Source: an optimization exercise on an open RTL-to-GDS flow (aim: small area and a short achievable clock period). Production flows keep margins and buffers that such runs may drop. RTL that was checked went through simulation tests only; none was proved equivalent to the original. The series may have gaps, and a smaller design here may also do less where the tests do not look. Function not checked in runs 2 to 4: the RTL went through the layout flow alone.

--- design/flow/config.mk ---
export PLATFORM = sky130hd
export DESIGN_NAME = vga_controller
export DESIGN_NICKNAME = vga_controller
export VERILOG_FILES = /design/flow/design.v
export SDC_FILE = /design/flow/constraint.sdc
export NUM_CORES = 4
export LEC_CHECK = 0
export CAP_MARGIN = 20
export CORE_MARGIN = 2
export CORE_UTILIZATION = 40
export SLEW_MARGIN = 20
--- design/flow/constraint.sdc ---
create_clock -name core_clock -period 10.0 [get_ports {clk_148MHz}]
set_input_delay 2.0000 -clock core_clock [delete_from_list [all_inputs] [get_ports {clk_148MHz}]]
set_output_delay 2.0000 -clock core_clock [all_outputs]
set_load 0.01 [all_outputs]
--- design/flow/design.v ---
`timescale 1ns / 1ps
module vga_controller(
    input clk_148MHz,
    input reset,     
    input [11:0] sw,  
    input btnU,       
    input btnD,       
    input btnR,     
    input btnL,       
    output hsync,     
    output vsync,    
    output video_on,  
    output reg [11:0] h_count_reg,  
    output reg [11:0] v_count_reg,  
    output reg [3:0] vgaRed,      
    output reg [3:0] vgaGreen,    
    output reg [3:0] vgaBlue      
);
    parameter HD       = 1920;  
    parameter HF       = 88;    
    parameter HR       = 44;    
    parameter HB       = 148;   
    parameter HMAX     = HD+HF+HB+HR;  
    parameter VD       = 1080;  
    parameter VF       = 4;     
    parameter VR       = 5;     
    parameter VB       = 36;    
    parameter VMAX     = VD+VF+VB+VR;  
    parameter R                  = 100;  
    parameter R_SQ               = R*R;  
    parameter CIRC_WIDTH         = 2 * R;  
    parameter ONE_THIRD_CIRC_WIDTH = CIRC_WIDTH / 3;  
    parameter TWO_THIRDS_CIRC_WIDTH = ONE_THIRD_CIRC_WIDTH * 2;  
    parameter BUTTON_MOVE_INTERVAL = 1000;  
    parameter SQUARE_X_START = 1400;
    parameter SQUARE_Y_START = 0;
    parameter SQUARE_LENGTH  = 200;  
    parameter SQUARE_WIDTH   = 1080;  
    parameter SQUARE_X_END   = SQUARE_X_START + SQUARE_LENGTH;  
    parameter SQUARE_Y_END   = SQUARE_Y_START + SQUARE_WIDTH;  
    reg [25:0] button_move_counter;  
    reg [11:0] circ_center_h;  
    reg [11:0] circ_center_v;  
    wire reset_circ_collision;        
    wire [11:0] circ_center_h_reset_val;  
    wire [11:0] circ_center_v_reset_val;  
    wire signed [12:0] dx_circ       = h_count_reg - circ_center_h;  
    wire signed [12:0] dy_circ       = v_count_reg - circ_center_v;  
    wire [25:0] dist_sq_circ         = dx_circ*dx_circ + dy_circ*dy_circ;  
    wire signed [12:0] relative_h    = h_count_reg - (circ_center_h - R);  
    always @(posedge clk_148MHz or posedge reset) begin
        if(reset)
            h_count_reg <= 0;
        else if(h_count_reg == HMAX)
            h_count_reg <= 0;
        else
            h_count_reg <= h_count_reg + 1;
    end
    always @(posedge clk_148MHz or posedge reset) begin
        if(reset)
            v_count_reg <= 0;
        else if (h_count_reg == HMAX) begin  
            if(v_count_reg == VMAX)
                v_count_reg <= 0;
            else
                v_count_reg <= v_count_reg + 1;
        end
    end
    always @(posedge clk_148MHz or posedge reset) begin
        if (reset) begin
            button_move_counter <= 0;
        end else if (sw[2]) begin  
            if (button_move_counter >= BUTTON_MOVE_INTERVAL) begin
                button_move_counter <= 0;  
            end else begin
                button_move_counter <= button_move_counter + 1;  
            end
        end
    end
    always @(posedge clk_148MHz or posedge reset) begin
        if (reset) begin
            circ_center_h <= HD/2;  
        end else if (sw[2]) begin  
            if (reset_circ_collision) begin  
                circ_center_h <= circ_center_h_reset_val;
            end else if (button_move_counter >= BUTTON_MOVE_INTERVAL) begin  
                if (btnL && circ_center_h > R)  
                    circ_center_h <= circ_center_h - 1;
                else if (btnR && circ_center_h < (HD - R))  
                    circ_center_h <= circ_center_h + 1;
            end
        end
    end
    always @(posedge clk_148MHz or posedge reset) begin
        if (reset) begin
            circ_center_v <= VD/2;  
        end else if (sw[2]) begin  
            if (reset_circ_collision) begin  
                circ_center_v <= circ_center_v_reset_val;
            end else if (button_move_counter >= BUTTON_MOVE_INTERVAL) begin  
                if (btnU && circ_center_v > R)  
                    circ_center_v <= circ_center_v - 1;
                else if (btnD && circ_center_v < (VD - R))  
                    circ_center_v <= circ_center_v + 1;
            end
        end
    end
    always @(posedge clk_148MHz or posedge reset) begin
        if(reset) begin
            vgaRed   <= 4'b0000;
            vgaGreen <= 4'b0000;
            vgaBlue  <= 4'b0000;
        end else begin
            if(video_on) begin  
                if(sw[0]) begin  
                    if(h_count_reg < HD/3) begin
                        vgaRed   <= 4'b0000;
                        vgaGreen <= 4'b0000;
                        vgaBlue  <= 4'b1111;  
                    end else if (h_count_reg < (HD*2)/3) begin
                        vgaRed   <= 4'b1111;
                        vgaGreen <= 4'b1100;
                        vgaBlue  <= 4'b0000;  
                    end else begin
                        vgaRed   <= 4'b1111;
                        vgaGreen <= 4'b0000;
                        vgaBlue  <= 4'b0000;  
                    end
                end else if(sw[1]) begin  
                    if(v_count_reg < VD/3) begin
                        vgaRed   <= 4'b0000;
                        vgaGreen <= 4'b0000;
                        vgaBlue  <= 4'b0000;  
                    end else if (v_count_reg < (VD*2)/3) begin
                        vgaRed   <= 4'b1111;
                        vgaGreen <= 4'b0000;
                        vgaBlue  <= 4'b0000;  
                    end else begin
                        vgaRed   <= 4'b1111;
                        vgaGreen <= 4'b1100;
                        vgaBlue  <= 4'b0000;  
                    end
                end else if(sw[2]) begin  
                    if(dist_sq_circ <= R_SQ) begin  
                        if(relative_h < ONE_THIRD_CIRC_WIDTH) begin
                            vgaRed   <= 4'b0000;
                            vgaGreen <= 4'b0000;
                            vgaBlue  <= 4'b1111;  
                        end else if (relative_h < TWO_THIRDS_CIRC_WIDTH) begin
                            vgaRed   <= 4'b1111;
                            vgaGreen <= 4'b1100;
                            vgaBlue  <= 4'b0000;  
                        end else begin
                            vgaRed   <= 4'b1111;
                            vgaGreen <= 4'b0000;
                            vgaBlue  <= 4'b0000;  
                        end
                    end else if(h_count_reg >= SQUARE_X_START && h_count_reg <= SQUARE_X_END &&
                                 ( (v_count_reg >= SQUARE_Y_START && v_count_reg <= 600) ||
                                   (v_count_reg >= 850 && v_count_reg <= SQUARE_Y_END) )
                                ) begin  
                        vgaRed   <= 4'b0110;
                        vgaGreen <= 4'b1000;
                        vgaBlue  <= 4'b1101;  
                    end else begin
                        vgaRed   <= 4'b1111;
                        vgaGreen <= 4'b1111;
                        vgaBlue  <= 4'b1111;  
                    end
                end else begin  
                    vgaRed   <= 4'b1111;
                    vgaGreen <= 4'b0011;
                    vgaBlue  <= 4'b1100;  
                end
            end else begin  
                vgaRed   <= 4'b0000;
                vgaGreen <= 4'b0000;
                vgaBlue  <= 4'b0000;
            end
        end
    end
    assign hsync      = (h_count_reg >= (HD+HF) && h_count_reg <= (HD+HF+HR));
    assign vsync      = (v_count_reg >= (VD+VF) && v_count_reg <= (VD+VF+VR));
    assign video_on   = (h_count_reg < HD) && (v_count_reg < VD);
    assign reset_circ_collision = ( (circ_center_h + R >= SQUARE_X_START && circ_center_h - R <= SQUARE_X_END &&
                                     ( (circ_center_v + R >= SQUARE_Y_START && circ_center_v - R <= 600) ||
                                       (circ_center_v + R >= 850 && circ_center_v - R <= SQUARE_Y_END) ) ) ||
                                   (circ_center_h - R <= 0) ||    
                                   (circ_center_h + R >= HD) ||   
                                   (circ_center_v - R <= 0) ||    
                                   (circ_center_v + R >= VD) );   
    assign circ_center_h_reset_val = HD/2;
    assign circ_center_v_reset_val = VD/2;
endmodule
--- design/flow/run.sh ---
#!/bin/bash
# synth_recipe.tcl (not shown) runs the flow's synth.tcl, then flattens the netlist and writes it again
# the make line also repeats each setting of config.mk as NAME=value (left out here)
make -C /OpenROAD-flow-scripts/flow DESIGN_CONFIG=/design/flow/config.mk WORK_HOME=/design/flow/orfs CLKGATE_MAP_FILE= SYNTH_SCRIPT=/design/flow/synth_recipe.tcl finish
run_1/wires.png
Scale: 3 px per um. Two of the layers only.
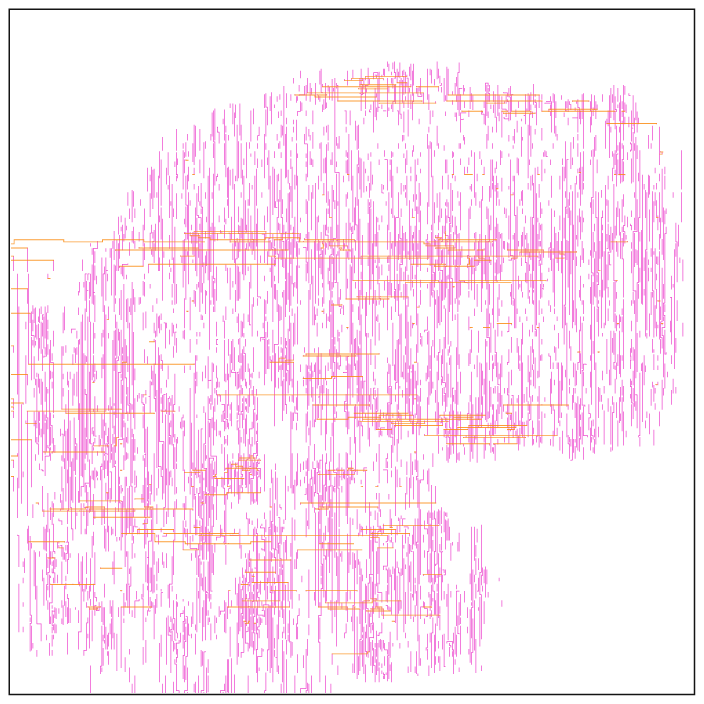
| colour | layer | wire length |
|---|---|---|
| magenta | metal 2 | 25.4 mm |
| orange | metal 3 | 2690 um |

run_1/layer_met2.png
Scale: 1.5 px per um.
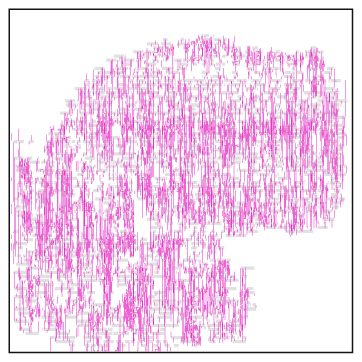
wire length on this layer: 25.4 mm
nets with wire on the layer: 2522

run_1/chip.png
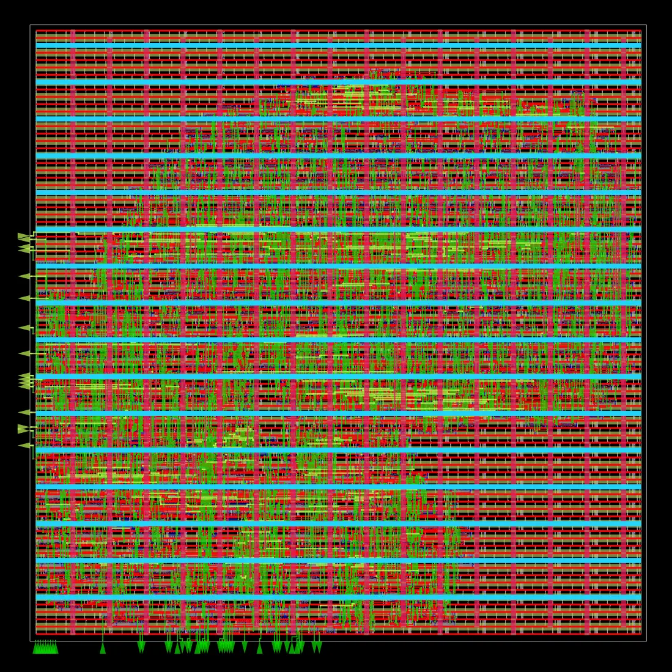
Row Count: 82
Finished Core Util: 0.443
Die Y: 228 um
finished layout cell area: 22100 um2

==> run 1: through the flow <==
stage | cell area, um2 | util
3_3_place_gp | 21700 | 0.435
4_1_cts | 22000 | 0.441
5_1_grt | 22100 | 0.443
6_report | 22100 | 0.443
3_5_place_dp | 21700 | 0.435
2_1_floorplan | 20100 | -
==> run 1: worst max-delay path, delay by kind of cell (launching register included) <==
kind | cells | cell delay, ns
adder cells (fa/ha/maj) | 9 | 4.53
AO/OA/AOI/OAI | 10 | 2.16
AND/OR/NAND/NOR | 7 | 1.03
buffers and inverters | 7 | 0.92
flip-flops | 1 | 0.54
XOR/XNOR | 1 | 0.16
==> run 1: cell type report <==
type	instances	area, um2
clock buffers	9	225
clock inverters	7	81.3
fillers	4965	27800
inverters	499	1880
multi-input cells	1598	15800
flip-flops and latches	82	2060
well taps	672	841
repair buffers	142	1200
==> run 1: how the worst max path moves through the flow <==
stage / startpoint / end / slack (ns) / cells after the start
2_1_floorplan: circ_center_v[2]$_DFFE_PP1P_ / vgaGreen[2]$_DFF_PP0_ / 0.77 / 34
3_3_place_gp: v_count_reg[0]$_DFFE_PP0N_ / vgaGreen[2]$_DFF_PP0_ / 0.11 / 33
3_5_place_dp: v_count_reg[0]$_DFFE_PP0N_ / vgaGreen[2]$_DFF_PP0_ / -0.006 / 33
4_1_cts: circ_center_v[2]$_DFFE_PP1P_ / vgaGreen[2]$_DFF_PP0_ / 0.22 / 34
5_1_grt: v_count_reg[0]$_DFFE_PP0N_ / vgaGreen[2]$_DFF_PP0_ / -0.01 / 36
6_report: circ_center_v[2]$_DFFE_PP1P_ / vgaGreen[2]$_DFF_PP0_ / 0.50 / 34
==> run 1: cells in the final DEF, fill, tap and decap left out, types with 14 or more instances in the layout <==
| master | n |
|---|---|
| a211oi_1 | 15 |
| nand3_1 | 50 |
| nand2_1 | 113 |
| nand4_1 | 16 |
| inv_1 | 491 |
| a31oi_1 | 21 |
| a21oi_1 | 81 |
| xor2_1 | 33 |
| dfrtp_1 | 72 |
| nor3_1 | 45 |
| a21o_1 | 28 |
| buf_4 | 93 |
| nand2b_1 | 22 |
| or3_1 | 16 |
| nor2_1 | 191 |
| nor4_1 | 15 |
| xnor2_1 | 71 |
| fa_1 | 338 |
| nor2b_1 | 14 |
| clkdlybuf4s50_1 | 47 |
| o21ai_0 | 68 |
| or2_2 | 27 |
| ha_1 | 171 |
==> impl_results.md, run 1 <==
* Max Cap Viol at 0
* Hold worst-path end: button_move_counter[25]$_DFFE_PP0P_
* Worst skew pair latency at 0.35 ns
* Combinational family with the most area after synthesis: adder cells
* Initial antenna violation count at 0
* DP Worst Slack at -0.00560 ns
* Mapped Area at 20100 um2
* Cells taking the most area after synthesis: fa_1 (34%), ha_1 (11%), dfrtp_1 (9.2%)
* First drt pass iteration count at 6
* Yosys reg bits at 82
* Post-synthesis xor/xnor area fraction at 0.0475
* Post-DP HPWL at 42800 um
* HP Class: reg2reg
* Worst hold slack at 0.506 ns
* Clk slew on worst S/H paths at 0.08 ns
* Vias at 16000
* M1 GR Usage at 0.260
* GR peak layer: met2
* GPL Wtd Cong at 0.909
* Crit Path Max Fanout at 11
* Synth Instances at 2264
* Worst-Margin Slew at 1.07 ns
* Post-synth top cells: inv_1 (492), fa_1 (345), nor2_1 (191), ha_1 (173), nand2_1 (113)
* Count leader, synth: inv_1
* Top-level port count at 57
* Arrival @ worst endpoint at 9.73 ns
* Pin count of the biggest net entering global routing at 83
* Startpoint Class: flop
* CTS Buf Count at 9
* Reg-to-Reg End: vgaGreen[2]$_DFF_PP0_
* TritonCTS Sinks at 82
* Reg-to-reg startpoint: circ_center_v[2]$_DFFE_PP1P_
* DRC viols at 0
* CTS resizes at 1
* Layout area overhead at 10.1%
* Wirelength per Cell at 16.9 um
* Req. time, crit path at 10.22 ns
* Max FFs per register at 26
* Area share of the largest cell type after synthesis at 0.344
* Status: complete, no violations
* Fin nets at 2868
* EDFF count, synth at 0
* CTS root buf: clkbuf_16
run_1/placement_by_type.png
Scale: 2 px per um. Fill, decap, tap and diode cells in grey.
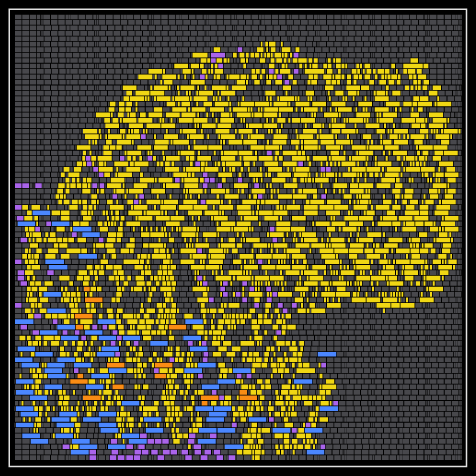

## Run 2: files that changed since run 1, shown whole
==> design/flow/design.v <==
`timescale 1ns / 1ps
module vga_controller(
    input clk_148MHz,
    input reset,
    input [11:0] sw,
    input btnU,
    input btnD,
    input btnR,
    input btnL,
    output hsync,
    output vsync,
    output video_on,
    output reg [11:0] h_count_reg,
    output [11:0] v_count_reg,
    output [3:0] vgaRed,
    output [3:0] vgaGreen,
    output [3:0] vgaBlue
);
    function lt12;
        input [11:0] x;
        input [11:0] k;
        integer i;
        reg r;
        begin
            r = 1'b0;
            for (i = 0; i < 12; i = i + 1)
                r = k[i] ? (~x[i] | r) : (~x[i] & r);
            lt12 = r;
        end
    endfunction
    reg [10:0] v;           
    reg [9:0]  lfsr;        
    reg [10:0] ch;          
    reg [9:0]  cv;          
    reg [7:0]  col;
    wire [11:0] h = h_count_reg;
    assign v_count_reg = {1'b0, v};
    wire h_end = h[11] & h[7] & h[4] & h[3];               
    wire v_end = v[10] & v[6] & v[5] & v[2] & v[0];        
    wire move  = (lfsr == 10'b0101100100);
    always @(posedge clk_148MHz or posedge reset) begin
        if (reset)
            h_count_reg <= 12'd0;
        else if (h_end)
            h_count_reg <= 12'd0;
        else
            h_count_reg <= h + 12'd1;
    end
    always @(posedge clk_148MHz or posedge reset) begin
        if (reset)
            v <= 11'd0;
        else if (h_end) begin
            if (v_end)
                v <= 11'd0;
            else
                v <= v + 11'd1;
        end
    end
    always @(posedge clk_148MHz or posedge reset) begin
        if (reset)
            lfsr <= 10'd0;
        else if (sw[2]) begin
            if (move)
                lfsr <= 10'd0;
            else
                lfsr <= {lfsr[8:0], ~(lfsr[9] ^ lfsr[6])};
        end
    end
    wire ch_lo  = lt12({1'b0, ch}, 12'd101);                        
    wire ch_hi  = ~lt12({1'b0, ch}, 12'd1820);
    wire ch_bar = ~lt12({1'b0, ch}, 12'd1300) & lt12({1'b0, ch}, 12'd1701);
    wire cv_lo  = lt12({2'b0, cv}, 12'd101);                        
    wire cv_hi  = ~lt12({2'b0, cv}, 12'd980);
    wire cv_gap = ~lt12({2'b0, cv}, 12'd701) & lt12({2'b0, cv}, 12'd750);
    wire coll = ch_lo | ch_hi | cv_lo | cv_hi | (ch_bar & ~cv_gap);
    always @(posedge clk_148MHz or posedge reset) begin
        if (reset) begin
            ch <= 11'd960;
            cv <= 10'd540;
        end else if (sw[2]) begin
            if (coll) begin
                ch <= 11'd960;
                cv <= 10'd540;
            end else if (move) begin
                if (btnL)
                    ch <= ch - 11'd1;
                else if (btnR)
                    ch <= ch + 11'd1;
                if (btnU)
                    cv <= cv - 10'd1;
                else if (btnD)
                    cv <= cv + 10'd1;
            end
        end
    end
    wire vis = lt12(h, 12'd1920) & lt12({1'b0, v}, 12'd1080);
    wire [11:0] s = {1'b0, h[10:0]} + ~{1'b0, ch};
    wire [10:0] t = v + ~{1'b0, cv};
    wire [10:0] mx = s[10:0] ^ {11{s[11]}};    
    wire [9:0]  my = t[9:0] ^ {10{t[10]}};     
    wire [6:0]  ay = my[6:0] + {6'd0, ~t[10]};  
    reg  [6:0]  wtab;
    always @* begin
        case (ay)
            7'd0  : wtab = 7'd100;
            7'd1  : wtab = 7'd99;
            7'd2  : wtab = 7'd99;
            7'd3  : wtab = 7'd99;
            7'd4  : wtab = 7'd99;
            7'd5  : wtab = 7'd99;
            7'd6  : wtab = 7'd99;
            7'd7  : wtab = 7'd99;
            7'd8  : wtab = 7'd99;
            7'd9  : wtab = 7'd99;
            7'd10 : wtab = 7'd99;
            7'd11 : wtab = 7'd99;
            7'd12 : wtab = 7'd99;
            7'd13 : wtab = 7'd99;
            7'd14 : wtab = 7'd99;
            7'd15 : wtab = 7'd98;
            7'd16 : wtab = 7'd98;
            7'd17 : wtab = 7'd98;
            7'd18 : wtab = 7'd98;
            7'd19 : wtab = 7'd98;
            7'd20 : wtab = 7'd97;
            7'd21 : wtab = 7'd97;
            7'd22 : wtab = 7'd97;
            7'd23 : wtab = 7'd97;
            7'd24 : wtab = 7'd97;
            7'd25 : wtab = 7'd96;
            7'd26 : wtab = 7'd96;
            7'd27 : wtab = 7'd96;
            7'd28 : wtab = 7'd96;
            7'd29 : wtab = 7'd95;
            7'd30 : wtab = 7'd95;
            7'd31 : wtab = 7'd95;
            7'd32 : wtab = 7'd94;
            7'd33 : wtab = 7'd94;
            7'd34 : wtab = 7'd94;
            7'd35 : wtab = 7'd93;
            7'd36 : wtab = 7'd93;
            7'd37 : wtab = 7'd92;
            7'd38 : wtab = 7'd92;
            7'd39 : wtab = 7'd92;
            7'd40 : wtab = 7'd91;
            7'd41 : wtab = 7'd91;
            7'd42 : wtab = 7'd90;
            7'd43 : wtab = 7'd90;
            7'd44 : wtab = 7'd89;
            7'd45 : wtab = 7'd89;
            7'd46 : wtab = 7'd88;
            7'd47 : wtab = 7'd88;
            7'd48 : wtab = 7'd87;
            7'd49 : wtab = 7'd87;
            7'd50 : wtab = 7'd86;
            7'd51 : wtab = 7'd86;
            7'd52 : wtab = 7'd85;
            7'd53 : wtab = 7'd84;
            7'd54 : wtab = 7'd84;
            7'd55 : wtab = 7'd83;
            7'd56 : wtab = 7'd82;
            7'd57 : wtab = 7'd82;
            7'd58 : wtab = 7'd81;
            7'd59 : wtab = 7'd80;
            7'd60 : wtab = 7'd80;
            7'd61 : wtab = 7'd79;
            7'd62 : wtab = 7'd78;
            7'd63 : wtab = 7'd77;
            7'd64 : wtab = 7'd76;
            7'd65 : wtab = 7'd75;
            7'd66 : wtab = 7'd75;
            7'd67 : wtab = 7'd74;
            7'd68 : wtab = 7'd73;
            7'd69 : wtab = 7'd72;
            7'd70 : wtab = 7'd71;
            7'd71 : wtab = 7'd70;
            7'd72 : wtab = 7'd69;
            7'd73 : wtab = 7'd68;
            7'd74 : wtab = 7'd67;
            7'd75 : wtab = 7'd66;
            7'd76 : wtab = 7'd64;
            7'd77 : wtab = 7'd63;
            7'd78 : wtab = 7'd62;
            7'd79 : wtab = 7'd61;
            7'd80 : wtab = 7'd60;
            7'd81 : wtab = 7'd58;
            7'd82 : wtab = 7'd57;
            7'd83 : wtab = 7'd55;
            7'd84 : wtab = 7'd54;
            7'd85 : wtab = 7'd52;
            7'd86 : wtab = 7'd51;
            7'd87 : wtab = 7'd49;
            7'd88 : wtab = 7'd47;
            7'd89 : wtab = 7'd45;
            7'd90 : wtab = 7'd43;
            7'd91 : wtab = 7'd41;
            7'd92 : wtab = 7'd39;
            7'd93 : wtab = 7'd36;
            7'd94 : wtab = 7'd34;
            7'd95 : wtab = 7'd31;
            7'd96 : wtab = 7'd28;
            7'd97 : wtab = 7'd24;
            7'd98 : wtab = 7'd19;
            7'd99 : wtab = 7'd14;
            7'd100: wtab = 7'd0;
            default: wtab = 7'bx;
        endcase
    end
    wire neary = (my[9:7] == 3'd0) & (t[10] ? lt12({5'd0, my[6:0]}, 12'd101) : lt12({5'd0, my[6:0]}, 12'd100));
    wire nearx = (mx[10:7] == 4'd0);
    wire cmpx  = s[11] ? (mx[6:0] <= wtab) : (mx[6:0] < wtab);
    wire in_circ = nearx & neary & cmpx;
    wire left3  = s[11] & ~lt12({5'd0, mx[6:0]}, 12'd35);    
    wire right3 = ~s[11] & ~lt12({5'd0, mx[6:0]}, 12'd31);   
    wire bar = ~lt12(h, 12'd1400) & lt12(h, 12'd1601) &
               (lt12({1'b0, v}, 12'd601) | ~lt12({1'b0, v}, 12'd850));
    localparam [7:0] C_BLACK  = 8'b00000000,
                     C_BLUE   = 8'b00000111,
                     C_YELLOW = 8'b11110000,
                     C_RED    = 8'b11000000,
                     C_BAR    = 8'b01100101,
                     C_WHITE  = 8'b11111111,
                     C_PURPLE = 8'b11001100;
    reg [7:0] col_n;
    always @* begin
        if (!vis)
            col_n = C_BLACK;
        else if (sw[0])
            col_n = lt12(h, 12'd640) ? C_BLUE : lt12(h, 12'd1280) ? C_YELLOW : C_RED;
        else if (sw[1])
            col_n = lt12({1'b0, v}, 12'd360) ? C_BLACK : lt12({1'b0, v}, 12'd720) ? C_RED : C_YELLOW;
        else if (sw[2]) begin
            if (in_circ)
                col_n = left3 ? C_BLUE : right3 ? C_RED : C_YELLOW;
            else if (bar)
                col_n = C_BAR;
            else
                col_n = C_WHITE;
        end else
            col_n = C_PURPLE;
    end
    always @(posedge clk_148MHz or posedge reset) begin
        if (reset)
            col <= 8'd0;
        else
            col <= col_n;
    end
    assign vgaRed   = {col[7], col[6], col[6], col[7]};
    assign vgaGreen = {col[5], col[4], col[3], col[3]};
    assign vgaBlue  = {col[2], col[2], col[1], col[0]};
    assign hsync    = ~lt12(h, 12'd2008) & lt12(h, 12'd2053);
    assign vsync    = ~lt12({1'b0, v}, 12'd1084) & lt12({1'b0, v}, 12'd1090);
    assign video_on = vis;
endmodule
run_2/placement_by_type.png
Scale: 4 px per um. Fill, decap, tap and diode cells in grey.
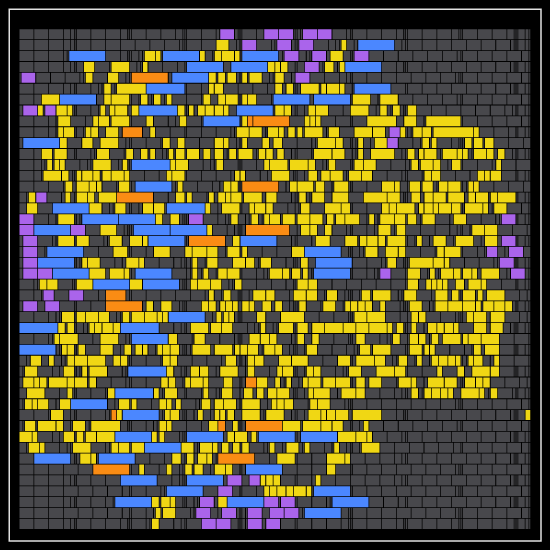
| colour | class | cells |
|---|---|---|
| purple | remaining buffers and delay cells | 54 |
| blue | sequential cells | 62 |
| orange | clock drivers and dummy loads | 16 |
| yellow | combinational and other logic | 713 |
Core ar.: 16000 um2
Finished Core Util: 0.469
Row Count: 46

run_2/detail.png
Region (84, 18) to (114, 48) um. Cells in grey, sequential cells in the stronger grey; small squares are vias.
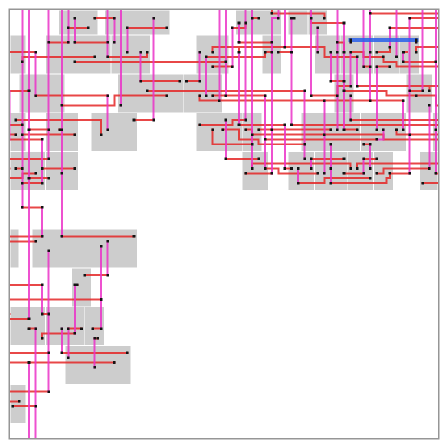
| colour | layer |
|---|---|
| red | metal 1 |
| magenta | metal 2 |
| blue | metal 3 |
most frequent: o21ai_0 (5), ha_1 (5)
sequential cells in the window: 0
cells with their middle in the window: 38

==> impl_results.md, run 2 <==
* Layout cells sized above 1 at 0.0686
* TritonCTS Sinks at 62
* Max Cap Viol at 0
* GRT overflow at 0
* Post-DP HPWL at 12400 um
* DRC viols at 0
* Crit Path Max Fanout at 12
* EDFF count, synth at 0
* Pin count of the biggest net entering global routing at 63
* CTS resizes at 0
* Area share of the largest cell type after synthesis at 0.204
* Hold Fails Final Rpt at 0
* Req. time, crit path at 10.22 ns
* FILL cells at 1621
* Most common cell after layout, fill and taps aside: a21oi_1
* Arrival @ worst endpoint at 8.17 ns
* Clk slew on worst S/H paths at 0.06 ns
* Crit Path Class: reg2reg
* Hold_buf cts at 0
* CTS root buf: clkbuf_16
* Mapped Area at 6610 um2
* Worst skew pair latency at 0.34 ns
* Synth Instances at 819
* Main flop type after synthesis: dfrtp_1
* Cells taking the most area after synthesis: dfrtp_1 (20%), ha_1 (11%), xnor2_1 (5.2%)
* Fmax at 126 MHz
* Worst-Margin Slew at 0.854 ns
* Wirelength per Cell at 16.0 um
* HP Class: reg2reg
* Post-synth top cells: a21oi_1 (62), inv_1 (62), nor2_1 (61), ha_1 (58), dfrtp_1 (54)
* GPL Wtd Cong at 0.843
* Initial antenna violation count at 0
* Max FFs per register at 12
* Layout area overhead at 13.5%
* Vias at 6110
* Status: complete, no violations
* DP Worst Slack at 2.15 ns
* Fin nets at 920
* Effective utilization at floorplan at 0.413
* First drt pass iteration count at 5
* Most frequent cells in the layout: a21oi_1 (62), inv_1 (61), nor2_1 (61), ha_1 (58), dfrtp_1 (54)
run_2/chip.png
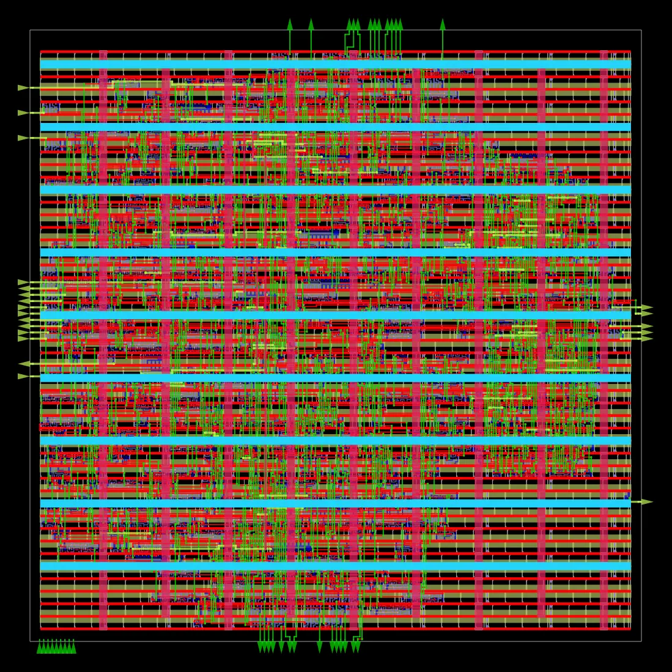
drt total wl: 16900 um
chip width: 133 um
top-level port count: 57
DIE AREA: 17600 um2
finished layout cell area: 7500 um2

==> run 2: final timing paths <==
check | startpoint | end | slack (ns)
setup / recovery | cv[0]$_DFFE_PP0P_ | col[6]$_DFF_PP0_ | 2.05
hold / removal | lfsr[7]$_DFFE_PP0P_ | lfsr[7]$_DFFE_PP0P_ | 0.53
setup reg to reg | cv[0]$_DFFE_PP0P_ | col[6]$_DFF_PP0_ | 2.05
hold reg to reg | lfsr[7]$_DFFE_PP0P_ | lfsr[7]$_DFFE_PP0P_ | 0.53
max in group asynchronous | reset | h_count_reg[3]$_DFF_PP0_ | 7.27
min in group asynchronous | reset | cv[5]$_DFFE_PP0P_ | 2.21
==> run 2: routing by layer <==
| layer | wire, um | global-route usage |
|---|---|---|
| met5 | 0 | 0 |
| met4 | 163 | 0.0382 |
| met3 | 556 | 0.0310 |
| met2 | 7520 | 0.296 |
| met1 | 8700 | 0.285 |
==> run 2: logic make-up (layout without fill, tap and decap cells) <==
kind of cell,Yosys count,after routing,share of synthesized area
muxes,9,9,0.0150
xor gates and xnor gates,57,57,0.0778
adders and majority gates,62,62,0.122
DFF,62,62,0.236
other,1,1,0.000567
and+or+nand+nor,257,257,0.202
AOI/OAI and AO/OA,263,263,0.280
buffers and inverters,108,134,0.0668
==> run 2: critical path, delay by kind of cell (launching register included) <==
family | cells | cell delay (ns)
buffers and inverters | 4 | 0.80
AOI/OAI and AO/OA | 14 | 3.08
adders and majority gates | 5 | 1.86
DFF | 1 | 0.45
and+or+nand+nor | 5 | 1.64
==> run 2: layout make-up <==
cell class	instances	area, um2	share of cell area
clock buffer	13	260	0.0347
inverter	64	240	0.0320
timing repair buffer	54	520	0.0694
multi-input combinational	649	4610	0.614
clock inverter	3	42.5	0.00567
tap	216	270	0.0360
sequential	62	1560	0.208
==> run 2: stage by stage <==
step / instance area (um2) / instances / hold WS [ns] / util
6_report: 7500 / 1061 / 0.529 / 0.469
5_1_grt: 7500 / 1061 / 0.533 / 0.469
4_1_cts: 7500 / 1061 / 0.524 / 0.469
3_5_place_dp: 7200 / 1045 / 0.515 / 0.450
3_3_place_gp: 7200 / 1045 / 0.499 / 0.450
2_1_floorplan: 6610 / 819 / 0.472 / -
run_2/wires.png
Scale: 4 px per um. Two of the layers only.
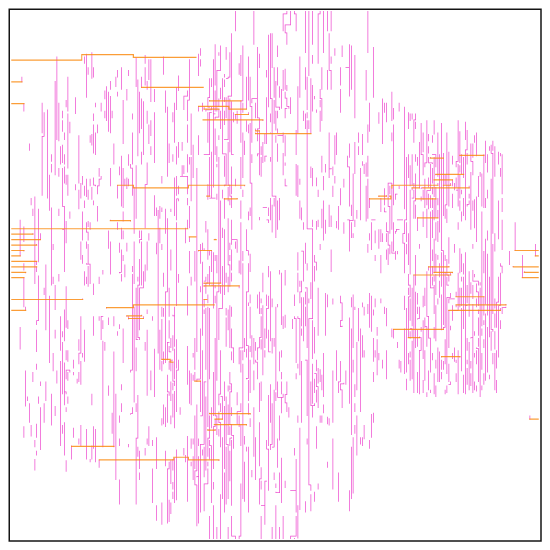

==> run 3, diff against run 2 <==
--- a/design/flow/config.mk
+++ b/design/flow/config.mk
@@ -7,5 +7,7 @@
 export LEC_CHECK = 0
+export ABC_CLOCK_PERIOD_IN_PS = 2500
 export CAP_MARGIN = 20
 export CORE_MARGIN = 2
-export CORE_UTILIZATION = 40
+export CORE_UTILIZATION = 60
+export SETUP_SLACK_MARGIN = 5
 export SLEW_MARGIN = 20
run_3/wires.png
Scale: 6 px per um. Two of the layers only.
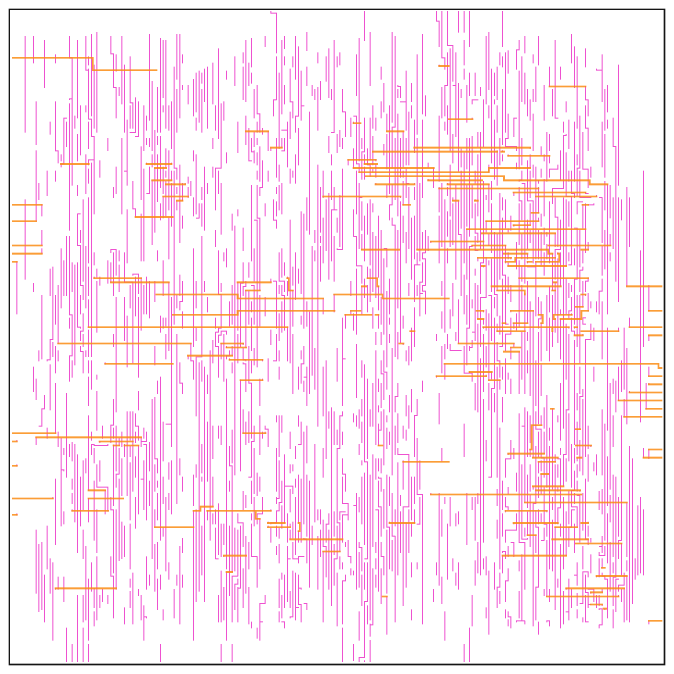
| colour | layer | wire length |
|---|---|---|
| magenta | metal 2 | 8920 um |
| orange | metal 3 | 1120 um |
drt total wl: 18500 um
vias: 6659
GRT Total Usage: 0.315

run_3/detail.png
Region (67, 12) to (97, 42) um. Cells in grey, sequential cells in the stronger grey; small squares are vias.
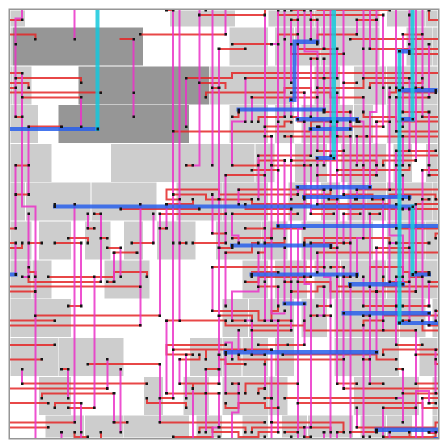
| colour | layer |
|---|---|
| magenta | metal 2 |
| blue | metal 3 |
| red | metal 1 |
| cyan | metal 4 |
sequential cells in the window: 3
cells with their middle in the window: 76
netlist names of flops here include: col (3)
most frequent: ha_1 (9), nor2_1 (7)

run_3/chip.png
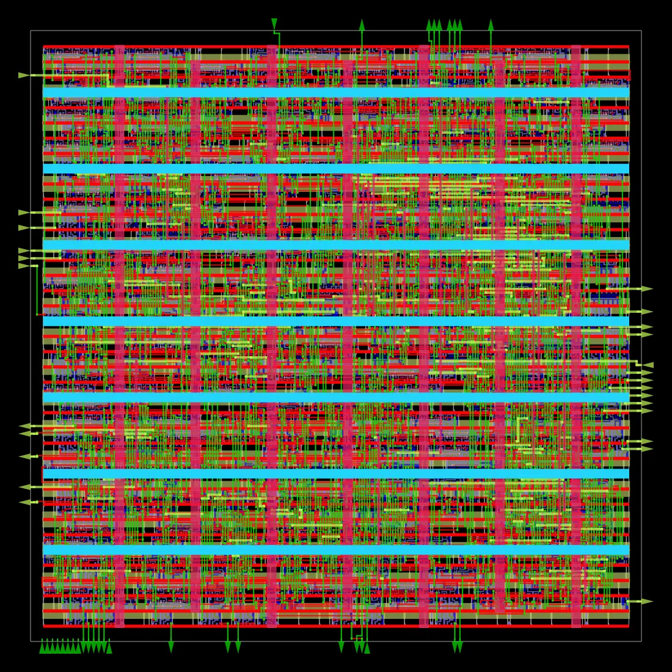
DIE AREA: 11900 um2
chip width: 109 um
count of non-filler cells in the finished layout: 1016
Row Count: 38

==> impl_results.md, run 3 <==
* Status: complete, no violations
* Hold Fails Final Rpt at 0
* CTS Buf Count at 9
* Most frequent cells in the layout: nor2_1 (59), a21oi_1 (59), inv_1 (58), ha_1 (52), dfrtp_1 (46)
* GRT overflow at 0
* Post-synth top cells: a21oi_1 (62), inv_1 (62), nor2_1 (61), ha_1 (58), dfrtp_1 (54)
* Crit Path Max Fanout at 7
* Worst skew pair latency at 0.37 ns
* Pin count of the biggest net entering global routing at 63
* Reg-to-Reg End: col[6]$_DFF_PP0_
* R2r setup slk at 3.84 ns
* Max FFs per register at 12
* HP Class: reg2reg
* Mapped Area at 6610 um2
* Hold Path Origin: lfsr[7]$_DFFE_PP0P_
* Placed insts at 965
* Layout cells sized above 1 at 0.168
* Crit Path Class: reg2reg
* Arrival @ worst endpoint at 6.38 ns
* Main flop type after synthesis: dfrtp_1
* Highest routed layer: met4
* Layout area overhead at 20.4%
* Hold worst-path end: lfsr[7]$_DFFE_PP0P_
* Startpoint Class: flop
* Post-DP HPWL at 12700 um
* Area share of the largest cell type after synthesis at 0.204
* Hold_buf cts at 0
* DR WL met3 at 1120 um
* Cells taking the most area after synthesis: dfrtp_1 (20%), ha_1 (11%), xnor2_1 (5.2%)
* FILL cells at 823
* CTS resizes at 34
* Max Cap Viol at 0
* Effective utilization at floorplan at 0.612
* Initial antenna violation count at 0
* Req. time, crit path at 10.22 ns
* CTS root buf: clkbuf_8
* First drt pass iteration count at 6
* DP Worst Slack at 2.58 ns
* Top-level port count at 57
* Post-DP Area at 7210 um2
* Wirelength per Cell at 18.2 um
* Reg-to-reg startpoint: v[0]$_DFFE_PP0P_
* Fin nets at 951
* Clk slew on worst S/H paths at 0.08 ns
* EDFF count, synth at 0
* Worst-Margin Slew at 0.803 ns
* WL met2 at 8920 um
run 3: cell types whose count changed in the layout (fill, tap and decap cells not counted), moves of 4 or more:
cell       before  now
clkbuf_8        2    9
buf_4           8   37
o21ai_1         4    8
dfrtp_2         0    8
xnor2_1        39   33
dfrtp_1        54   46
clkbuf_16       9    0
ha_1           58   52
xnor2_2         2    6
o21ai_0        41   35
ha_4            0    5
run 3: worst max-delay path by stage:
stage	depth (start not counted)	slack [ns]	to
3_5_place_dp	28	2.58	col[6]$_DFF_PP0_
4_1_cts	30	3.84	col[6]$_DFF_PP0_
3_3_place_gp	28	2.77	col[6]$_DFF_PP0_
5_1_grt	28	3.50	col[6]$_DFF_PP0_
2_1_floorplan	33	4.06	col[6]$_DFF_PP0_
6_report	28	3.84	col[6]$_DFF_PP0_
run 3: area by class of cell:
cell class                 count  area [um2]  share of cell area
clock inverter                 7        96.3              0.0121
inverter                      64         255              0.0321
tap                          140         175              0.0220
timing repair buffer          85         763              0.0959
sequential                    62        1570               0.197
clock buffer                   9         124              0.0156
multi-input combinational    649        4970               0.625
run 3: layer usage:
metal  GRT usage  vias up
met4       0.116        0
met3      0.0532       57
met2       0.523      298
li1            -     3131
met1       0.410     3173
met5           0        -
run 3: per-stage QoR:
stage                     hold WS [ns]
after floorplan                  0.472
after global placement           0.501
after global routing             0.546
final                            0.529
after detailed placement         0.517
after CTS                        0.536
run 3: critical path: cells and delay by family, from the launching register on:
| kind | cells | cell delay, ns |
|---|---|---|
| AOI/OAI and AO/OA | 14 | 2.63 |
| and+or+nand+nor | 6 | 1.48 |
| xor gates and xnor gates | 1 | 0.16 |
| buffers and inverters | 3 | 0.26 |
| DFF | 1 | 0.43 |
| adders and majority gates | 4 | 1.09 |
run 3: kinds of logic (layout without fill, tap and decap cells):
| group | after synthesis | in the layout | synth area share |
|---|---|---|---|
| xor+xnor | 57 | 57 | 0.0778 |
| buf+inv | 108 | 165 | 0.0668 |
| mux | 9 | 9 | 0.0150 |
| flops | 62 | 62 | 0.236 |
| other cells | 1 | 1 | 0.000567 |
| compound gates | 263 | 263 | 0.280 |
| fa+ha+maj | 62 | 62 | 0.122 |
| simple gates | 257 | 257 | 0.202 |
run_3/placement_by_type.png
Scale: 4 px per um. Fill, decap, tap and diode cells in grey.
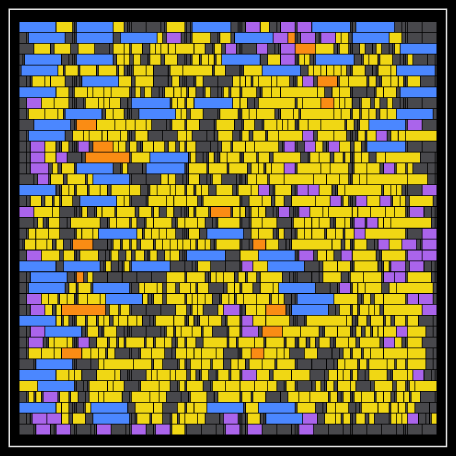

==> run 4, diff against run 3 <==
--- a/design/flow/config.mk
+++ b/design/flow/config.mk
@@ -11,3 +11,4 @@
 export CORE_UTILIZATION = 60
-export SETUP_SLACK_MARGIN = 5
+export CTS_BUF_LIST = sky130_fd_sc_hd__clkbuf_4 sky130_fd_sc_hd__clkbuf_8
+export CTS_CLUSTER_SIZE = 40
 export SLEW_MARGIN = 20
run_4/placement_by_type.png
Scale: 4 px per um. Fill, decap, tap and diode cells in grey.
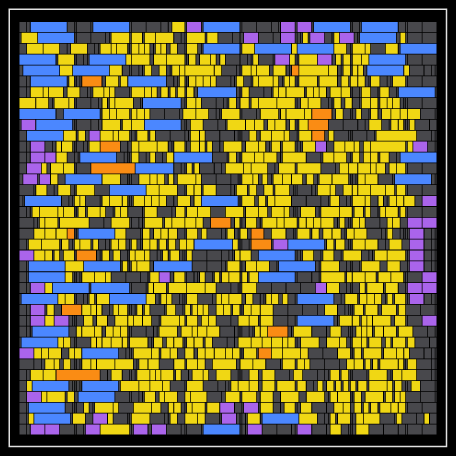
| colour | class | cells |
|---|---|---|
| yellow | combinational and other logic | 713 |
| orange | clock drivers and dummy loads | 16 |
| purple | remaining buffers and delay cells | 52 |
| blue | sequential cells | 62 |

run_4/detail.png
Region (67, 12) to (97, 42) um. Cells in grey, sequential cells in the stronger grey; small squares are vias.
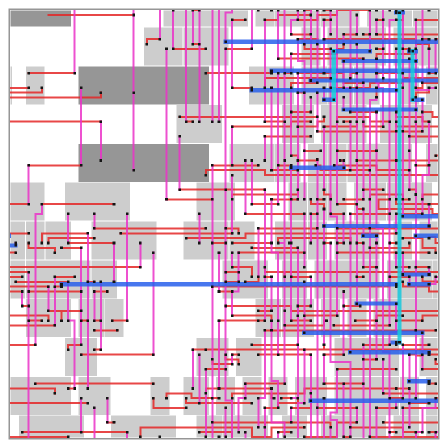
| colour | layer |
|---|---|
| magenta | metal 2 |
| cyan | metal 4 |
| blue | metal 3 |
| red | metal 1 |
sequential cells in the window: 2
cells with their middle in the window: 75
most frequent: ha_1 (12), nor2_1 (9), inv_1 (6)
netlist names of flops here include: col (2)

run_4/chip.png
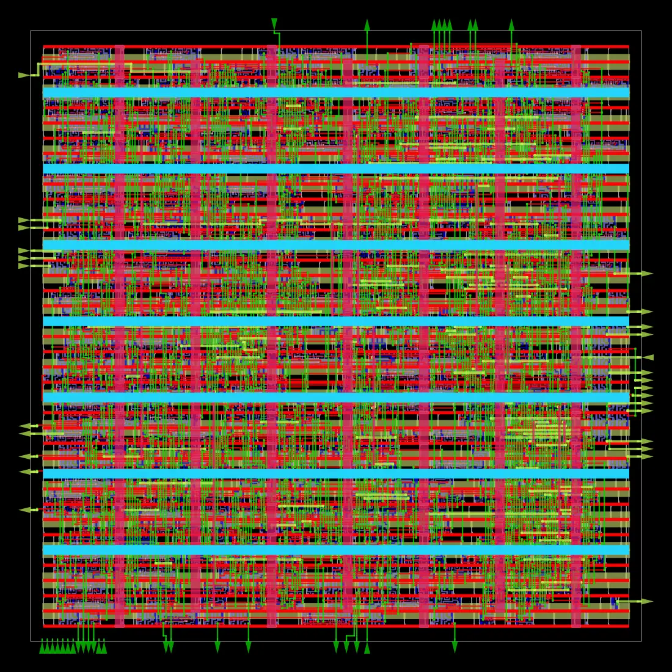
drt total wl: 17100 um
Die Y: 109 um
count of non-filler cells in the finished layout: 983
Finished Core Util: 0.677

==> impl_results.md, run 4 <==
* DIE AREA at 11900 um2
* Most common cell after layout, fill and taps aside: a21oi_1
* HP Class: reg2reg
* Most frequent cells in the layout: a21oi_1 (62), inv_1 (61), nor2_1 (61), ha_1 (58), dfrtp_1 (54)
* Crit Path Class: reg2reg
* Effective utilization at floorplan at 0.612
* Buf/Inv on CP at 4
* Post-synth top cells: a21oi_1 (62), inv_1 (62), nor2_1 (61), ha_1 (58), dfrtp_1 (54)
* Top-level port count at 57
* Status: complete, no violations
* Max FFs per register at 12
* EDFF count, synth at 0
* Main flop type after synthesis: dfrtp_1
* Hold Fails Final Rpt at 0
* Fmax at 121 MHz
* Req. time, crit path at 10.22 ns
* CTS resizes at 0
* Core ar. at 10800 um2
* Chip width at 109 um
* Placed insts at 967
* CTS Buf Count at 9
* Synth Instances at 819
* GRT Total Usage at 0.298
* Worst-Margin Slew at 1.07 ns
* Vias at 6390
-- run 4: cell counts after synthesis --
No cell type changed its count.
-- run 4: worst paths after layout --
kind | start | endpoint | slack, ns | cells after the start
setup / recovery | cv[0]$_DFFE_PP0P_ | col[6]$_DFF_PP0_ | 1.77 | 28
hold / removal | lfsr[5]$_DFFE_PP0P_ | lfsr[5]$_DFFE_PP0P_ | 0.54 | 1
setup reg to reg | cv[0]$_DFFE_PP0P_ | col[6]$_DFF_PP0_ | 1.77 | 28
hold reg to reg | lfsr[5]$_DFFE_PP0P_ | lfsr[5]$_DFFE_PP0P_ | 0.54 | 1
max in group asynchronous | reset | col[5]$_DFF_PP0_ | 7.26 | 3
min in group asynchronous | reset | v[1]$_DFFE_PP0P_ | 2.20 | 3
-- run 4: layer usage --
| metal | track usage | share of wire | up-vias |
|---|---|---|---|
| li1 | - | - | 3068 |
| met2 | 0.495 | 0.48 | 208 |
| met4 | 0.101 | 0.019 | 0 |
| met3 | 0.0412 | 0.050 | 27 |
| met5 | 0 | 0 | - |
| met1 | 0.400 | 0.45 | 3087 |
-- run 4: stage by stage --
step                      utilization  hold WS [ns]  instance area [um2]  setup slack (ns)
after floorplan                     -         0.472                 6610              3.29
after global placement          0.657         0.494                 7090              2.10
after detailed placement        0.657         0.519                 7090              1.93
after CTS                       0.677         0.537                 7310              1.89
after global routing            0.677         0.557                 7310              1.22
final                           0.677         0.539                 7310              1.77
-- run 4: cell families after synthesis --
group / Yosys count / share of synthesized area
flops: 62 / 0.236
fa+ha+maj: 62 / 0.122
other cells: 1 / 0.000567
simple gates: 257 / 0.202
buf+inv: 108 / 0.0668
mux: 9 / 0.0150
xor+xnor: 57 / 0.0778
compound gates: 263 / 0.280
-- run 4: layout make-up --
type	count	area (um2)
Clock buffer	9	124
Clock inverter	7	96.3
Fill cell	929	3480
Inverter	64	240
Multi-Input combinational cell	649	4610
Sequential cell	62	1560
Tap cell	140	175
Timing Repair Buffer	52	505
run_4/wires.png
Scale: 6 px per um. Two of the layers only.
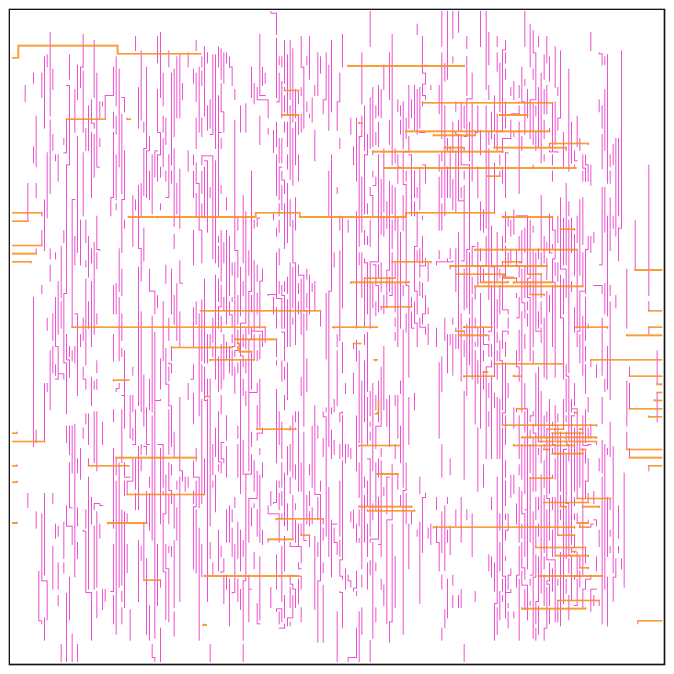

==> run 5, diff against run 4 <==
--- a/design/flow/design.v
+++ b/design/flow/design.v
@@ -34,24 +34,21 @@
     reg [9:0]  cv;          
-    reg [7:0]  col;
+    reg [10:0] y;           
+    reg        r3, g3, b3;
     wire [11:0] h = h_count_reg;
     assign v_count_reg = {1'b0, v};
-    wire h_end = h[11] & h[7] & h[4] & h[3];               
-    wire v_end = v[10] & v[6] & v[5] & v[2] & v[0];        
-    wire move  = (lfsr == 10'b0101100100);
-    always @(posedge clk_148MHz or posedge reset) begin
-        if (reset)
+    wire h_end  = h[11] & h[7] & h[4] & h[3];              
+    wire v_end  = v[10] & v[6] & v[5] & v[2] & v[0];       
+    wire f_end  = h_end & v_end;
+    wire move   = (lfsr == 10'b0101100100);
+    wire [11:0] h_inc = h + 12'd1;
+    wire [11:0] h_n = h_inc & ~({12{h_end}} & 12'b100010011001);
+    wire [10:0] v_inc = v + 11'd1;
+    wire [10:0] v_n = h_end ? (v_inc & ~({11{v_end}} & 11'b10001100110)) : v;
+    always @(posedge clk_148MHz or posedge reset) begin
+        if (reset) begin
             h_count_reg <= 12'd0;
-        else if (h_end)
-            h_count_reg <= 12'd0;
-        else
-            h_count_reg <= h + 12'd1;
-    end
-    always @(posedge clk_148MHz or posedge reset) begin
-        if (reset)
             v <= 11'd0;
-        else if (h_end) begin
-            if (v_end)
-                v <= 11'd0;
-            else
-                v <= v + 11'd1;
+        end else begin
+            h_count_reg <= h_n;
+            v <= v_n;
         end
@@ -75,2 +72,13 @@
     wire coll = ch_lo | ch_hi | cv_lo | cv_hi | (ch_bar & ~cv_gap);
+    wire go_home = sw[2] & coll;
+    wire step    = sw[2] & ~coll & move;
+    wire up      = step & btnU;              
+    wire down    = step & ~btnU & btnD;      
+    wire left    = step & btnL;
+    wire right   = step & ~btnL & btnR;
+    wire [9:0]  cv_n = go_home ? 10'd540 : up ? cv - 10'd1 : down ? cv + 10'd1 : cv;
+    wire [10:0] ch_n = go_home ? 11'd960 : left ? ch - 11'd1 : right ? ch + 11'd1 : ch;
+    wire [10:0] y_v  = y + {10'd0, h_end};                          
+    wire [10:0] y_st = up ? y_v + 11'd1 : down ? y_v - 11'd1 : y_v;  
+    wire [10:0] y_n  = go_home ? v_n - 11'd541 : f_end ? ~{1'b0, cv_n} : y_st;
     always @(posedge clk_148MHz or posedge reset) begin
@@ -79,16 +87,7 @@
             cv <= 10'd540;
-        end else if (sw[2]) begin
-            if (coll) begin
-                ch <= 11'd960;
-                cv <= 10'd540;
-            end else if (move) begin
-                if (btnL)
-                    ch <= ch - 11'd1;
-                else if (btnR)
-                    ch <= ch + 11'd1;
-                if (btnU)
-                    cv <= cv - 10'd1;
-                else if (btnD)
-                    cv <= cv + 10'd1;
-            end
+            y  <= 11'd1507;             
+        end else begin
+            ch <= ch_n;
+            cv <= cv_n;
+            y  <= y_n;
         end
@@ -97,6 +96,5 @@
     wire [11:0] s = {1'b0, h[10:0]} + ~{1'b0, ch};
-    wire [10:0] t = v + ~{1'b0, cv};
     wire [10:0] mx = s[10:0] ^ {11{s[11]}};    
-    wire [9:0]  my = t[9:0] ^ {10{t[10]}};     
-    wire [6:0]  ay = my[6:0] + {6'd0, ~t[10]};  
+    wire [9:0]  my = y[9:0] ^ {10{y[10]}};     
+    wire [6:0]  ay = my[6:0] + {6'd0, ~y[10]};  
     reg  [6:0]  wtab;
@@ -208,3 +206,3 @@
     end
-    wire neary = (my[9:7] == 3'd0) & (t[10] ? lt12({5'd0, my[6:0]}, 12'd101) : lt12({5'd0, my[6:0]}, 12'd100));
+    wire neary = (my[9:7] == 3'd0) & (y[10] ? lt12({5'd0, my[6:0]}, 12'd101) : lt12({5'd0, my[6:0]}, 12'd100));
     wire nearx = (mx[10:7] == 4'd0);
@@ -216,10 +214,10 @@
                (lt12({1'b0, v}, 12'd601) | ~lt12({1'b0, v}, 12'd850));
-    localparam [7:0] C_BLACK  = 8'b00000000,
-                     C_BLUE   = 8'b00000111,
-                     C_YELLOW = 8'b11110000,
-                     C_RED    = 8'b11000000,
-                     C_BAR    = 8'b01100101,
-                     C_WHITE  = 8'b11111111,
-                     C_PURPLE = 8'b11001100;
-    reg [7:0] col_n;
+    localparam [2:0] C_BLACK  = 3'b000,
+                     C_BLUE   = 3'b001,
+                     C_YELLOW = 3'b110,
+                     C_RED    = 3'b100,
+                     C_BAR    = 3'b011,
+                     C_WHITE  = 3'b111,
+                     C_PURPLE = 3'b101;
+    reg [2:0] col_n;
     always @* begin
@@ -243,9 +241,14 @@
         if (reset)
-            col <= 8'd0;
+            {r3, g3, b3} <= 3'b000;
         else
-            col <= col_n;
-    end
-    assign vgaRed   = {col[7], col[6], col[6], col[7]};
-    assign vgaGreen = {col[5], col[4], col[3], col[3]};
-    assign vgaBlue  = {col[2], col[2], col[1], col[0]};
+            {r3, g3, b3} <= col_n;
+    end
+    wire r2 = r3 | (g3 & b3);
+    wire g2 = r3 & g3;
+    wire g1 = r3 & b3;
+    wire b1 = b3 & ~(r3 ^ g3);
+    wire b0 = b3 & (~r3 | g3);
+    assign vgaRed   = {r3, r2, r2, r3};
+    assign vgaGreen = {g3, g2, g1, g1};
+    assign vgaBlue  = {b3, b3, b1, b0};
     assign hsync    = ~lt12(h, 12'd2008) & lt12(h, 12'd2053);
==> design/flow/config.mk (replaced) <==
export PLATFORM = sky130hd
export DESIGN_NAME = vga_controller
export DESIGN_NICKNAME = vga_controller
export VERILOG_FILES = /design/flow/design.v
export SDC_FILE = /design/flow/constraint.sdc
export NUM_CORES = 4
export LEC_CHECK = 0
export CAP_MARGIN = 20
export CORE_MARGIN = 2
export CORE_UTILIZATION = 60
export SETUP_SLACK_MARGIN = 5
export SLEW_MARGIN = 20
run_5/wires.png
Scale: 6 px per um. Two of the layers only.
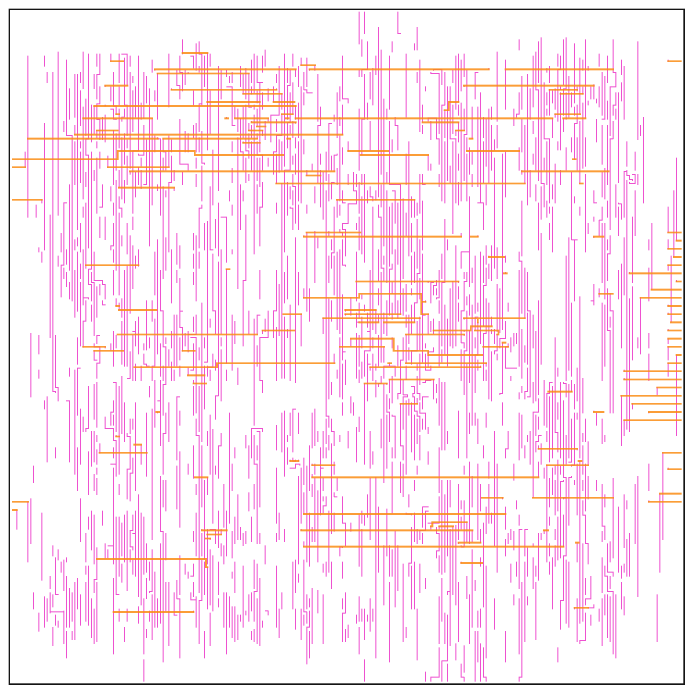
| colour | layer | wire length |
|---|---|---|
| orange | metal 3 | 1300 um |
| magenta | metal 2 | 8730 um |
GRT Total Usage: 0.303
vias: 6807
drt total wl: 19100 um

run_5/placement_by_type.png
Scale: 4 px per um. Fill, decap, tap and diode cells in grey.
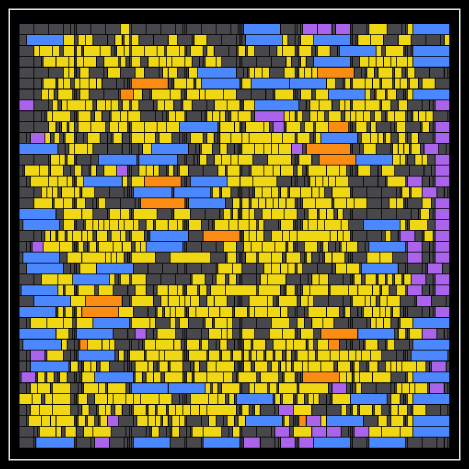
| colour | class | cells |
|---|---|---|
| purple | remaining buffers and delay cells | 53 |
| yellow | combinational and other logic | 756 |
| orange | clock drivers and dummy loads | 16 |
| blue | sequential cells | 68 |
Core ar.: 11400 um2
Seq/total area: 0.221

run_5/detail.png
Region (69, 13) to (99, 43) um. Cells in grey, sequential cells in the stronger grey; small squares are vias.
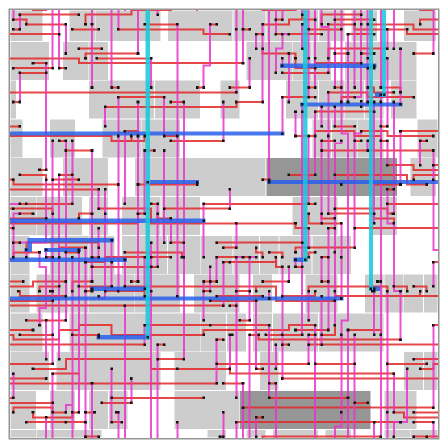
| colour | layer |
|---|---|
| blue | metal 3 |
| cyan | metal 4 |
| red | metal 1 |
| magenta | metal 2 |
netlist names of flops here include: h_count_reg (2)
most frequent: nand2_1 (8), inv_1 (7), nor2_1 (7)
sequential cells in the window: 2
cells with their middle in the window: 84

==> impl_results.md, run 5 <==
* Final WS setup at 5.24 ns
* CTS resizes at 18
* Reg-to-reg startpoint: y[10]$_DFF_PP1_
* DRC viols at 0
* Arrival @ worst endpoint at 5.04 ns
* Status: complete, no violations
* Met2 Track Usage GR at 0.473
* GR peak layer: met2
* Top-level port count at 57
* Pin count of the biggest net entering global routing at 69
* Area share of the largest cell type after synthesis at 0.189
* Layout area overhead at 10.9%
* Finished Core Util at 0.683
* Wirelength per Cell at 18.4 um
* GRT overflow at 0
* First drt pass iteration count at 5
* Fin nets at 953
* TritonCTS Sinks at 68
* Hold worst-path end: lfsr[8]$_DFFE_PP0P_
* Worst hold slack at 0.526 ns
* Worst hold stages at 1
* M1 GR Usage at 0.421
* Post-DP Area at 7350 um2
* Synth Instances at 888
* Cells taking the most area after synthesis: dfrtp_1 (19%), ha_1 (8.0%), xnor2_1 (6.5%)
* Main flop type after synthesis: dfrtp_1
* DP Worst Slack at 3.30 ns
* Finished layout cell area at 7790 um2
* Reg-to-Reg End: g3$_DFF_PP0_
* Worst-Margin Slew at 1.14 ns
* Largest delay contributor family on the critical path: compound AO/OA/AOI/OAI gates
[run 5: how the worst max path moves through the flow]
| stage | cells after the start | from | to | slack (ns) |
|---|---|---|---|---|
| 5_1_grt | 19 | y[10]$_DFF_PP1_ | b3$_DFF_PP0_ | 4.96 |
| 3_5_place_dp | 16 | sw[2] | ch[10]$_DFFE_PP0P_ | 3.30 |
| 2_1_floorplan | 17 | sw[2] | ch[10]$_DFFE_PP0P_ | 5.02 |
| 4_1_cts | 20 | y[10]$_DFF_PP1_ | g3$_DFF_PP0_ | 5.00 |
| 3_3_place_gp | 16 | sw[2] | ch[10]$_DFFE_PP0P_ | 3.54 |
| 6_report | 16 | sw[2] | ch[10]$_DFFE_PP0P_ | 5.24 |
[run 5: cell type report]
| cell class | count | area [um2] |
|---|---|---|
| flip-flops and latches | 68 | 1720 |
| clock buffers | 10 | 239 |
| inverters | 49 | 186 |
| well taps | 143 | 179 |
| clock inverters | 6 | 86.3 |
| repair buffers | 53 | 527 |
| multi-input cells | 707 | 4850 |
| fillers | 927 | 3620 |
[run 5: routing by layer]
layer | wire [um] | share of wire
met3 | 1300 | 0.068
met2 | 8730 | 0.46
met4 | 560 | 0.029
met1 | 8520 | 0.45
met5 | 0 | 0
[run 5: worst register-to-register path: stages, from the launching register on]
cell and delay, ns:
dfstp_4 0.63, inv_1 0.08, ha_1 0.24, nand2b_1 0.11, o31a_1 0.12, a21oi_1 0.07, xnor2_1 0.88, o221ai_1 0.29
o311ai_1 0.17, o31ai_1 0.13, ha_1 0.33, nor2b_1 0.13, o21ai_0 0.16, a21oi_1 0.14, nor4b_2 0.29, o2111ai_1 0.16
nor3_2 0.27, or2_1 0.18, a311oi_1 0.12
[run 5: cells by family (layout without fill, tap and decap cells)]
logic type | after synthesis | count (layout) | synth area share
AND/OR/NAND/NOR | 323 | 323 | 0.231
multiplexers | 21 | 21 | 0.0331
other | 1 | 1 | 0.000534
buffers and inverters | 113 | 118 | 0.0750
adder cells (fa/ha/maj) | 47 | 47 | 0.0858
flip-flops | 68 | 68 | 0.245
XOR/XNOR | 78 | 78 | 0.0972
AO/OA/AOI/OAI | 237 | 237 | 0.232
run_5/chip.png
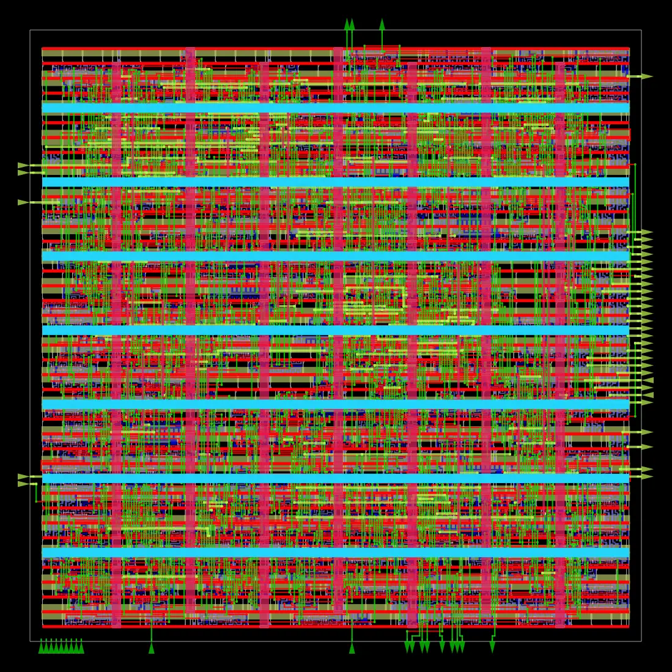

==> run 6, diff against run 5 <==
==> design/flow/flow/run.sh (new file) <==
#!/bin/bash
# Standard ORFS layout with a tighter timing-repair target (the SDC is unchanged).
bash standard.sh SETUP_SLACK_MARGIN=6 finish > standard_run.log 2>&1
==> design/flow/standard.sh (new file) <==
#!/bin/bash
# synth_recipe.tcl (not shown) runs the flow's synth.tcl, then flattens the netlist and writes it again
# the make line also repeats each setting of config.mk as NAME=value (left out here)
make -C /OpenROAD-flow-scripts/flow DESIGN_CONFIG=/design/flow/config.mk WORK_HOME=/design/flow/orfs CLKGATE_MAP_FILE= SYNTH_SCRIPT=/design/flow/synth_recipe.tcl "${@:-finish}"
--- a/design/flow/config.mk
+++ b/design/flow/config.mk
@@ -10,3 +10,2 @@
 export CORE_UTILIZATION = 60
-export SETUP_SLACK_MARGIN = 5
 export SLEW_MARGIN = 20
removed: design/flow/run.sh
run_6/chip.png
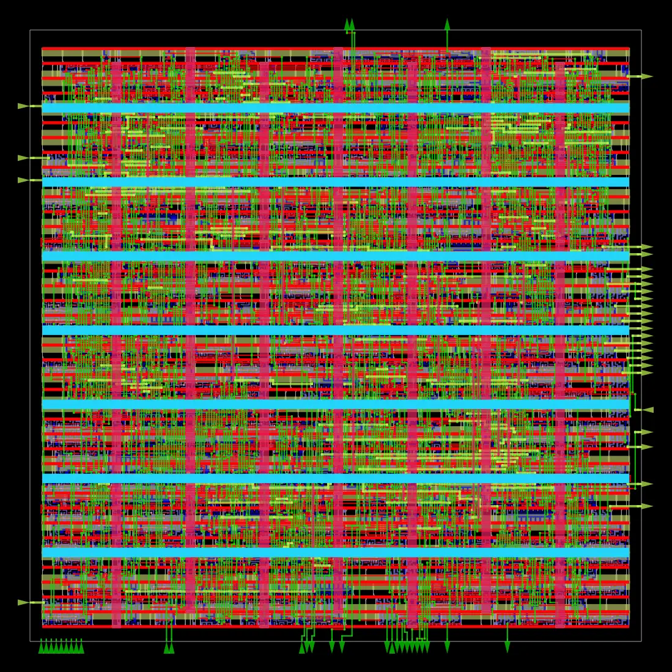
Finished Core Util: 0.740
count of non-filler cells in the finished layout: 1066

run_6/wires.png
Scale: 6 px per um. Two of the layers only.
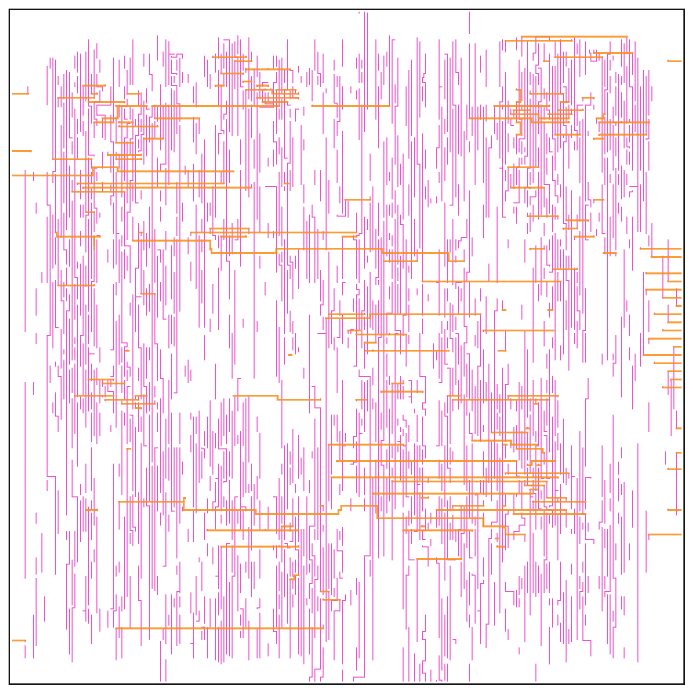
| colour | layer | wire length |
|---|---|---|
| orange | metal 3 | 1200 um |
| magenta | metal 2 | 9700 um |

run_6/layer_met2.png
Scale: 3 px per um.
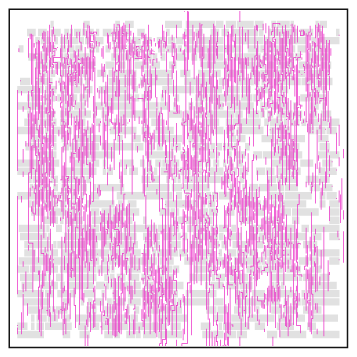
nets with wire on the layer: 852
wire length on this layer: 9700 um
share of all routed wire: 49%
main direction: vertical
longest straight run: 56.4 um
drt total wl: 20000 um
met2 Track Usage GR: 0.544

==> impl_results.md, run 6 <==
* Die Y at 112 um
* TritonCTS Sinks at 68
* Chip width at 112 um
* Max Cap Viol at 0
* HP Class: reg2reg
* Crit Path Max Fanout at 8
* Post-synthesis xor/xnor area fraction at 0.0972
* DRC viols at 0
* Pin count of the biggest net entering global routing at 69
* Req. time, crit path at 10.21 ns
* Effective utilization at floorplan at 0.615
* Status: complete, no violations
* Row Count at 39
* Layout area overhead at 20.2%
* Finished layout cell area at 8450 um2
* Main flop type after synthesis: dfrtp_1
* Combinational family with the most area after synthesis: compound AO/OA/AOI/OAI gates
* Hold_buf cts at 0
* Layout cells sized above 1 at 0.197
* Core ar. at 11400 um2
* Cells taking the most area after synthesis: dfrtp_1 (19%), ha_1 (8.0%), xnor2_1 (6.5%)
* GR peak layer: met2
* CTS Buf Count at 9
* Mapped Area at 7030 um2
* Most common cell after layout, fill and taps aside: nand2_1
* WL met2 at 9700 um
* Arrival @ worst endpoint at 4.52 ns
* Fin nets at 983
* FILL cells at 884
* CTS root buf: clkbuf_16
* Yosys reg bits at 68
* GPL Wtd Cong at 0.946
* GRT Total Usage at 0.313
* Max FFs per register at 12
* Mux cell area share after synthesis at 0.0331
* Synth Instances at 888
* DP Worst Slack at 4.11 ns
* Startpoint Class: flop
* First drt pass iteration count at 5
* Worst-Margin Slew at 0.918 ns
* Crit Path Class: reg2reg
* Vias at 7036
* DR WL met3 at 1200 um
* Wirelength per Cell at 18.8 um
* WL met1 at 8740 um
* Synth Area in Simple Gates at 0.231
* Highest routed layer: met4
* Initial antenna violation count at 0
run 6: through the flow:
step,hold slack (ns),util,instances
6_report,0.535,0.740,1066
5_1_grt,0.542,0.740,1066
4_1_cts,0.536,0.717,1053
3_5_place_dp,0.527,0.654,1016
3_3_place_gp,0.506,0.654,1016
2_1_floorplan,0.487,-,888
run 6: kinds of logic after synthesis:
group                    after synthesis
AND/OR/NAND/NOR                      323
other                                  1
multiplexers                          21
adder cells (fa/ha/maj)               47
AO/OA/AOI/OAI                        237
flip-flops                            68
XOR/XNOR                              78
buffers and inverters                113
run 6: timing repair:
action                                 in CTS  in global routing
resized for setup                          64                 36
pin swaps                                  27                 18
endpoints found under the hold margin       0                  0
setup endpoints to repair                  38                 19
gates cloned                                1                  0
buffers inserted                           20                 13
run 6: cell type report:
| type | instances | area, um2 | area share |
|---|---|---|---|
| Tap cell | 143 | 179 | 0.0212 |
| Multi-Input combinational cell | 707 | 5260 | 0.622 |
| Inverter | 49 | 201 | 0.0238 |
| Clock inverter | 6 | 88.8 | 0.0105 |
| Clock buffer | 10 | 229 | 0.0271 |
| Sequential cell | 68 | 1740 | 0.206 |
| Timing Repair Buffer | 83 | 756 | 0.0895 |
run 6: worst paths after layout:
kind / start / depth (start not counted) / endpoint / slack (ns)
setup / recovery: y[10]$_DFF_PP1_ / 20 / b3$_DFF_PP0_ / 5.69
hold / removal: lfsr[5]$_DFFE_PP0P_ / 1 / lfsr[5]$_DFFE_PP0P_ / 0.54
setup reg to reg: y[10]$_DFF_PP1_ / 20 / b3$_DFF_PP0_ / 5.69
hold reg to reg: lfsr[5]$_DFFE_PP0P_ / 1 / lfsr[5]$_DFFE_PP0P_ / 0.54
max in group asynchronous: reset / 3 / v[4]$_DFF_PP0_ / 7.15
min in group asynchronous: reset / 3 / lfsr[5]$_DFFE_PP0P_ / 2.24
run 6: critical path, stage by stage (launching register included):
cell and delay, ns:
dfstp_4 0.67, inv_4 0.05, ha_4 0.17, ha_4 0.19, nand2b_4 0.07, a21oi_2 0.05
or3_4 0.44, and2_4 0.22, a211oi_4 0.23, o221ai_2 0.14, o311ai_2 0.12, o31ai_2 0.13
ha_1 0.32, nor2b_4 0.13, o21ai_2 0.14, a21oi_2 0.10, nor4b_4 0.28, o2111ai_2 0.18
nor3_2 0.26, or2_4 0.18, a41oi_2 0.09
run_6/detail.png
Region (69, 13) to (99, 43) um. Cells in grey, sequential cells in the stronger grey; small squares are vias.
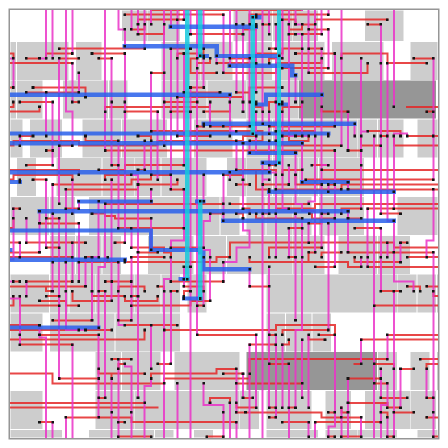

==> run 7, diff against run 6 <==
==> design/flow/flow/run.sh (replaced) <==
#!/bin/bash
# Standard ORFS layout with a tighter timing-repair target (the SDC is unchanged).
bash standard.sh SETUP_SLACK_MARGIN=7 ABC_CLOCK_PERIOD_IN_PS=3000 finish > standard_run.log 2>&1
run_7/detail.png
Region (69, 13) to (99, 43) um. Cells in grey, sequential cells in the stronger grey; small squares are vias.
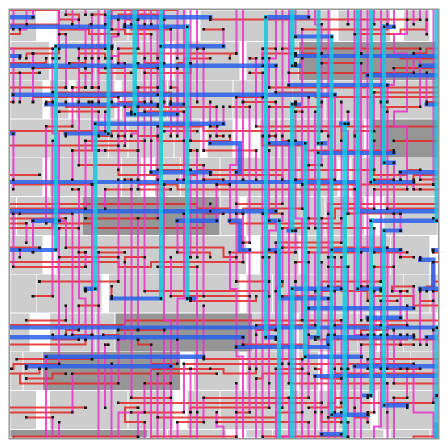
| colour | layer |
|---|---|
| blue | metal 3 |
| cyan | metal 4 |
| red | metal 1 |
| magenta | metal 2 |
most frequent: nor2_1 (8), nand2_1 (8), buf_4 (6)
netlist names of flops here include: h_count_reg (4)
sequential cells in the window: 4
cells with their middle in the window: 87

run_7/chip.png
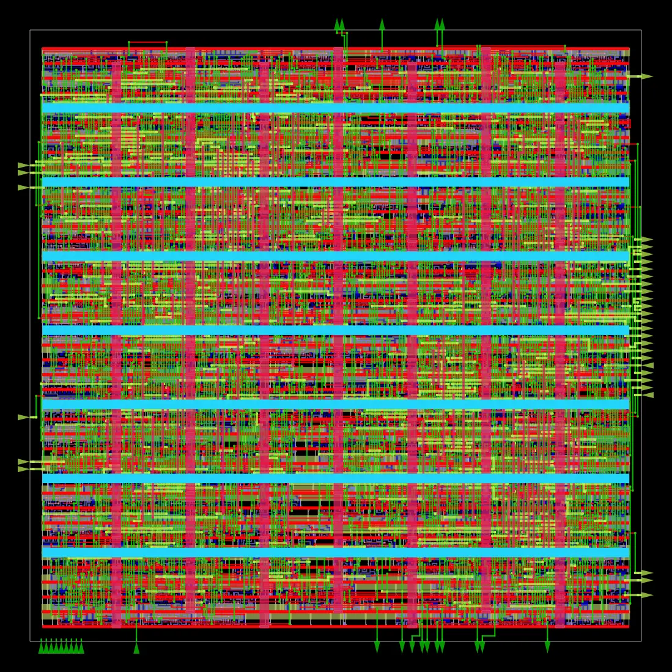
finished layout cell area: 10000 um2
Die Y: 112 um

run_7/placement_by_type.png
Scale: 4 px per um. Fill, decap, tap and diode cells in grey.
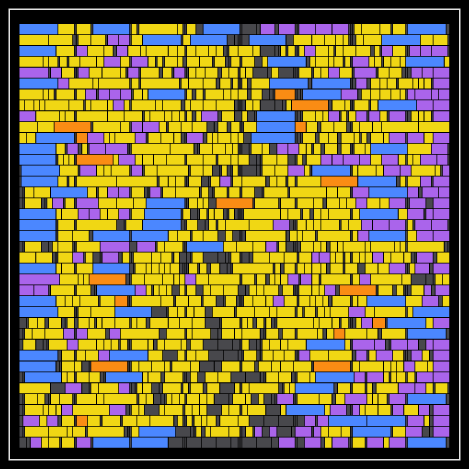
| colour | class | cells |
|---|---|---|
| orange | clock drivers and dummy loads | 16 |
| yellow | combinational and other logic | 760 |
| purple | remaining buffers and delay cells | 191 |
| blue | sequential cells | 68 |
Seq/total area: 0.175
Row Count: 39
Finished Core Util: 0.877

==> impl_results.md, run 7 <==
* Status: complete, no violations
* Clk slew on worst S/H paths at 0.07 ns
* Effective utilization at floorplan at 0.615
* Top-level port count at 57
* Fraction of the mapped netlist area in compound gates at 0.232
* Fin nets at 1095
* Most common cell after layout, fill and taps aside: buf_4
* CTS Buf Count at 9
* Layout cells sized above 1 at 0.386
* Crit Path Class: in2reg
* Post-synthesis xor/xnor area fraction at 0.0972
* HP Class: reg2reg
* GRT Total Usage at 0.370
* Main flop type after synthesis: dfrtp_1
* Crit path cell chain: buf_16 -> nand2_8 -> nor3_4 -> and4_4 -> o2111a_2 -> nand2_4 -> inv_8 -> ha_4 -> nor2b_4 -> o21ai_2 -> a21oi_2 -> o21ai_2 -> a21oi_2 -> a31oi_2 -> mux2i_1 -> o22a_1
* Arrival @ worst endpoint at 4.78 ns
* DP Worst Slack at 4.19 ns
* Req. time, crit path at 10.28 ns
* Count leader, synth: nand2_1
* Synth Area in Simple Gates at 0.231
* Slowest stage cell, crit path: mux2i_1
* Register Area at 1750 um2
* Pin count of the biggest net entering global routing at 69
* Layout area overhead at 42.4%
* Post-DP HPWL at 13800 um
* Hold_buf cts at 0
* Vias at 8303
* Startpoint Class: primary input
* Core ar. at 11400 um2
## run 7: worst paths after layout
check / to / slack [ns] / startpoint / cells past startpoint
worst max-delay path: ch[10]$_DFFE_PP0P_ / 5.51 / sw[2] / 16
worst min-delay path: lfsr[5]$_DFFE_PP0P_ / 0.54 / lfsr[5]$_DFFE_PP0P_ / 1
worst max register to register: g3$_DFF_PP0_ / 5.61 / y[10]$_DFF_PP1_ / 17
worst min register to register: lfsr[5]$_DFFE_PP0P_ / 0.54 / lfsr[5]$_DFFE_PP0P_ / 1
max in group asynchronous: v[10]$_DFF_PP0_ / 7.29 / reset / 3
min in group asynchronous: lfsr[9]$_DFFE_PP0P_ / 2.22 / reset / 3
## run 7: kinds of logic (layout without fill, tap and decap cells)
kind of cell,after synthesis,in the layout
simple gates,323,323
compound gates,237,241
buf+inv,113,256
xor+xnor,78,78
flops,68,68
fa+ha+maj,47,47
mux,21,21
other cells,1,1
## run 7: per-stage QoR
step | std cells | hold slack [ns]
final | 1178 | 0.536
after global routing | 1178 | 0.559
after CTS | 1138 | 0.526
after detailed placement | 1016 | 0.517
after global placement | 1016 | 0.508
after floorplan | 888 | 0.487
## run 7: critical path: cells and delay by family
kind / cells / cell delay [ns]
buf+inv: 2 / 0.21
compound gates: 7 / 1.29
fa+ha+maj: 1 / 0.21
simple gates: 5 / 0.78
mux: 1 / 0.30
## run 7: metal layers
metal | vias to the layer above | wire (um) | GRT usage
met5 | - | 0 | 0
met4 | 0 | 1600 | 0.141
met3 | 196 | 2810 | 0.0605
met2 | 674 | 12700 | 0.618
met1 | 3892 | 10000 | 0.485
li1 | 3541 | - | -
## run 7: layout make-up
class                      count  area share
inverter                      49      0.0207
multi-input combinational    711       0.576
clock inverter                 6     0.00475
sequential                    68       0.175
tap                          143      0.0179
clock buffer                  10      0.0239
timing repair buffer         191       0.181
## run 7: timing repair
| action | in CTS | in global routing |
|---|---|---|
| setup endpoints to repair | 83 | 125 |
| resized for setup | 345 | 77 |
| gates cloned | 4 | 1 |
| buffers inserted | 102 | 38 |
| pin swaps | 60 | 39 |
run_7/layer_met2.png
Scale: 3 px per um.
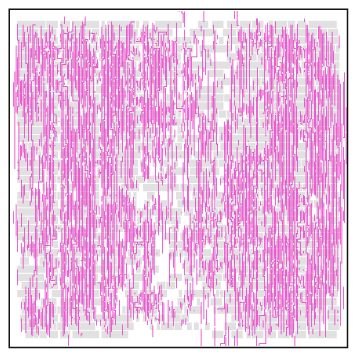

==> run 8, diff against run 7 <==
==> design/flow/flow/run.sh (replaced) <==
#!/bin/bash
# Standard ORFS layout; smaller port buffers, a smaller clock tree without dummy loads,
# and a tighter timing-repair target (the SDC is unchanged).
bash standard.sh SETUP_SLACK_MARGIN=5 \
  "BUFFER_PORTS_ARGS=-buffer_cell sky130_fd_sc_hd__buf_2" \
  "CTS_ARGS=-sink_clustering_enable -repair_clock_nets -dont_use_dummy_load -buf_list sky130_fd_sc_hd__clkbuf_8 -sink_clustering_size 30" \
  finish > standard_run.log 2>&1
run_8/layer_met2.png
Scale: 3 px per um.
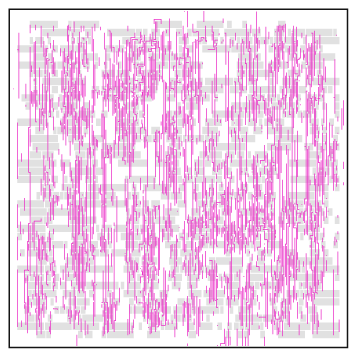
longest straight run: 74.1 um
nets with wire on the layer: 814
share of all routed wire: 46%
vias: 6698
drt total wl: 18700 um
met2 Track Usage GR: 0.476

run_8/wires.png
Scale: 6 px per um. Two of the layers only.
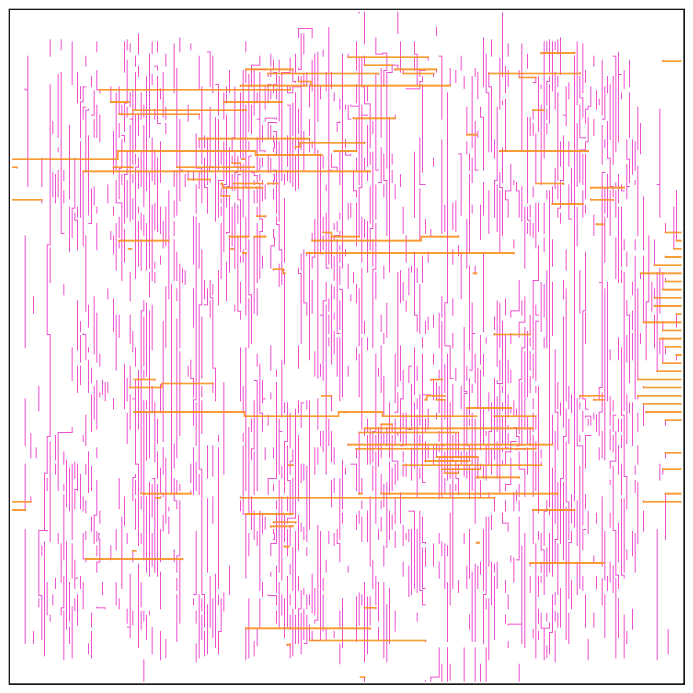
| colour | layer | wire length |
|---|---|---|
| orange | metal 3 | 1060 um |
| magenta | metal 2 | 8590 um |
Wirelength per Cell: 18.2 um
GRT Total Usage: 0.298

==> impl_results.md, run 8 <==
* Status: complete, no violations
* Layout area overhead at 4.70%
* Effective utilization at floorplan at 0.615
* Initial antenna violation count at 0
* First drt pass iteration count at 5
* Hold worst-path end: lfsr[8]$_DFFE_PP0P_
* Row Count at 39
* Yosys reg bits at 68
* Worst-Margin Slew at 1.01 ns
* R2r setup slk at 5.31 ns
* Reg-to-Reg End: b3$_DFF_PP0_
* Clk slew on worst S/H paths at 0.06 ns
* Synth Instances at 888
* Met3 Use GR at 0.0454
* Buf/Inv on CP at 2
* Crit path cell chain: buf_4 -> nand2_1 -> nor3_1 -> and4_2 -> o2111a_2 -> nand2_2 -> inv_4 -> ha_1 -> nor2b_1 -> o21ai_1 -> a21oi_1 -> o21ai_1 -> a21oi_1 -> a31oi_2 -> mux2i_1 -> o22a_1
* GRT overflow at 0
* Area share of the largest cell type after synthesis at 0.189
* Post-DP Area at 7120 um2
* Largest delay contributor family on the critical path: compound AO/OA/AOI/OAI gates
* Worst skew pair latency at 0.37 ns
* Slowest stage delay, CP at 0.34 ns
* Hold Fails Final Rpt at 0
* DR WL met3 at 1060 um
* Post-DP HPWL at 13800 um
* WL met1 at 8660 um
* GPL Wtd Cong at 0.913
* Max Cap Viol at 0
* HP Class: reg2reg
run_8/chip.png
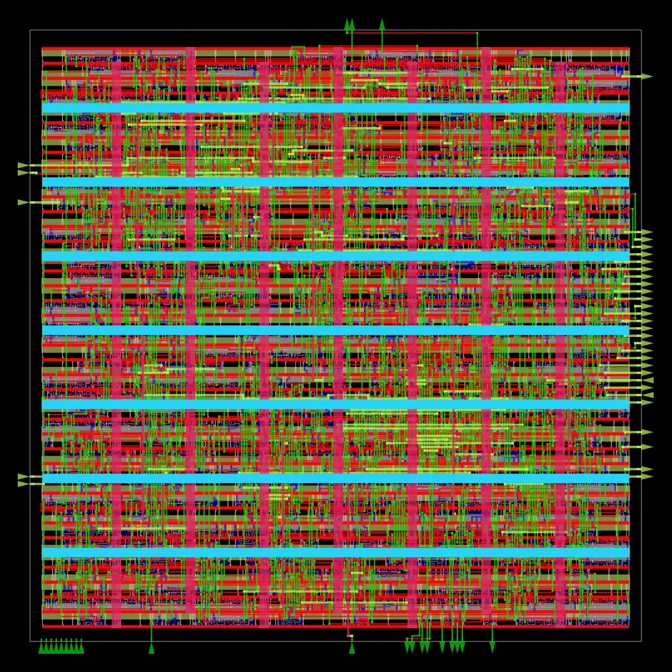
finished layout cell area: 7360 um2
Finished Core Util: 0.644
DIE AREA: 12600 um2
count of non-filler cells in the finished layout: 1027
chip width: 112 um

run 8: cell types whose count changed in the layout (fill, tap and decap cells not counted), sizes merged:
cell / before / now
buf: 179 / 51
clkinvlp: 7 / 0
clkdlybuf4s50: 5 / 0
clkdlybuf4s15: 4 / 0
clkbuf: 12 / 9
o2111ai: 11 / 8
dlymetal6s2s: 1 / 0
inv: 48 / 49
o21ai: 57 / 56
run 8: logic make-up after synthesis:
kind of cell | after synthesis | synth area share
compound gates | 237 | 0.232
xor+xnor | 78 | 0.0972
fa+ha+maj | 47 | 0.0858
buf+inv | 113 | 0.0750
flops | 68 | 0.245
mux | 21 | 0.0331
other cells | 1 | 0.000534
simple gates | 323 | 0.231
run 8: layout make-up:
class / instances / area, um2
flip-flops and latches: 68 / 1720
clock buffers: 9 / 124
well taps: 143 / 179
repair buffers: 51 / 270
multi-input cells: 707 / 4870
inverters: 49 / 186
fillers: 1021 / 4060
run 8: metrics by stage:
stage / hold slack [ns] / util / instances
6_report: 0.510 / 0.644 / 1027
5_1_grt: 0.539 / 0.644 / 1027
4_1_cts: 0.519 / 0.638 / 1025
3_5_place_dp: 0.503 / 0.623 / 1016
3_3_place_gp: 0.494 / 0.623 / 1016
2_1_floorplan: 0.481 / - / 888
run 8: what timing repair did:
action | 4_1_cts | 5_1_grt
gates resized for setup | 15 | 14
setup endpoints to repair | 8 | 5
buffers inserted | 0 | 2
pin swaps | 0 | 1
run 8: worst reg2reg max path: cells and delay by family (launching register included):
kind | cells | cell delay [ns]
DFF | 1 | 0.66
adders and majority gates | 3 | 0.79
buffers and inverters | 1 | 0.09
AOI/OAI and AO/OA | 9 | 1.53
and+or+nand+nor | 7 | 1.48
run 8: worst max path at each step:
stage,cells past startpoint,start,end
global placement,16,sw[2],ch[10]$_DFFE_PP0P_
detailed placement,16,sw[2],ch[10]$_DFFE_PP0P_
floorplan,17,sw[2],ch[10]$_DFFE_PP0P_
global route,20,y[10]$_DFF_PP1_,b3$_DFF_PP0_
CTS,18,y[10]$_DFF_PP1_,b3$_DFF_PP0_
finish,16,sw[2],ch[10]$_DFFE_PP0P_
run_8/detail.png
Region (69, 13) to (99, 43) um. Cells in grey, sequential cells in the stronger grey; small squares are vias.
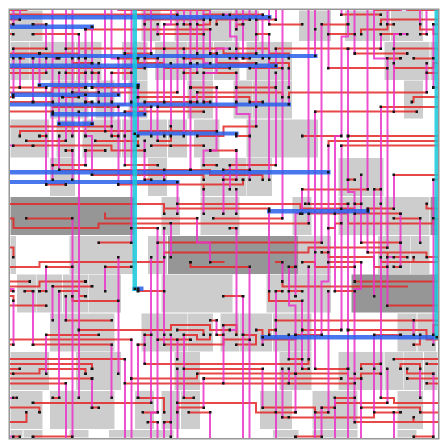

==> run 9, diff against run 8 <==
--- a/design/flow/design.v
+++ b/design/flow/design.v
@@ -34,3 +34,4 @@
     reg [9:0]  cv;          
-    reg [10:0] y;           
+    reg [9:0]  ya;          
+    reg        ys;          
     reg        r3, g3, b3;
@@ -76,9 +77,35 @@
     wire down    = step & ~btnU & btnD;      
-    wire left    = step & btnL;
-    wire right   = step & ~btnL & btnR;
-    wire [9:0]  cv_n = go_home ? 10'd540 : up ? cv - 10'd1 : down ? cv + 10'd1 : cv;
-    wire [10:0] ch_n = go_home ? 11'd960 : left ? ch - 11'd1 : right ? ch + 11'd1 : ch;
-    wire [10:0] y_v  = y + {10'd0, h_end};                          
-    wire [10:0] y_st = up ? y_v + 11'd1 : down ? y_v - 11'd1 : y_v;  
-    wire [10:0] y_n  = go_home ? v_n - 11'd541 : f_end ? ~{1'b0, cv_n} : y_st;
+    wire left    = step & btnL;              
+    wire right   = step & ~btnL & btnR;      
+    function [10:0] ones11;
+        input [10:0] x;
+        integer i;
+        begin
+            ones11[0] = 1'b1;
+            for (i = 1; i < 11; i = i + 1)
+                ones11[i] = ones11[i-1] & x[i-1];
+        end
+    endfunction
+    wire [10:0] ch_1 = ones11(ch);
+    wire [10:0] ch_0 = ones11(~ch);
+    wire [9:0]  cv_1 = ones11({1'b0, cv});
+    wire [9:0]  cv_0 = ones11({1'b0, ~cv});
+    wire [9:0]  cv_n = go_home ? 10'd540 : cv ^ (({10{down}} & cv_1) | ({10{up}} & cv_0));
+    wire [10:0] ch_n = go_home ? 11'd960 : ch ^ (({11{right}} & ch_1) | ({11{left}} & ch_0));
+    wire [9:0]  ya_1 = ones11({1'b0, ya});
+    wire [9:0]  ya_0 = ones11({1'b0, ~ya});
+    wire [9:0]  yv_a = ya ^ ({10{h_end}} & (ys ? ya_0 : ya_1));
+    wire        yv_s = ys & ~(h_end & (ya == 10'd1));
+    wire [9:0]  yv_1 = ones11({1'b0, yv_a});
+    wire [9:0]  yv_0 = ones11({1'b0, ~yv_a});
+    wire        yv_z = (yv_a == 10'd0);
+    wire        yv_o = (yv_a == 10'd1);
+    wire        mag_inc = (up & ~yv_s) | (down & (yv_s | yv_z));
+    wire        mag_dec = (up & yv_s) | (down & ~yv_s & ~yv_z);
+    wire [9:0]  st_a = yv_a ^ (({10{mag_inc}} & yv_1) | ({10{mag_dec}} & yv_0));
+    wire        st_s = up ? (yv_s & ~yv_o) : down ? (yv_s | yv_z) : yv_s;
+    wire [11:0] dh = {1'b0, v_n} - 12'd540;
+    wire [9:0]  hm_a = dh[11] ? 10'd540 - v_n[9:0] : dh[9:0];
+    wire [9:0]  ya_n = f_end ? cv_n : go_home ? hm_a : st_a;
+    wire        ys_n = f_end ? 1'b1 : go_home ? dh[11] : st_s;
     always @(posedge clk_148MHz or posedge reset) begin
@@ -87,3 +114,4 @@
             cv <= 10'd540;
-            y  <= 11'd1507;             
+            ya <= 10'd540;              
+            ys <= 1'b1;
         end else begin
@@ -91,3 +119,4 @@
             cv <= cv_n;
-            y  <= y_n;
+            ya <= ya_n;
+            ys <= ys_n;
         end
@@ -97,4 +126,3 @@
     wire [10:0] mx = s[10:0] ^ {11{s[11]}};    
-    wire [9:0]  my = y[9:0] ^ {10{y[10]}};     
-    wire [6:0]  ay = my[6:0] + {6'd0, ~y[10]};  
+    wire [6:0]  ay = ya[6:0];
     reg  [6:0]  wtab;
@@ -206,3 +234,3 @@
     end
-    wire neary = (my[9:7] == 3'd0) & (y[10] ? lt12({5'd0, my[6:0]}, 12'd101) : lt12({5'd0, my[6:0]}, 12'd100));
+    wire neary = lt12({2'd0, ya}, 12'd101);
     wire nearx = (mx[10:7] == 4'd0);
--- a/design/flow/flow/run.sh
+++ b/design/flow/flow/run.sh
@@ -2,3 +2,3 @@
 # Standard ORFS layout; smaller port buffers, a smaller clock tree without dummy loads,
-# and a tighter timing-repair target (the SDC is unchanged).
+# and a timing-repair margin of 5 ns (the SDC is unchanged).
 bash standard.sh SETUP_SLACK_MARGIN=5 \
run_9/detail.png
Region (67, 12) to (97, 42) um. Cells in grey, sequential cells in the stronger grey; small squares are vias.
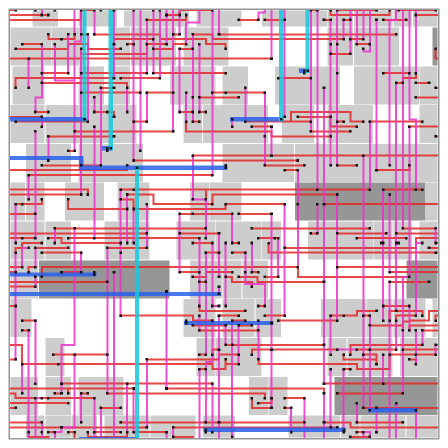
| colour | layer |
|---|---|
| blue | metal 3 |
| red | metal 1 |
| magenta | metal 2 |
| cyan | metal 4 |
most frequent: nand2_1 (8), xnor2_1 (7), ha_1 (6)
sequential cells in the window: 3
cells with their middle in the window: 75
netlist names of flops here include: h_count_reg (2), b3 (1)

run_9/layer_met2.png
Scale: 3 px per um.
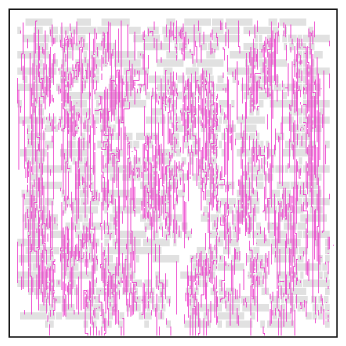
nets with wire on the layer: 732
main direction: vertical
longest straight run: 61.9 um

==> impl_results.md, run 9 <==
* Status: complete, no violations
* Crit Path Max Fanout at 7
* Finished Core Util at 0.640
* Hold Fails Final Rpt at 0
* Fmax at 210 MHz
* Max FFs per register at 12
* Core ar. at 10800 um2
* Layout cells sized above 1 at 0.126
* CTS resizes at 3
* DIE AREA at 11800 um2
* Chip width at 109 um
* Max Cap Viol at 0
* Post-CTS Setup Bufs at 0
* Effective utilization at floorplan at 0.610
* HP Class: reg2reg
* Worst skew pair latency at 0.38 ns
* Hold_buf cts at 0
* CTS root buf: clkbuf_8
* Crit Path Class: reg2reg
* FILL cells at 942
* Post-DP HPWL at 12800 um
* Main flop type after synthesis: dfrtp_1
* Pin count of the biggest net entering global routing at 69
* Layout area overhead at 4.90%
* R2r setup slk at 5.25 ns
* Req. time, crit path at 10.26 ns
* Cells taking the most area after synthesis: dfrtp_1 (21%), xnor2_1 (7.7%), ha_1 (6.5%)
* Placed insts at 966
* Fin nets at 891
* EDFF count, synth at 0
* First drt pass iteration count at 5
* Most common cell after layout, fill and taps aside: nor2_1
* Synth Instances at 839
* Top-level port count at 57
* Mapped Area at 6590 um2
* Worst-Margin Slew at 0.906 ns
* GRT overflow at 0
* Die Y at 109 um
* Final WS setup at 5.25 ns
* Startpoint Class: flop
* Arrival @ worst endpoint at 5.02 ns
* Clk slew on worst S/H paths at 0.08 ns
* CTS Buf Count at 9
* Initial antenna violation count at 0
* Area share of the largest cell type after synthesis at 0.209
* Worst hold slack at 0.508 ns
* Post-DP Area at 6750 um2
* TritonCTS Sinks at 68
* GPL Wtd Cong at 0.923
run_9/wires.png
Scale: 6 px per um. Two of the layers only.
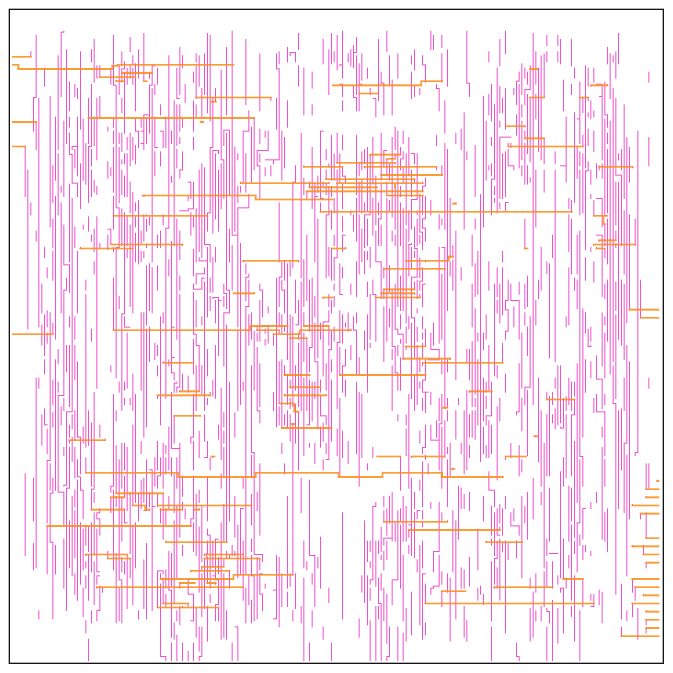
| colour | layer | wire length |
|---|---|---|
| magenta | metal 2 | 8430 um |
| orange | metal 3 | 1020 um |
GRT Total Usage: 0.311
vias: 6288
drt total wl: 17800 um
Wirelength per Cell: 18.2 um

## run 9: cell count changes after synthesis, sizes merged, moves of 13 or more
cell and change:
nor3 -19, nand3 -16, clkbuf +18, or3 +13, buf -17
## run 9: worst paths after layout
kind	startpoint	endpoint	cells past startpoint
setup / recovery	ch[1]$_DFF_PP0_	r3$_DFF_PP0_	17
hold / removal	lfsr[8]$_DFFE_PP0P_	lfsr[9]$_DFFE_PP0P_	1
setup reg to reg	ch[1]$_DFF_PP0_	r3$_DFF_PP0_	17
hold reg to reg	lfsr[8]$_DFFE_PP0P_	lfsr[9]$_DFFE_PP0P_	1
max in group asynchronous	reset	h_count_reg[7]$_DFF_PP0_	3
min in group asynchronous	reset	ya[1]$_DFF_PP0_	3
## run 9: final cells by class
class / instances / area, um2 / area share
multi-input cells: 666 / 4460 / 0.646
flip-flops and latches: 68 / 1720 / 0.249
repair buffers: 53 / 280 / 0.0406
well taps: 140 / 175 / 0.0254
inverters: 40 / 150 / 0.0217
clock buffers: 9 / 124 / 0.0179
## run 9: cell families (layout without fill, tap and decap cells)
| kind of cell | count (synthesis) | after routing | synth area share |
|---|---|---|---|
| XOR/XNOR | 76 | 76 | 0.101 |
| AND/OR/NAND/NOR | 302 | 302 | 0.234 |
| AO/OA/AOI/OAI | 232 | 232 | 0.236 |
| other | 1 | 1 | 0.000569 |
| multiplexers | 20 | 20 | 0.0319 |
| buffers and inverters | 105 | 102 | 0.0678 |
| flip-flops | 68 | 68 | 0.261 |
| adder cells (fa/ha/maj) | 35 | 35 | 0.0676 |
## run 9: metal layers
metal  GRT usage  up-vias  wire length (um)
li1            -     3038                 -
met1       0.413     2989              7840
met2       0.504      232              8430
met3      0.0556       29              1020
met4       0.116        0               486
met5           0        -                 0
## run 9: critical path, stage by stage (launching register included)
cell       delay, ns
dfrtp_1         0.46
inv_1           0.13
ha_1            0.32
a211oi_1        0.25
nor2_1          0.13
or4_1           0.50
a2111oi_4       0.38
o31ai_2         0.21
buf_4           0.21
xnor2_1         0.13
ha_1            0.32
a21o_1          0.19
a21o_1          0.18
a211oi_2        0.26
o21bai_1        0.10
or4_1           0.44
a21oi_2         0.22
mux2i_1         0.23
run_9/chip.png
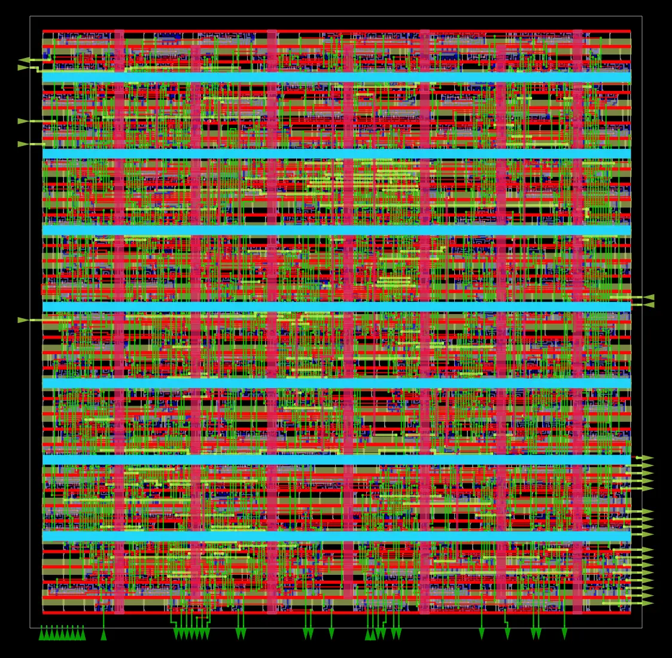

==> run 10, diff against run 9 <==
--- a/design/flow/flow/run.sh
+++ b/design/flow/flow/run.sh
@@ -2,4 +2,4 @@
 # Standard ORFS layout; smaller port buffers, a smaller clock tree without dummy loads,
-# and a timing-repair margin of 5 ns (the SDC is unchanged).
-bash standard.sh SETUP_SLACK_MARGIN=5 \
+# and a timing-repair margin of 7 ns (the SDC is unchanged).
+bash standard.sh SETUP_SLACK_MARGIN=7 \
   "BUFFER_PORTS_ARGS=-buffer_cell sky130_fd_sc_hd__buf_2" \
run_10/chip.png
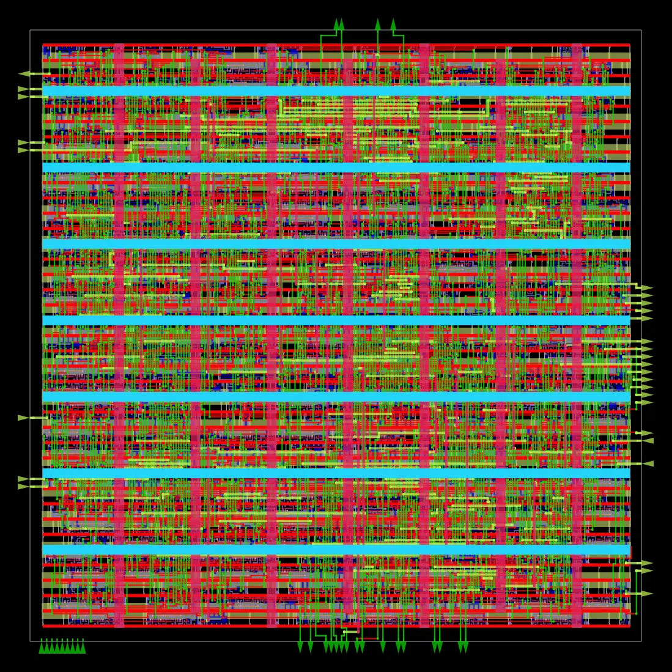
DIE AREA: 11800 um2
Finished Core Util: 0.769
count of non-filler cells in the finished layout: 1061
drt total wl: 20700 um
chip width: 109 um

run_10/layer_met2.png
Scale: 3 px per um.
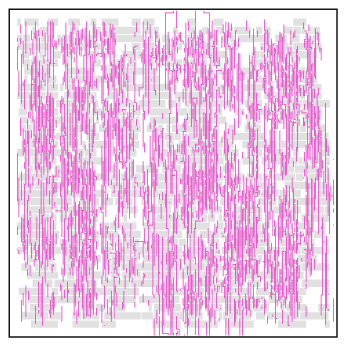
share of all routed wire: 46%
wire length on this layer: 9570 um

run_10/placement_by_type.png
Scale: 4 px per um. Fill, decap, tap and diode cells in grey.
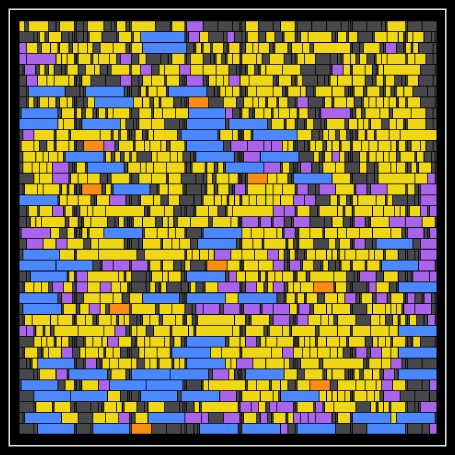
| colour | class | cells |
|---|---|---|
| yellow | combinational and other logic | 706 |
| orange | clock drivers | 9 |
| blue | sequential cells | 68 |
| purple | remaining buffers and delay cells | 138 |

==> impl_results.md, run 10 <==
* Status: complete, no violations
* Arrival @ worst endpoint at 4.42 ns
* Final WS setup at 5.87 ns
* Worst hold slack at 0.525 ns
* First drt pass iteration count at 5
* WL met1 at 8900 um
* Cells taking the most area after synthesis: dfrtp_1 (21%), xnor2_1 (7.7%), ha_1 (6.5%)
* Area share of the largest cell type after synthesis at 0.209
* CTS Buf Count at 9
* Fmax at 242 MHz
* Crit Path Max Fanout at 5
* HP Class: reg2reg
* Effective utilization at floorplan at 0.610
* Req. time, crit path at 10.29 ns
* Count leader, synth: nor2_1
* DP Worst Slack at 5.38 ns
* GRT overflow at 0
* Initial antenna violation count at 0
* Pin count of the biggest net entering global routing at 69
* Placed insts at 965
* Register Area at 1770 um2
* Top-level port count at 57
* Fin. max-slew vios at 0
* Mapped Area at 6590 um2
* DRC viols at 0
* Launch point of the worst path: ch[1]$_DFF_PP0_
* Hold Fails Final Rpt at 0
* Yosys reg bits at 68
* Post-DP HPWL at 13100 um
* Row Count at 38
* Max FFs per register at 12
* Multi-input logic area at 4910 um2
* Fin nets at 976
* Crit path capture type: flop
* Main flop type after synthesis: dfrtp_1
* Most frequent cells in the layout: nor2_1 (73), nand2_1 (67), buf_4 (62), xnor2_1 (56), a21oi_1 (53)
* Worst-Margin Slew at 0.942 ns
* Core ar. at 10800 um2
* Max Cap Viol at 0
* Layout area overhead at 26.0%
* Startpoint Class: flop
* Reg-to-reg startpoint: ch[1]$_DFF_PP0_
* GRT Total Usage at 0.343
* Wirelength per Cell at 19.5 um
* Layout cells sized above 1 at 0.315
* FILL cells at 792
* Vias at 6897
* Clk slew on worst S/H paths at 0.09 ns
* Synth Instances at 839
* DR WL met3 at 1620 um
* Post-synth top cells: nor2_1 (76), nand2_1 (68), a21oi_1 (60), xnor2_1 (58), dfrtp_1 (55)
* TritonCTS Sinks at 68
* CTS root buf: clkbuf_8
* Crit Path Class: reg2reg
* Finished layout cell area at 8300 um2
## run 10: cell counts after synthesis
Identical to the previous run, type by type.
## run 10: final timing paths
path | endpoint | slack [ns] | depth (start not counted)
max | r3$_DFF_PP0_ | 5.87 | 17
min | lfsr[9]$_DFFE_PP0P_ | 0.52 | 1
max reg2reg | r3$_DFF_PP0_ | 5.87 | 17
min reg2reg | lfsr[9]$_DFFE_PP0P_ | 0.52 | 1
max in group asynchronous | v[6]$_DFF_PP0_ | 7.43 | 3
min in group asynchronous | cv[1]$_DFF_PP0_ | 1.92 | 3
## run 10: logic make-up (layout without fill, tap and decap cells)
group                    Yosys count  in the layout  share of synthesized area
AO/OA/AOI/OAI                    232            232                      0.236
XOR/XNOR                          76             76                      0.101
adder cells (fa/ha/maj)           35             35                     0.0676
buffers and inverters            105            187                     0.0678
flip-flops                        68             68                      0.261
multiplexers                      20             20                     0.0319
other                              1              1                   0.000569
AND/OR/NAND/NOR                  302            302                      0.234
## run 10: final cells by class
type | count | share of cell area
Timing Repair Buffer | 138 | 0.140
Clock buffer | 9 | 0.0149
Multi-Input combinational cell | 666 | 0.592
Sequential cell | 68 | 0.213
Tap cell | 140 | 0.0211
Inverter | 40 | 0.0188
## run 10: per-layer routing
metal,vias to the layer above,global-route usage
li1,3206,-
met1,3318,0.467
met2,325,0.535
met3,48,0.0753
met4,0,0.127
met5,-,0
## run 10: worst max-delay path, cell delays in order, from the launching register on
cell       delay [ns]
dfrtp_2          0.43
inv_4            0.08
ha_4             0.20
a211oi_2         0.18
nor2_1           0.08
or4_4            0.45
a2111oi_4        0.36
o31ai_2          0.11
buf_4            0.17
xnor2_1          0.13
ha_1             0.30
a21o_1           0.18
a21o_1           0.17
a211oi_2         0.25
o21bai_1         0.12
or4_1            0.43
a21oi_2          0.21
mux2i_1          0.21
## run 10: what timing repair did
| action | in CTS | in global routing |
|---|---|---|
| gates cloned | 1 | 0 |
| endpoints found under the setup margin | 64 | 61 |
| pin swaps | 13 | 14 |
| resized for setup | 100 | 47 |
| setup buffers | 49 | 37 |
run_10/detail.png
Region (67, 12) to (97, 42) um. Cells in grey, sequential cells in the stronger grey; small squares are vias.
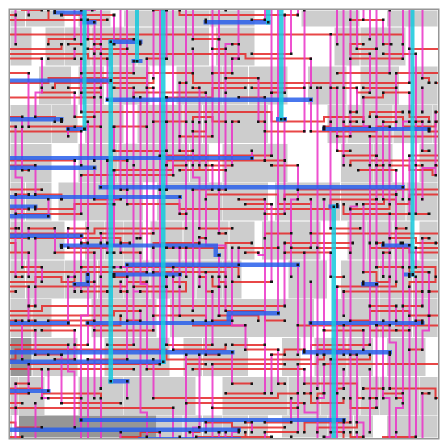

==> run 11, diff against run 10 <==
--- a/design/flow/config.mk
+++ b/design/flow/config.mk
@@ -7,2 +7,3 @@
 export LEC_CHECK = 0
+export ABC_AREA = 1
 export CAP_MARGIN = 20
run_11/detail.png
Region (69, 13) to (99, 43) um. Cells in grey, sequential cells in the stronger grey; small squares are vias.
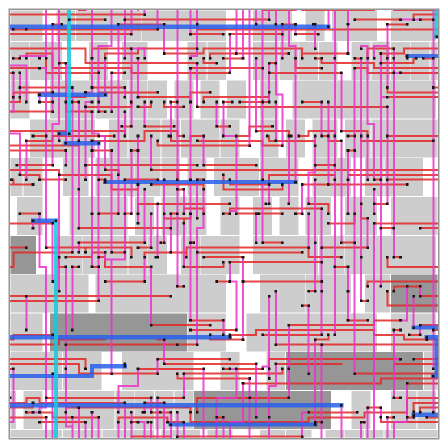
| colour | layer |
|---|---|
| red | metal 1 |
| blue | metal 3 |
| cyan | metal 4 |
| magenta | metal 2 |
netlist names of flops here include: h_count_reg (3)
most frequent: nand2_1 (25), inv_1 (15), buf_4 (8)
cells with their middle in the window: 101
sequential cells in the window: 3

run_11/wires.png
Scale: 6 px per um. Two of the layers only.
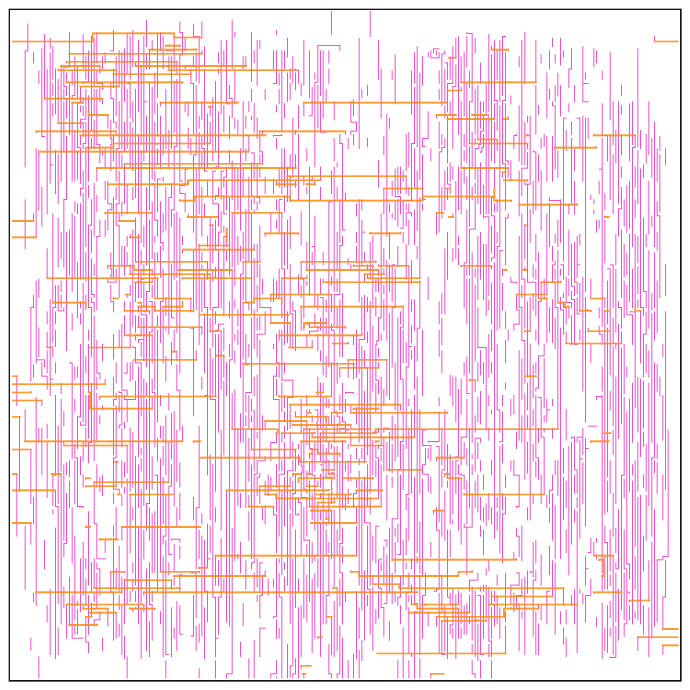
| colour | layer | wire length |
|---|---|---|
| orange | metal 3 | 1910 um |
| magenta | metal 2 | 11600 um |

run_11/placement_by_type.png
Scale: 4 px per um. Fill, decap, tap and diode cells in grey.
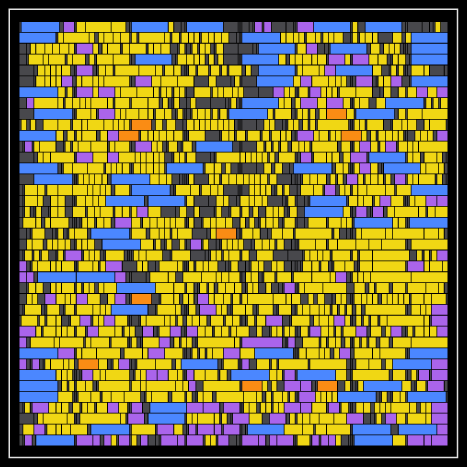
| colour | class | cells |
|---|---|---|
| orange | clock drivers | 9 |
| purple | remaining buffers and delay cells | 146 |
| yellow | combinational and other logic | 991 |
| blue | sequential cells | 68 |

==> impl_results.md, run 11 <==
* Most frequent cells in the layout: nand2_1 (224), inv_1 (137), nor2_1 (88), nand3_1 (79), buf_4 (64)
* Arrival @ worst endpoint at 1.65 ns
* Wirelength per Cell at 17.6 um
* DP Worst Slack at 5.44 ns
* Layout area overhead at 34.7%
* Initial antenna violation count at 0
* TritonCTS Sinks at 68
* CTS Buf Count at 9
* EDFF count, synth at 0
* Synth Area in Simple Gates at 0.372
* GRT Total Usage at 0.344
* Core ar. at 11400 um2
* Max Cap Viol at 0
* CTS root buf: clkbuf_8
* Area share of the largest cell type after synthesis at 0.198
* Fin nets at 1269
* GPL Wtd Cong at 0.945
* Worst hold stages at 2
* Req. time, crit path at 8.00 ns
* Worst skew pair latency at 0.38 ns
* Chip width at 112 um
* Combinational family with the most area after synthesis: simple AND/OR/NAND/NOR gates
* Vias at 8133
* Crit Path Class: reg2out
* DIE AREA at 12500 um2
* Layout cells sized above 1 at 0.335
* Post-DP HPWL at 14300 um
* Fin. max-slew vios at 0
* Count leader, synth: nand2_1
* GRT overflow at 0
* Post-synth top cells: nand2_1 (265), inv_1 (161), nor2_1 (110), nand3_1 (106), o21ai_0 (60)
* HP Class: reg2reg
* Main flop type after synthesis: dfrtp_1
* Pin count of the biggest net entering global routing at 69
* Status: complete, no violations
* Top-level port count at 57
run 11: critical path, cell delays in order (launching register included):
cell	delay [ns]
dfrtp_2	0.48
nand2_2	0.11
inv_2	0.06
nand2_4	0.08
nand2_2	0.05
o21ai_2	0.17
nand3_2	0.12
inv_2	0.11
buf_6	0.12
run 11: timing repair:
item	CTS	global route
resized for setup	127	152
endpoints found under the setup margin	59	61
cloned	2	0
buffers inserted	55	44
pin swaps	47	59
hold buffers	0	0
run 11: cell type report:
class | count | area, um2
repair buffers | 146 | 1250
multi-input cells | 821 | 5370
flip-flops and latches | 68 | 1750
well taps | 143 | 179
clock buffers | 9 | 124
fillers | 760 | 2000
inverters | 170 | 694
run 11: kinds of logic after synthesis:
family                     after synthesis
and+or+nand+nor                        572
buffers and inverters                  202
DFF                                     68
adders and majority gates               35
xor gates and xnor gates                41
AOI/OAI and AO/OA                      170
other                                    1
run 11: path summary, 6_finish.rpt:
path	startpoint	to	slack (ns)
setup / recovery	v[3]$_DFF_PP0_	video_on	6.35
hold / removal	lfsr[2]$_DFFE_PP0P_	lfsr[3]$_DFFE_PP0P_	0.51
setup reg to reg	ch[0]$_DFF_PP0_	b3$_DFF_PP0_	6.40
hold reg to reg	lfsr[2]$_DFFE_PP0P_	lfsr[3]$_DFFE_PP0P_	0.51
max in group asynchronous	reset	ch[5]$_DFF_PP0_	7.40
min in group asynchronous	reset	v[9]$_DFF_PP0_	1.92
run 11: stage by stage:
stage / hold slack, ns / instance area [um2] / utilization / std cells
2_1_floorplan: 0.464 / 7200 / - / 1089
3_3_place_gp: 0.473 / 7390 / 0.650 / 1247
3_5_place_dp: 0.487 / 7390 / 0.650 / 1247
4_1_cts: 0.508 / 8410 / 0.740 / 1313
5_1_grt: 0.547 / 9370 / 0.824 / 1357
6_report: 0.509 / 9370 / 0.824 / 1357
run 11: routing by layer:
metal | vias up | GRT usage | routed length (um)
li1 | 3819 | - | -
met1 | 3813 | 0.462 | 9580
met2 | 421 | 0.571 | 11600
met3 | 80 | 0.0452 | 1910
met4 | 0 | 0.124 | 798
met5 | - | 0 | 0
run_11/chip.png
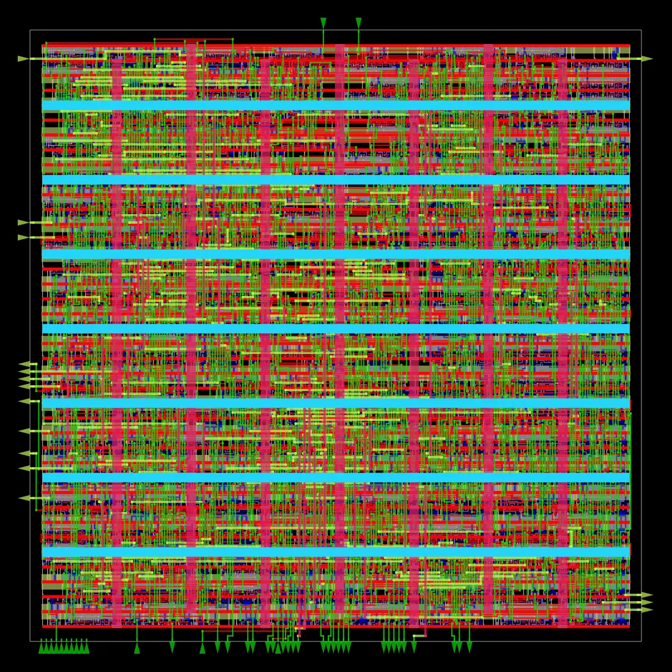

==> run 12, diff against run 11 <==
--- a/design/flow/flow/run.sh
+++ b/design/flow/flow/run.sh
@@ -2,4 +2,4 @@
 # Standard ORFS layout; smaller port buffers, a smaller clock tree without dummy loads,
-# and a timing-repair margin of 7 ns (the SDC is unchanged).
-bash standard.sh SETUP_SLACK_MARGIN=7 \
+# and a timing-repair margin of 6 ns (the SDC is unchanged).
+bash standard.sh SETUP_SLACK_MARGIN=6 \
   "BUFFER_PORTS_ARGS=-buffer_cell sky130_fd_sc_hd__buf_2" \
run_12/chip.png
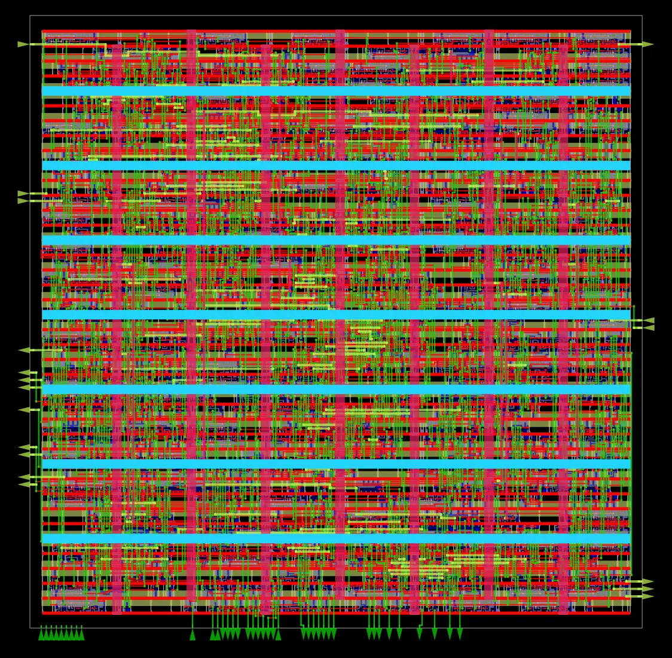
Finished Core Util: 0.649
chip width: 112 um
drt total wl: 18800 um

run_12/placement_by_type.png
Scale: 4 px per um. Fill, decap, tap and diode cells in grey.
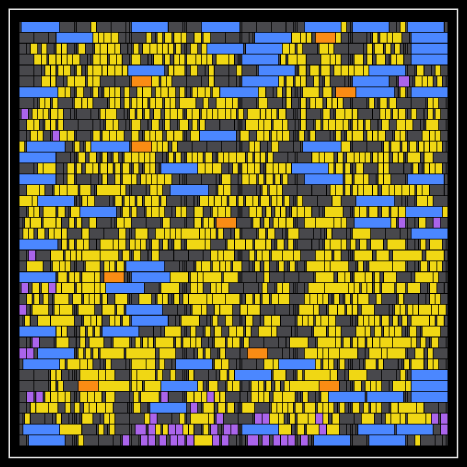
| colour | class | cells |
|---|---|---|
| blue | sequential cells | 68 |
| yellow | combinational and other logic | 989 |
| orange | clock drivers | 9 |
| purple | remaining buffers and delay cells | 48 |

run_12/layer_met2.png
Scale: 3 px per um.
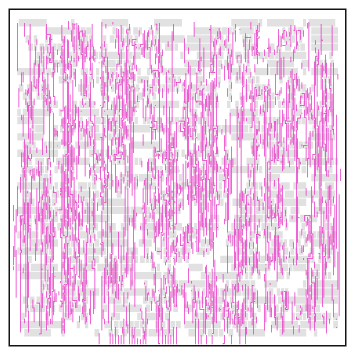
nets with wire on the layer: 890
longest straight run: 57.5 um
wire length on this layer: 8550 um

==> impl_results.md, run 12 <==
* Status: complete, no violations
* Buf/Inv on CP at 2
* Crit path capture type: primary output
* Effective utilization at floorplan at 0.612
* Fin. max-slew vios at 0
* GRT Total Usage at 0.307
* Post-DP HPWL at 14300 um
* Slowest stage delay, CP at 0.47 ns
* DIE AREA at 12500 um2
* Yosys reg bits at 68
* Crit Path Max Fanout at 5
* Layout area overhead at 6.13%
* Vias at 7127
* GPL Wtd Cong at 0.949
* Pin count of the biggest net entering global routing at 69
* Largest delay contributor family on the critical path: flip-flops
* Crit Path Class: reg2out
* Worst skew pair latency at 0.38 ns
* YS warnings at 1
* Layout Skew at 0.0205 ns
* Slowest stage cell, crit path: dfrtp_1
* Sequential area share after synthesis at 0.247
* First drt pass iteration count at 5
* Count leader, synth: nand2_1
* Most common cell after layout, fill and taps aside: nand2_1
* Req. time, crit path at 8.00 ns
* DRC viols at 0
* Top-level port count at 57
* Finished layout cell area at 7380 um2
* TritonCTS Sinks at 68
* Core ar. at 11400 um2
* Synth Instances at 1089
* Hold_buf cts at 0
* Cells taking the most area after synthesis: dfrtp_1 (20%), nand2_1 (14%), inv_1 (8.7%)
* EDFF count, synth at 0
* Main flop type after synthesis: dfrtp_1
* Arrival @ worst endpoint at 1.83 ns
* Post-CTS Setup Bufs at 0
* Row Count at 39
* Count of non-filler cells in the finished layout at 1257
* Crit path cell chain: inv_1 -> nor4_1 -> nand3_1 -> o41ai_1 -> buf_2
* Post-synth top cells: nand2_1 (265), inv_1 (161), nor2_1 (110), nand3_1 (106), o21ai_0 (60)
* HP Class: reg2reg
* Most frequent cells in the layout: nand2_1 (264), inv_1 (159), nor2_1 (107), nand3_1 (106), o21ai_0 (59)
* Mapped Area at 6960 um2
* Wirelength per Cell at 15.0 um
* CTS root buf: clkbuf_8
* Area share of the largest cell type after synthesis at 0.198
* Startpoint Class: flop
* Placed insts at 1248
* Post-DP Area at 7190 um2
* Fmax at 261 MHz
* CTS Buf Count at 9
* Worst-Margin Slew at 0.930 ns
* Max Cap Viol at 0
* Clk slew on worst S/H paths at 0.08 ns
run 12: timing repair:
| item | in CTS | in global routing |
|---|---|---|
| endpoints found under the hold margin | 0 | 0 |
| resized for setup | 7 | 15 |
| endpoints found under the setup margin | 16 | 11 |
run 12: layout make-up:
type	instances	area (um2)
fill	1117	3990
tap	143	179
timing repair buffer	48	248
clock buffer	9	124
multi-input combinational	819	4470
sequential	68	1720
inverter	170	647
run 12: final timing paths:
kind	from	endpoint	slack (ns)	cells past startpoint
min in group asynchronous	reset	b3$_DFF_PP0_	1.92	3
setup reg to reg	ch[8]$_DFF_PP1_	b3$_DFF_PP0_	6.38	18
max in group asynchronous	reset	v[4]$_DFF_PP0_	7.43	3
setup / recovery	h_count_reg[11]$_DFF_PP0_	hsync	6.17	5
hold reg to reg	lfsr[5]$_DFFE_PP0P_	lfsr[6]$_DFFE_PP0P_	0.49	2
hold / removal	lfsr[5]$_DFFE_PP0P_	lfsr[6]$_DFFE_PP0P_	0.49	2
run 12: cell families (layout without fill, tap and decap cells):
| family | after synthesis | in the layout | synth area share |
|---|---|---|---|
| buffers and inverters | 202 | 227 | 0.120 |
| adders and majority gates | 35 | 35 | 0.0640 |
| and+or+nand+nor | 572 | 572 | 0.372 |
| other | 1 | 1 | 0.000539 |
| AOI/OAI and AO/OA | 170 | 170 | 0.144 |
| DFF | 68 | 68 | 0.247 |
| xor gates and xnor gates | 41 | 41 | 0.0527 |
run 12: worst reg2reg max path, delay by kind of cell (launching register included):
family                   cells  cell delay [ns]
AO/OA/AOI/OAI                6             0.98
AND/OR/NAND/NOR              7             0.86
adder cells (fa/ha/maj)      2             0.67
flip-flops                   1             0.59
buffers and inverters        2             0.21
XOR/XNOR                     1             0.19
run 12: per-stage QoR:
step	hold WS [ns]	utilization	setup WS, ns
after floorplan	0.464	-	6.27
after global placement	0.474	0.632	5.23
after detailed placement	0.476	0.632	5.24
after CTS	0.497	0.645	6.03
after global routing	0.532	0.649	6.00
final	0.494	0.649	6.17
run 12: per-layer routing:
metal	share of wire	global-route usage	routed length [um]
met5	0	0	0
met4	0.020	0.0947	378
met3	0.057	0.0539	1080
met2	0.45	0.486	8550
met1	0.47	0.430	8810

==> afterwards: timing with drivers on the ports <==
Ports are ideal in the flow. The routed layouts listed here were re-timed in OpenROAD.
Step 1: set_driving_cell puts a clkbuf_16 on clk_148MHz and a buf_2 on each other input, an assumption about the parent block.
Step 2, shift: input delay + t, output delay - t, t = (earliest + latest rising clock arrival at the registers) / 2. This alone moves slack from input paths to output paths.
Slacks: no drivers / after step 1 / after step 2; pairs: no drivers / after step 1.
run | t, ns | slack for setup (ns) | worst setup path at the end | slew at the worst register clock pin (ns)
run 1 | 0.398 | 0.498 / 0.498 / 0.498 | register to register | 0.08 / 0.08
run 2 | 0.374 | 2.047 / 2.047 / 2.047 | register to register | 0.06 / 0.06
run 3 | 0.397 | 3.841 / 3.841 / 3.841 | register to register | 0.08 / 0.08
run 4 | 0.399 | 1.769 / 1.769 / 1.769 | register to register | 0.09 / 0.09
run 5 | 0.378 | 5.241 / 5.242 / 4.864 | input to register | 0.06 / 0.06
run 6 | 0.381 | 5.689 / 5.655 / 5.274 | input to register | 0.06 / 0.06
run 7 | 0.384 | 5.508 / 5.461 / 5.077 | input to register | 0.07 / 0.07
run 8 | 0.399 | 5.241 / 5.225 / 4.826 | input to register | 0.08 / 0.08
run 9 | 0.396 | 5.245 / 5.245 / 5.245 | register to register | 0.08 / 0.08
run 10 | 0.391 | 5.870 / 5.870 / 5.513 | input to register | 0.09 / 0.09
run 11 | 0.398 | 6.352 / 6.313 / 6.196 | input to register | 0.09 / 0.09
run 12 | 0.404 | 6.168 / 6.132 / 5.794 | input to register | 0.08 / 0.08
After both steps every run listed still meets setup and hold. The setup slack of run 7, which loses most, moves by -0.047 ns with the drivers and by -0.431 ns with both steps.
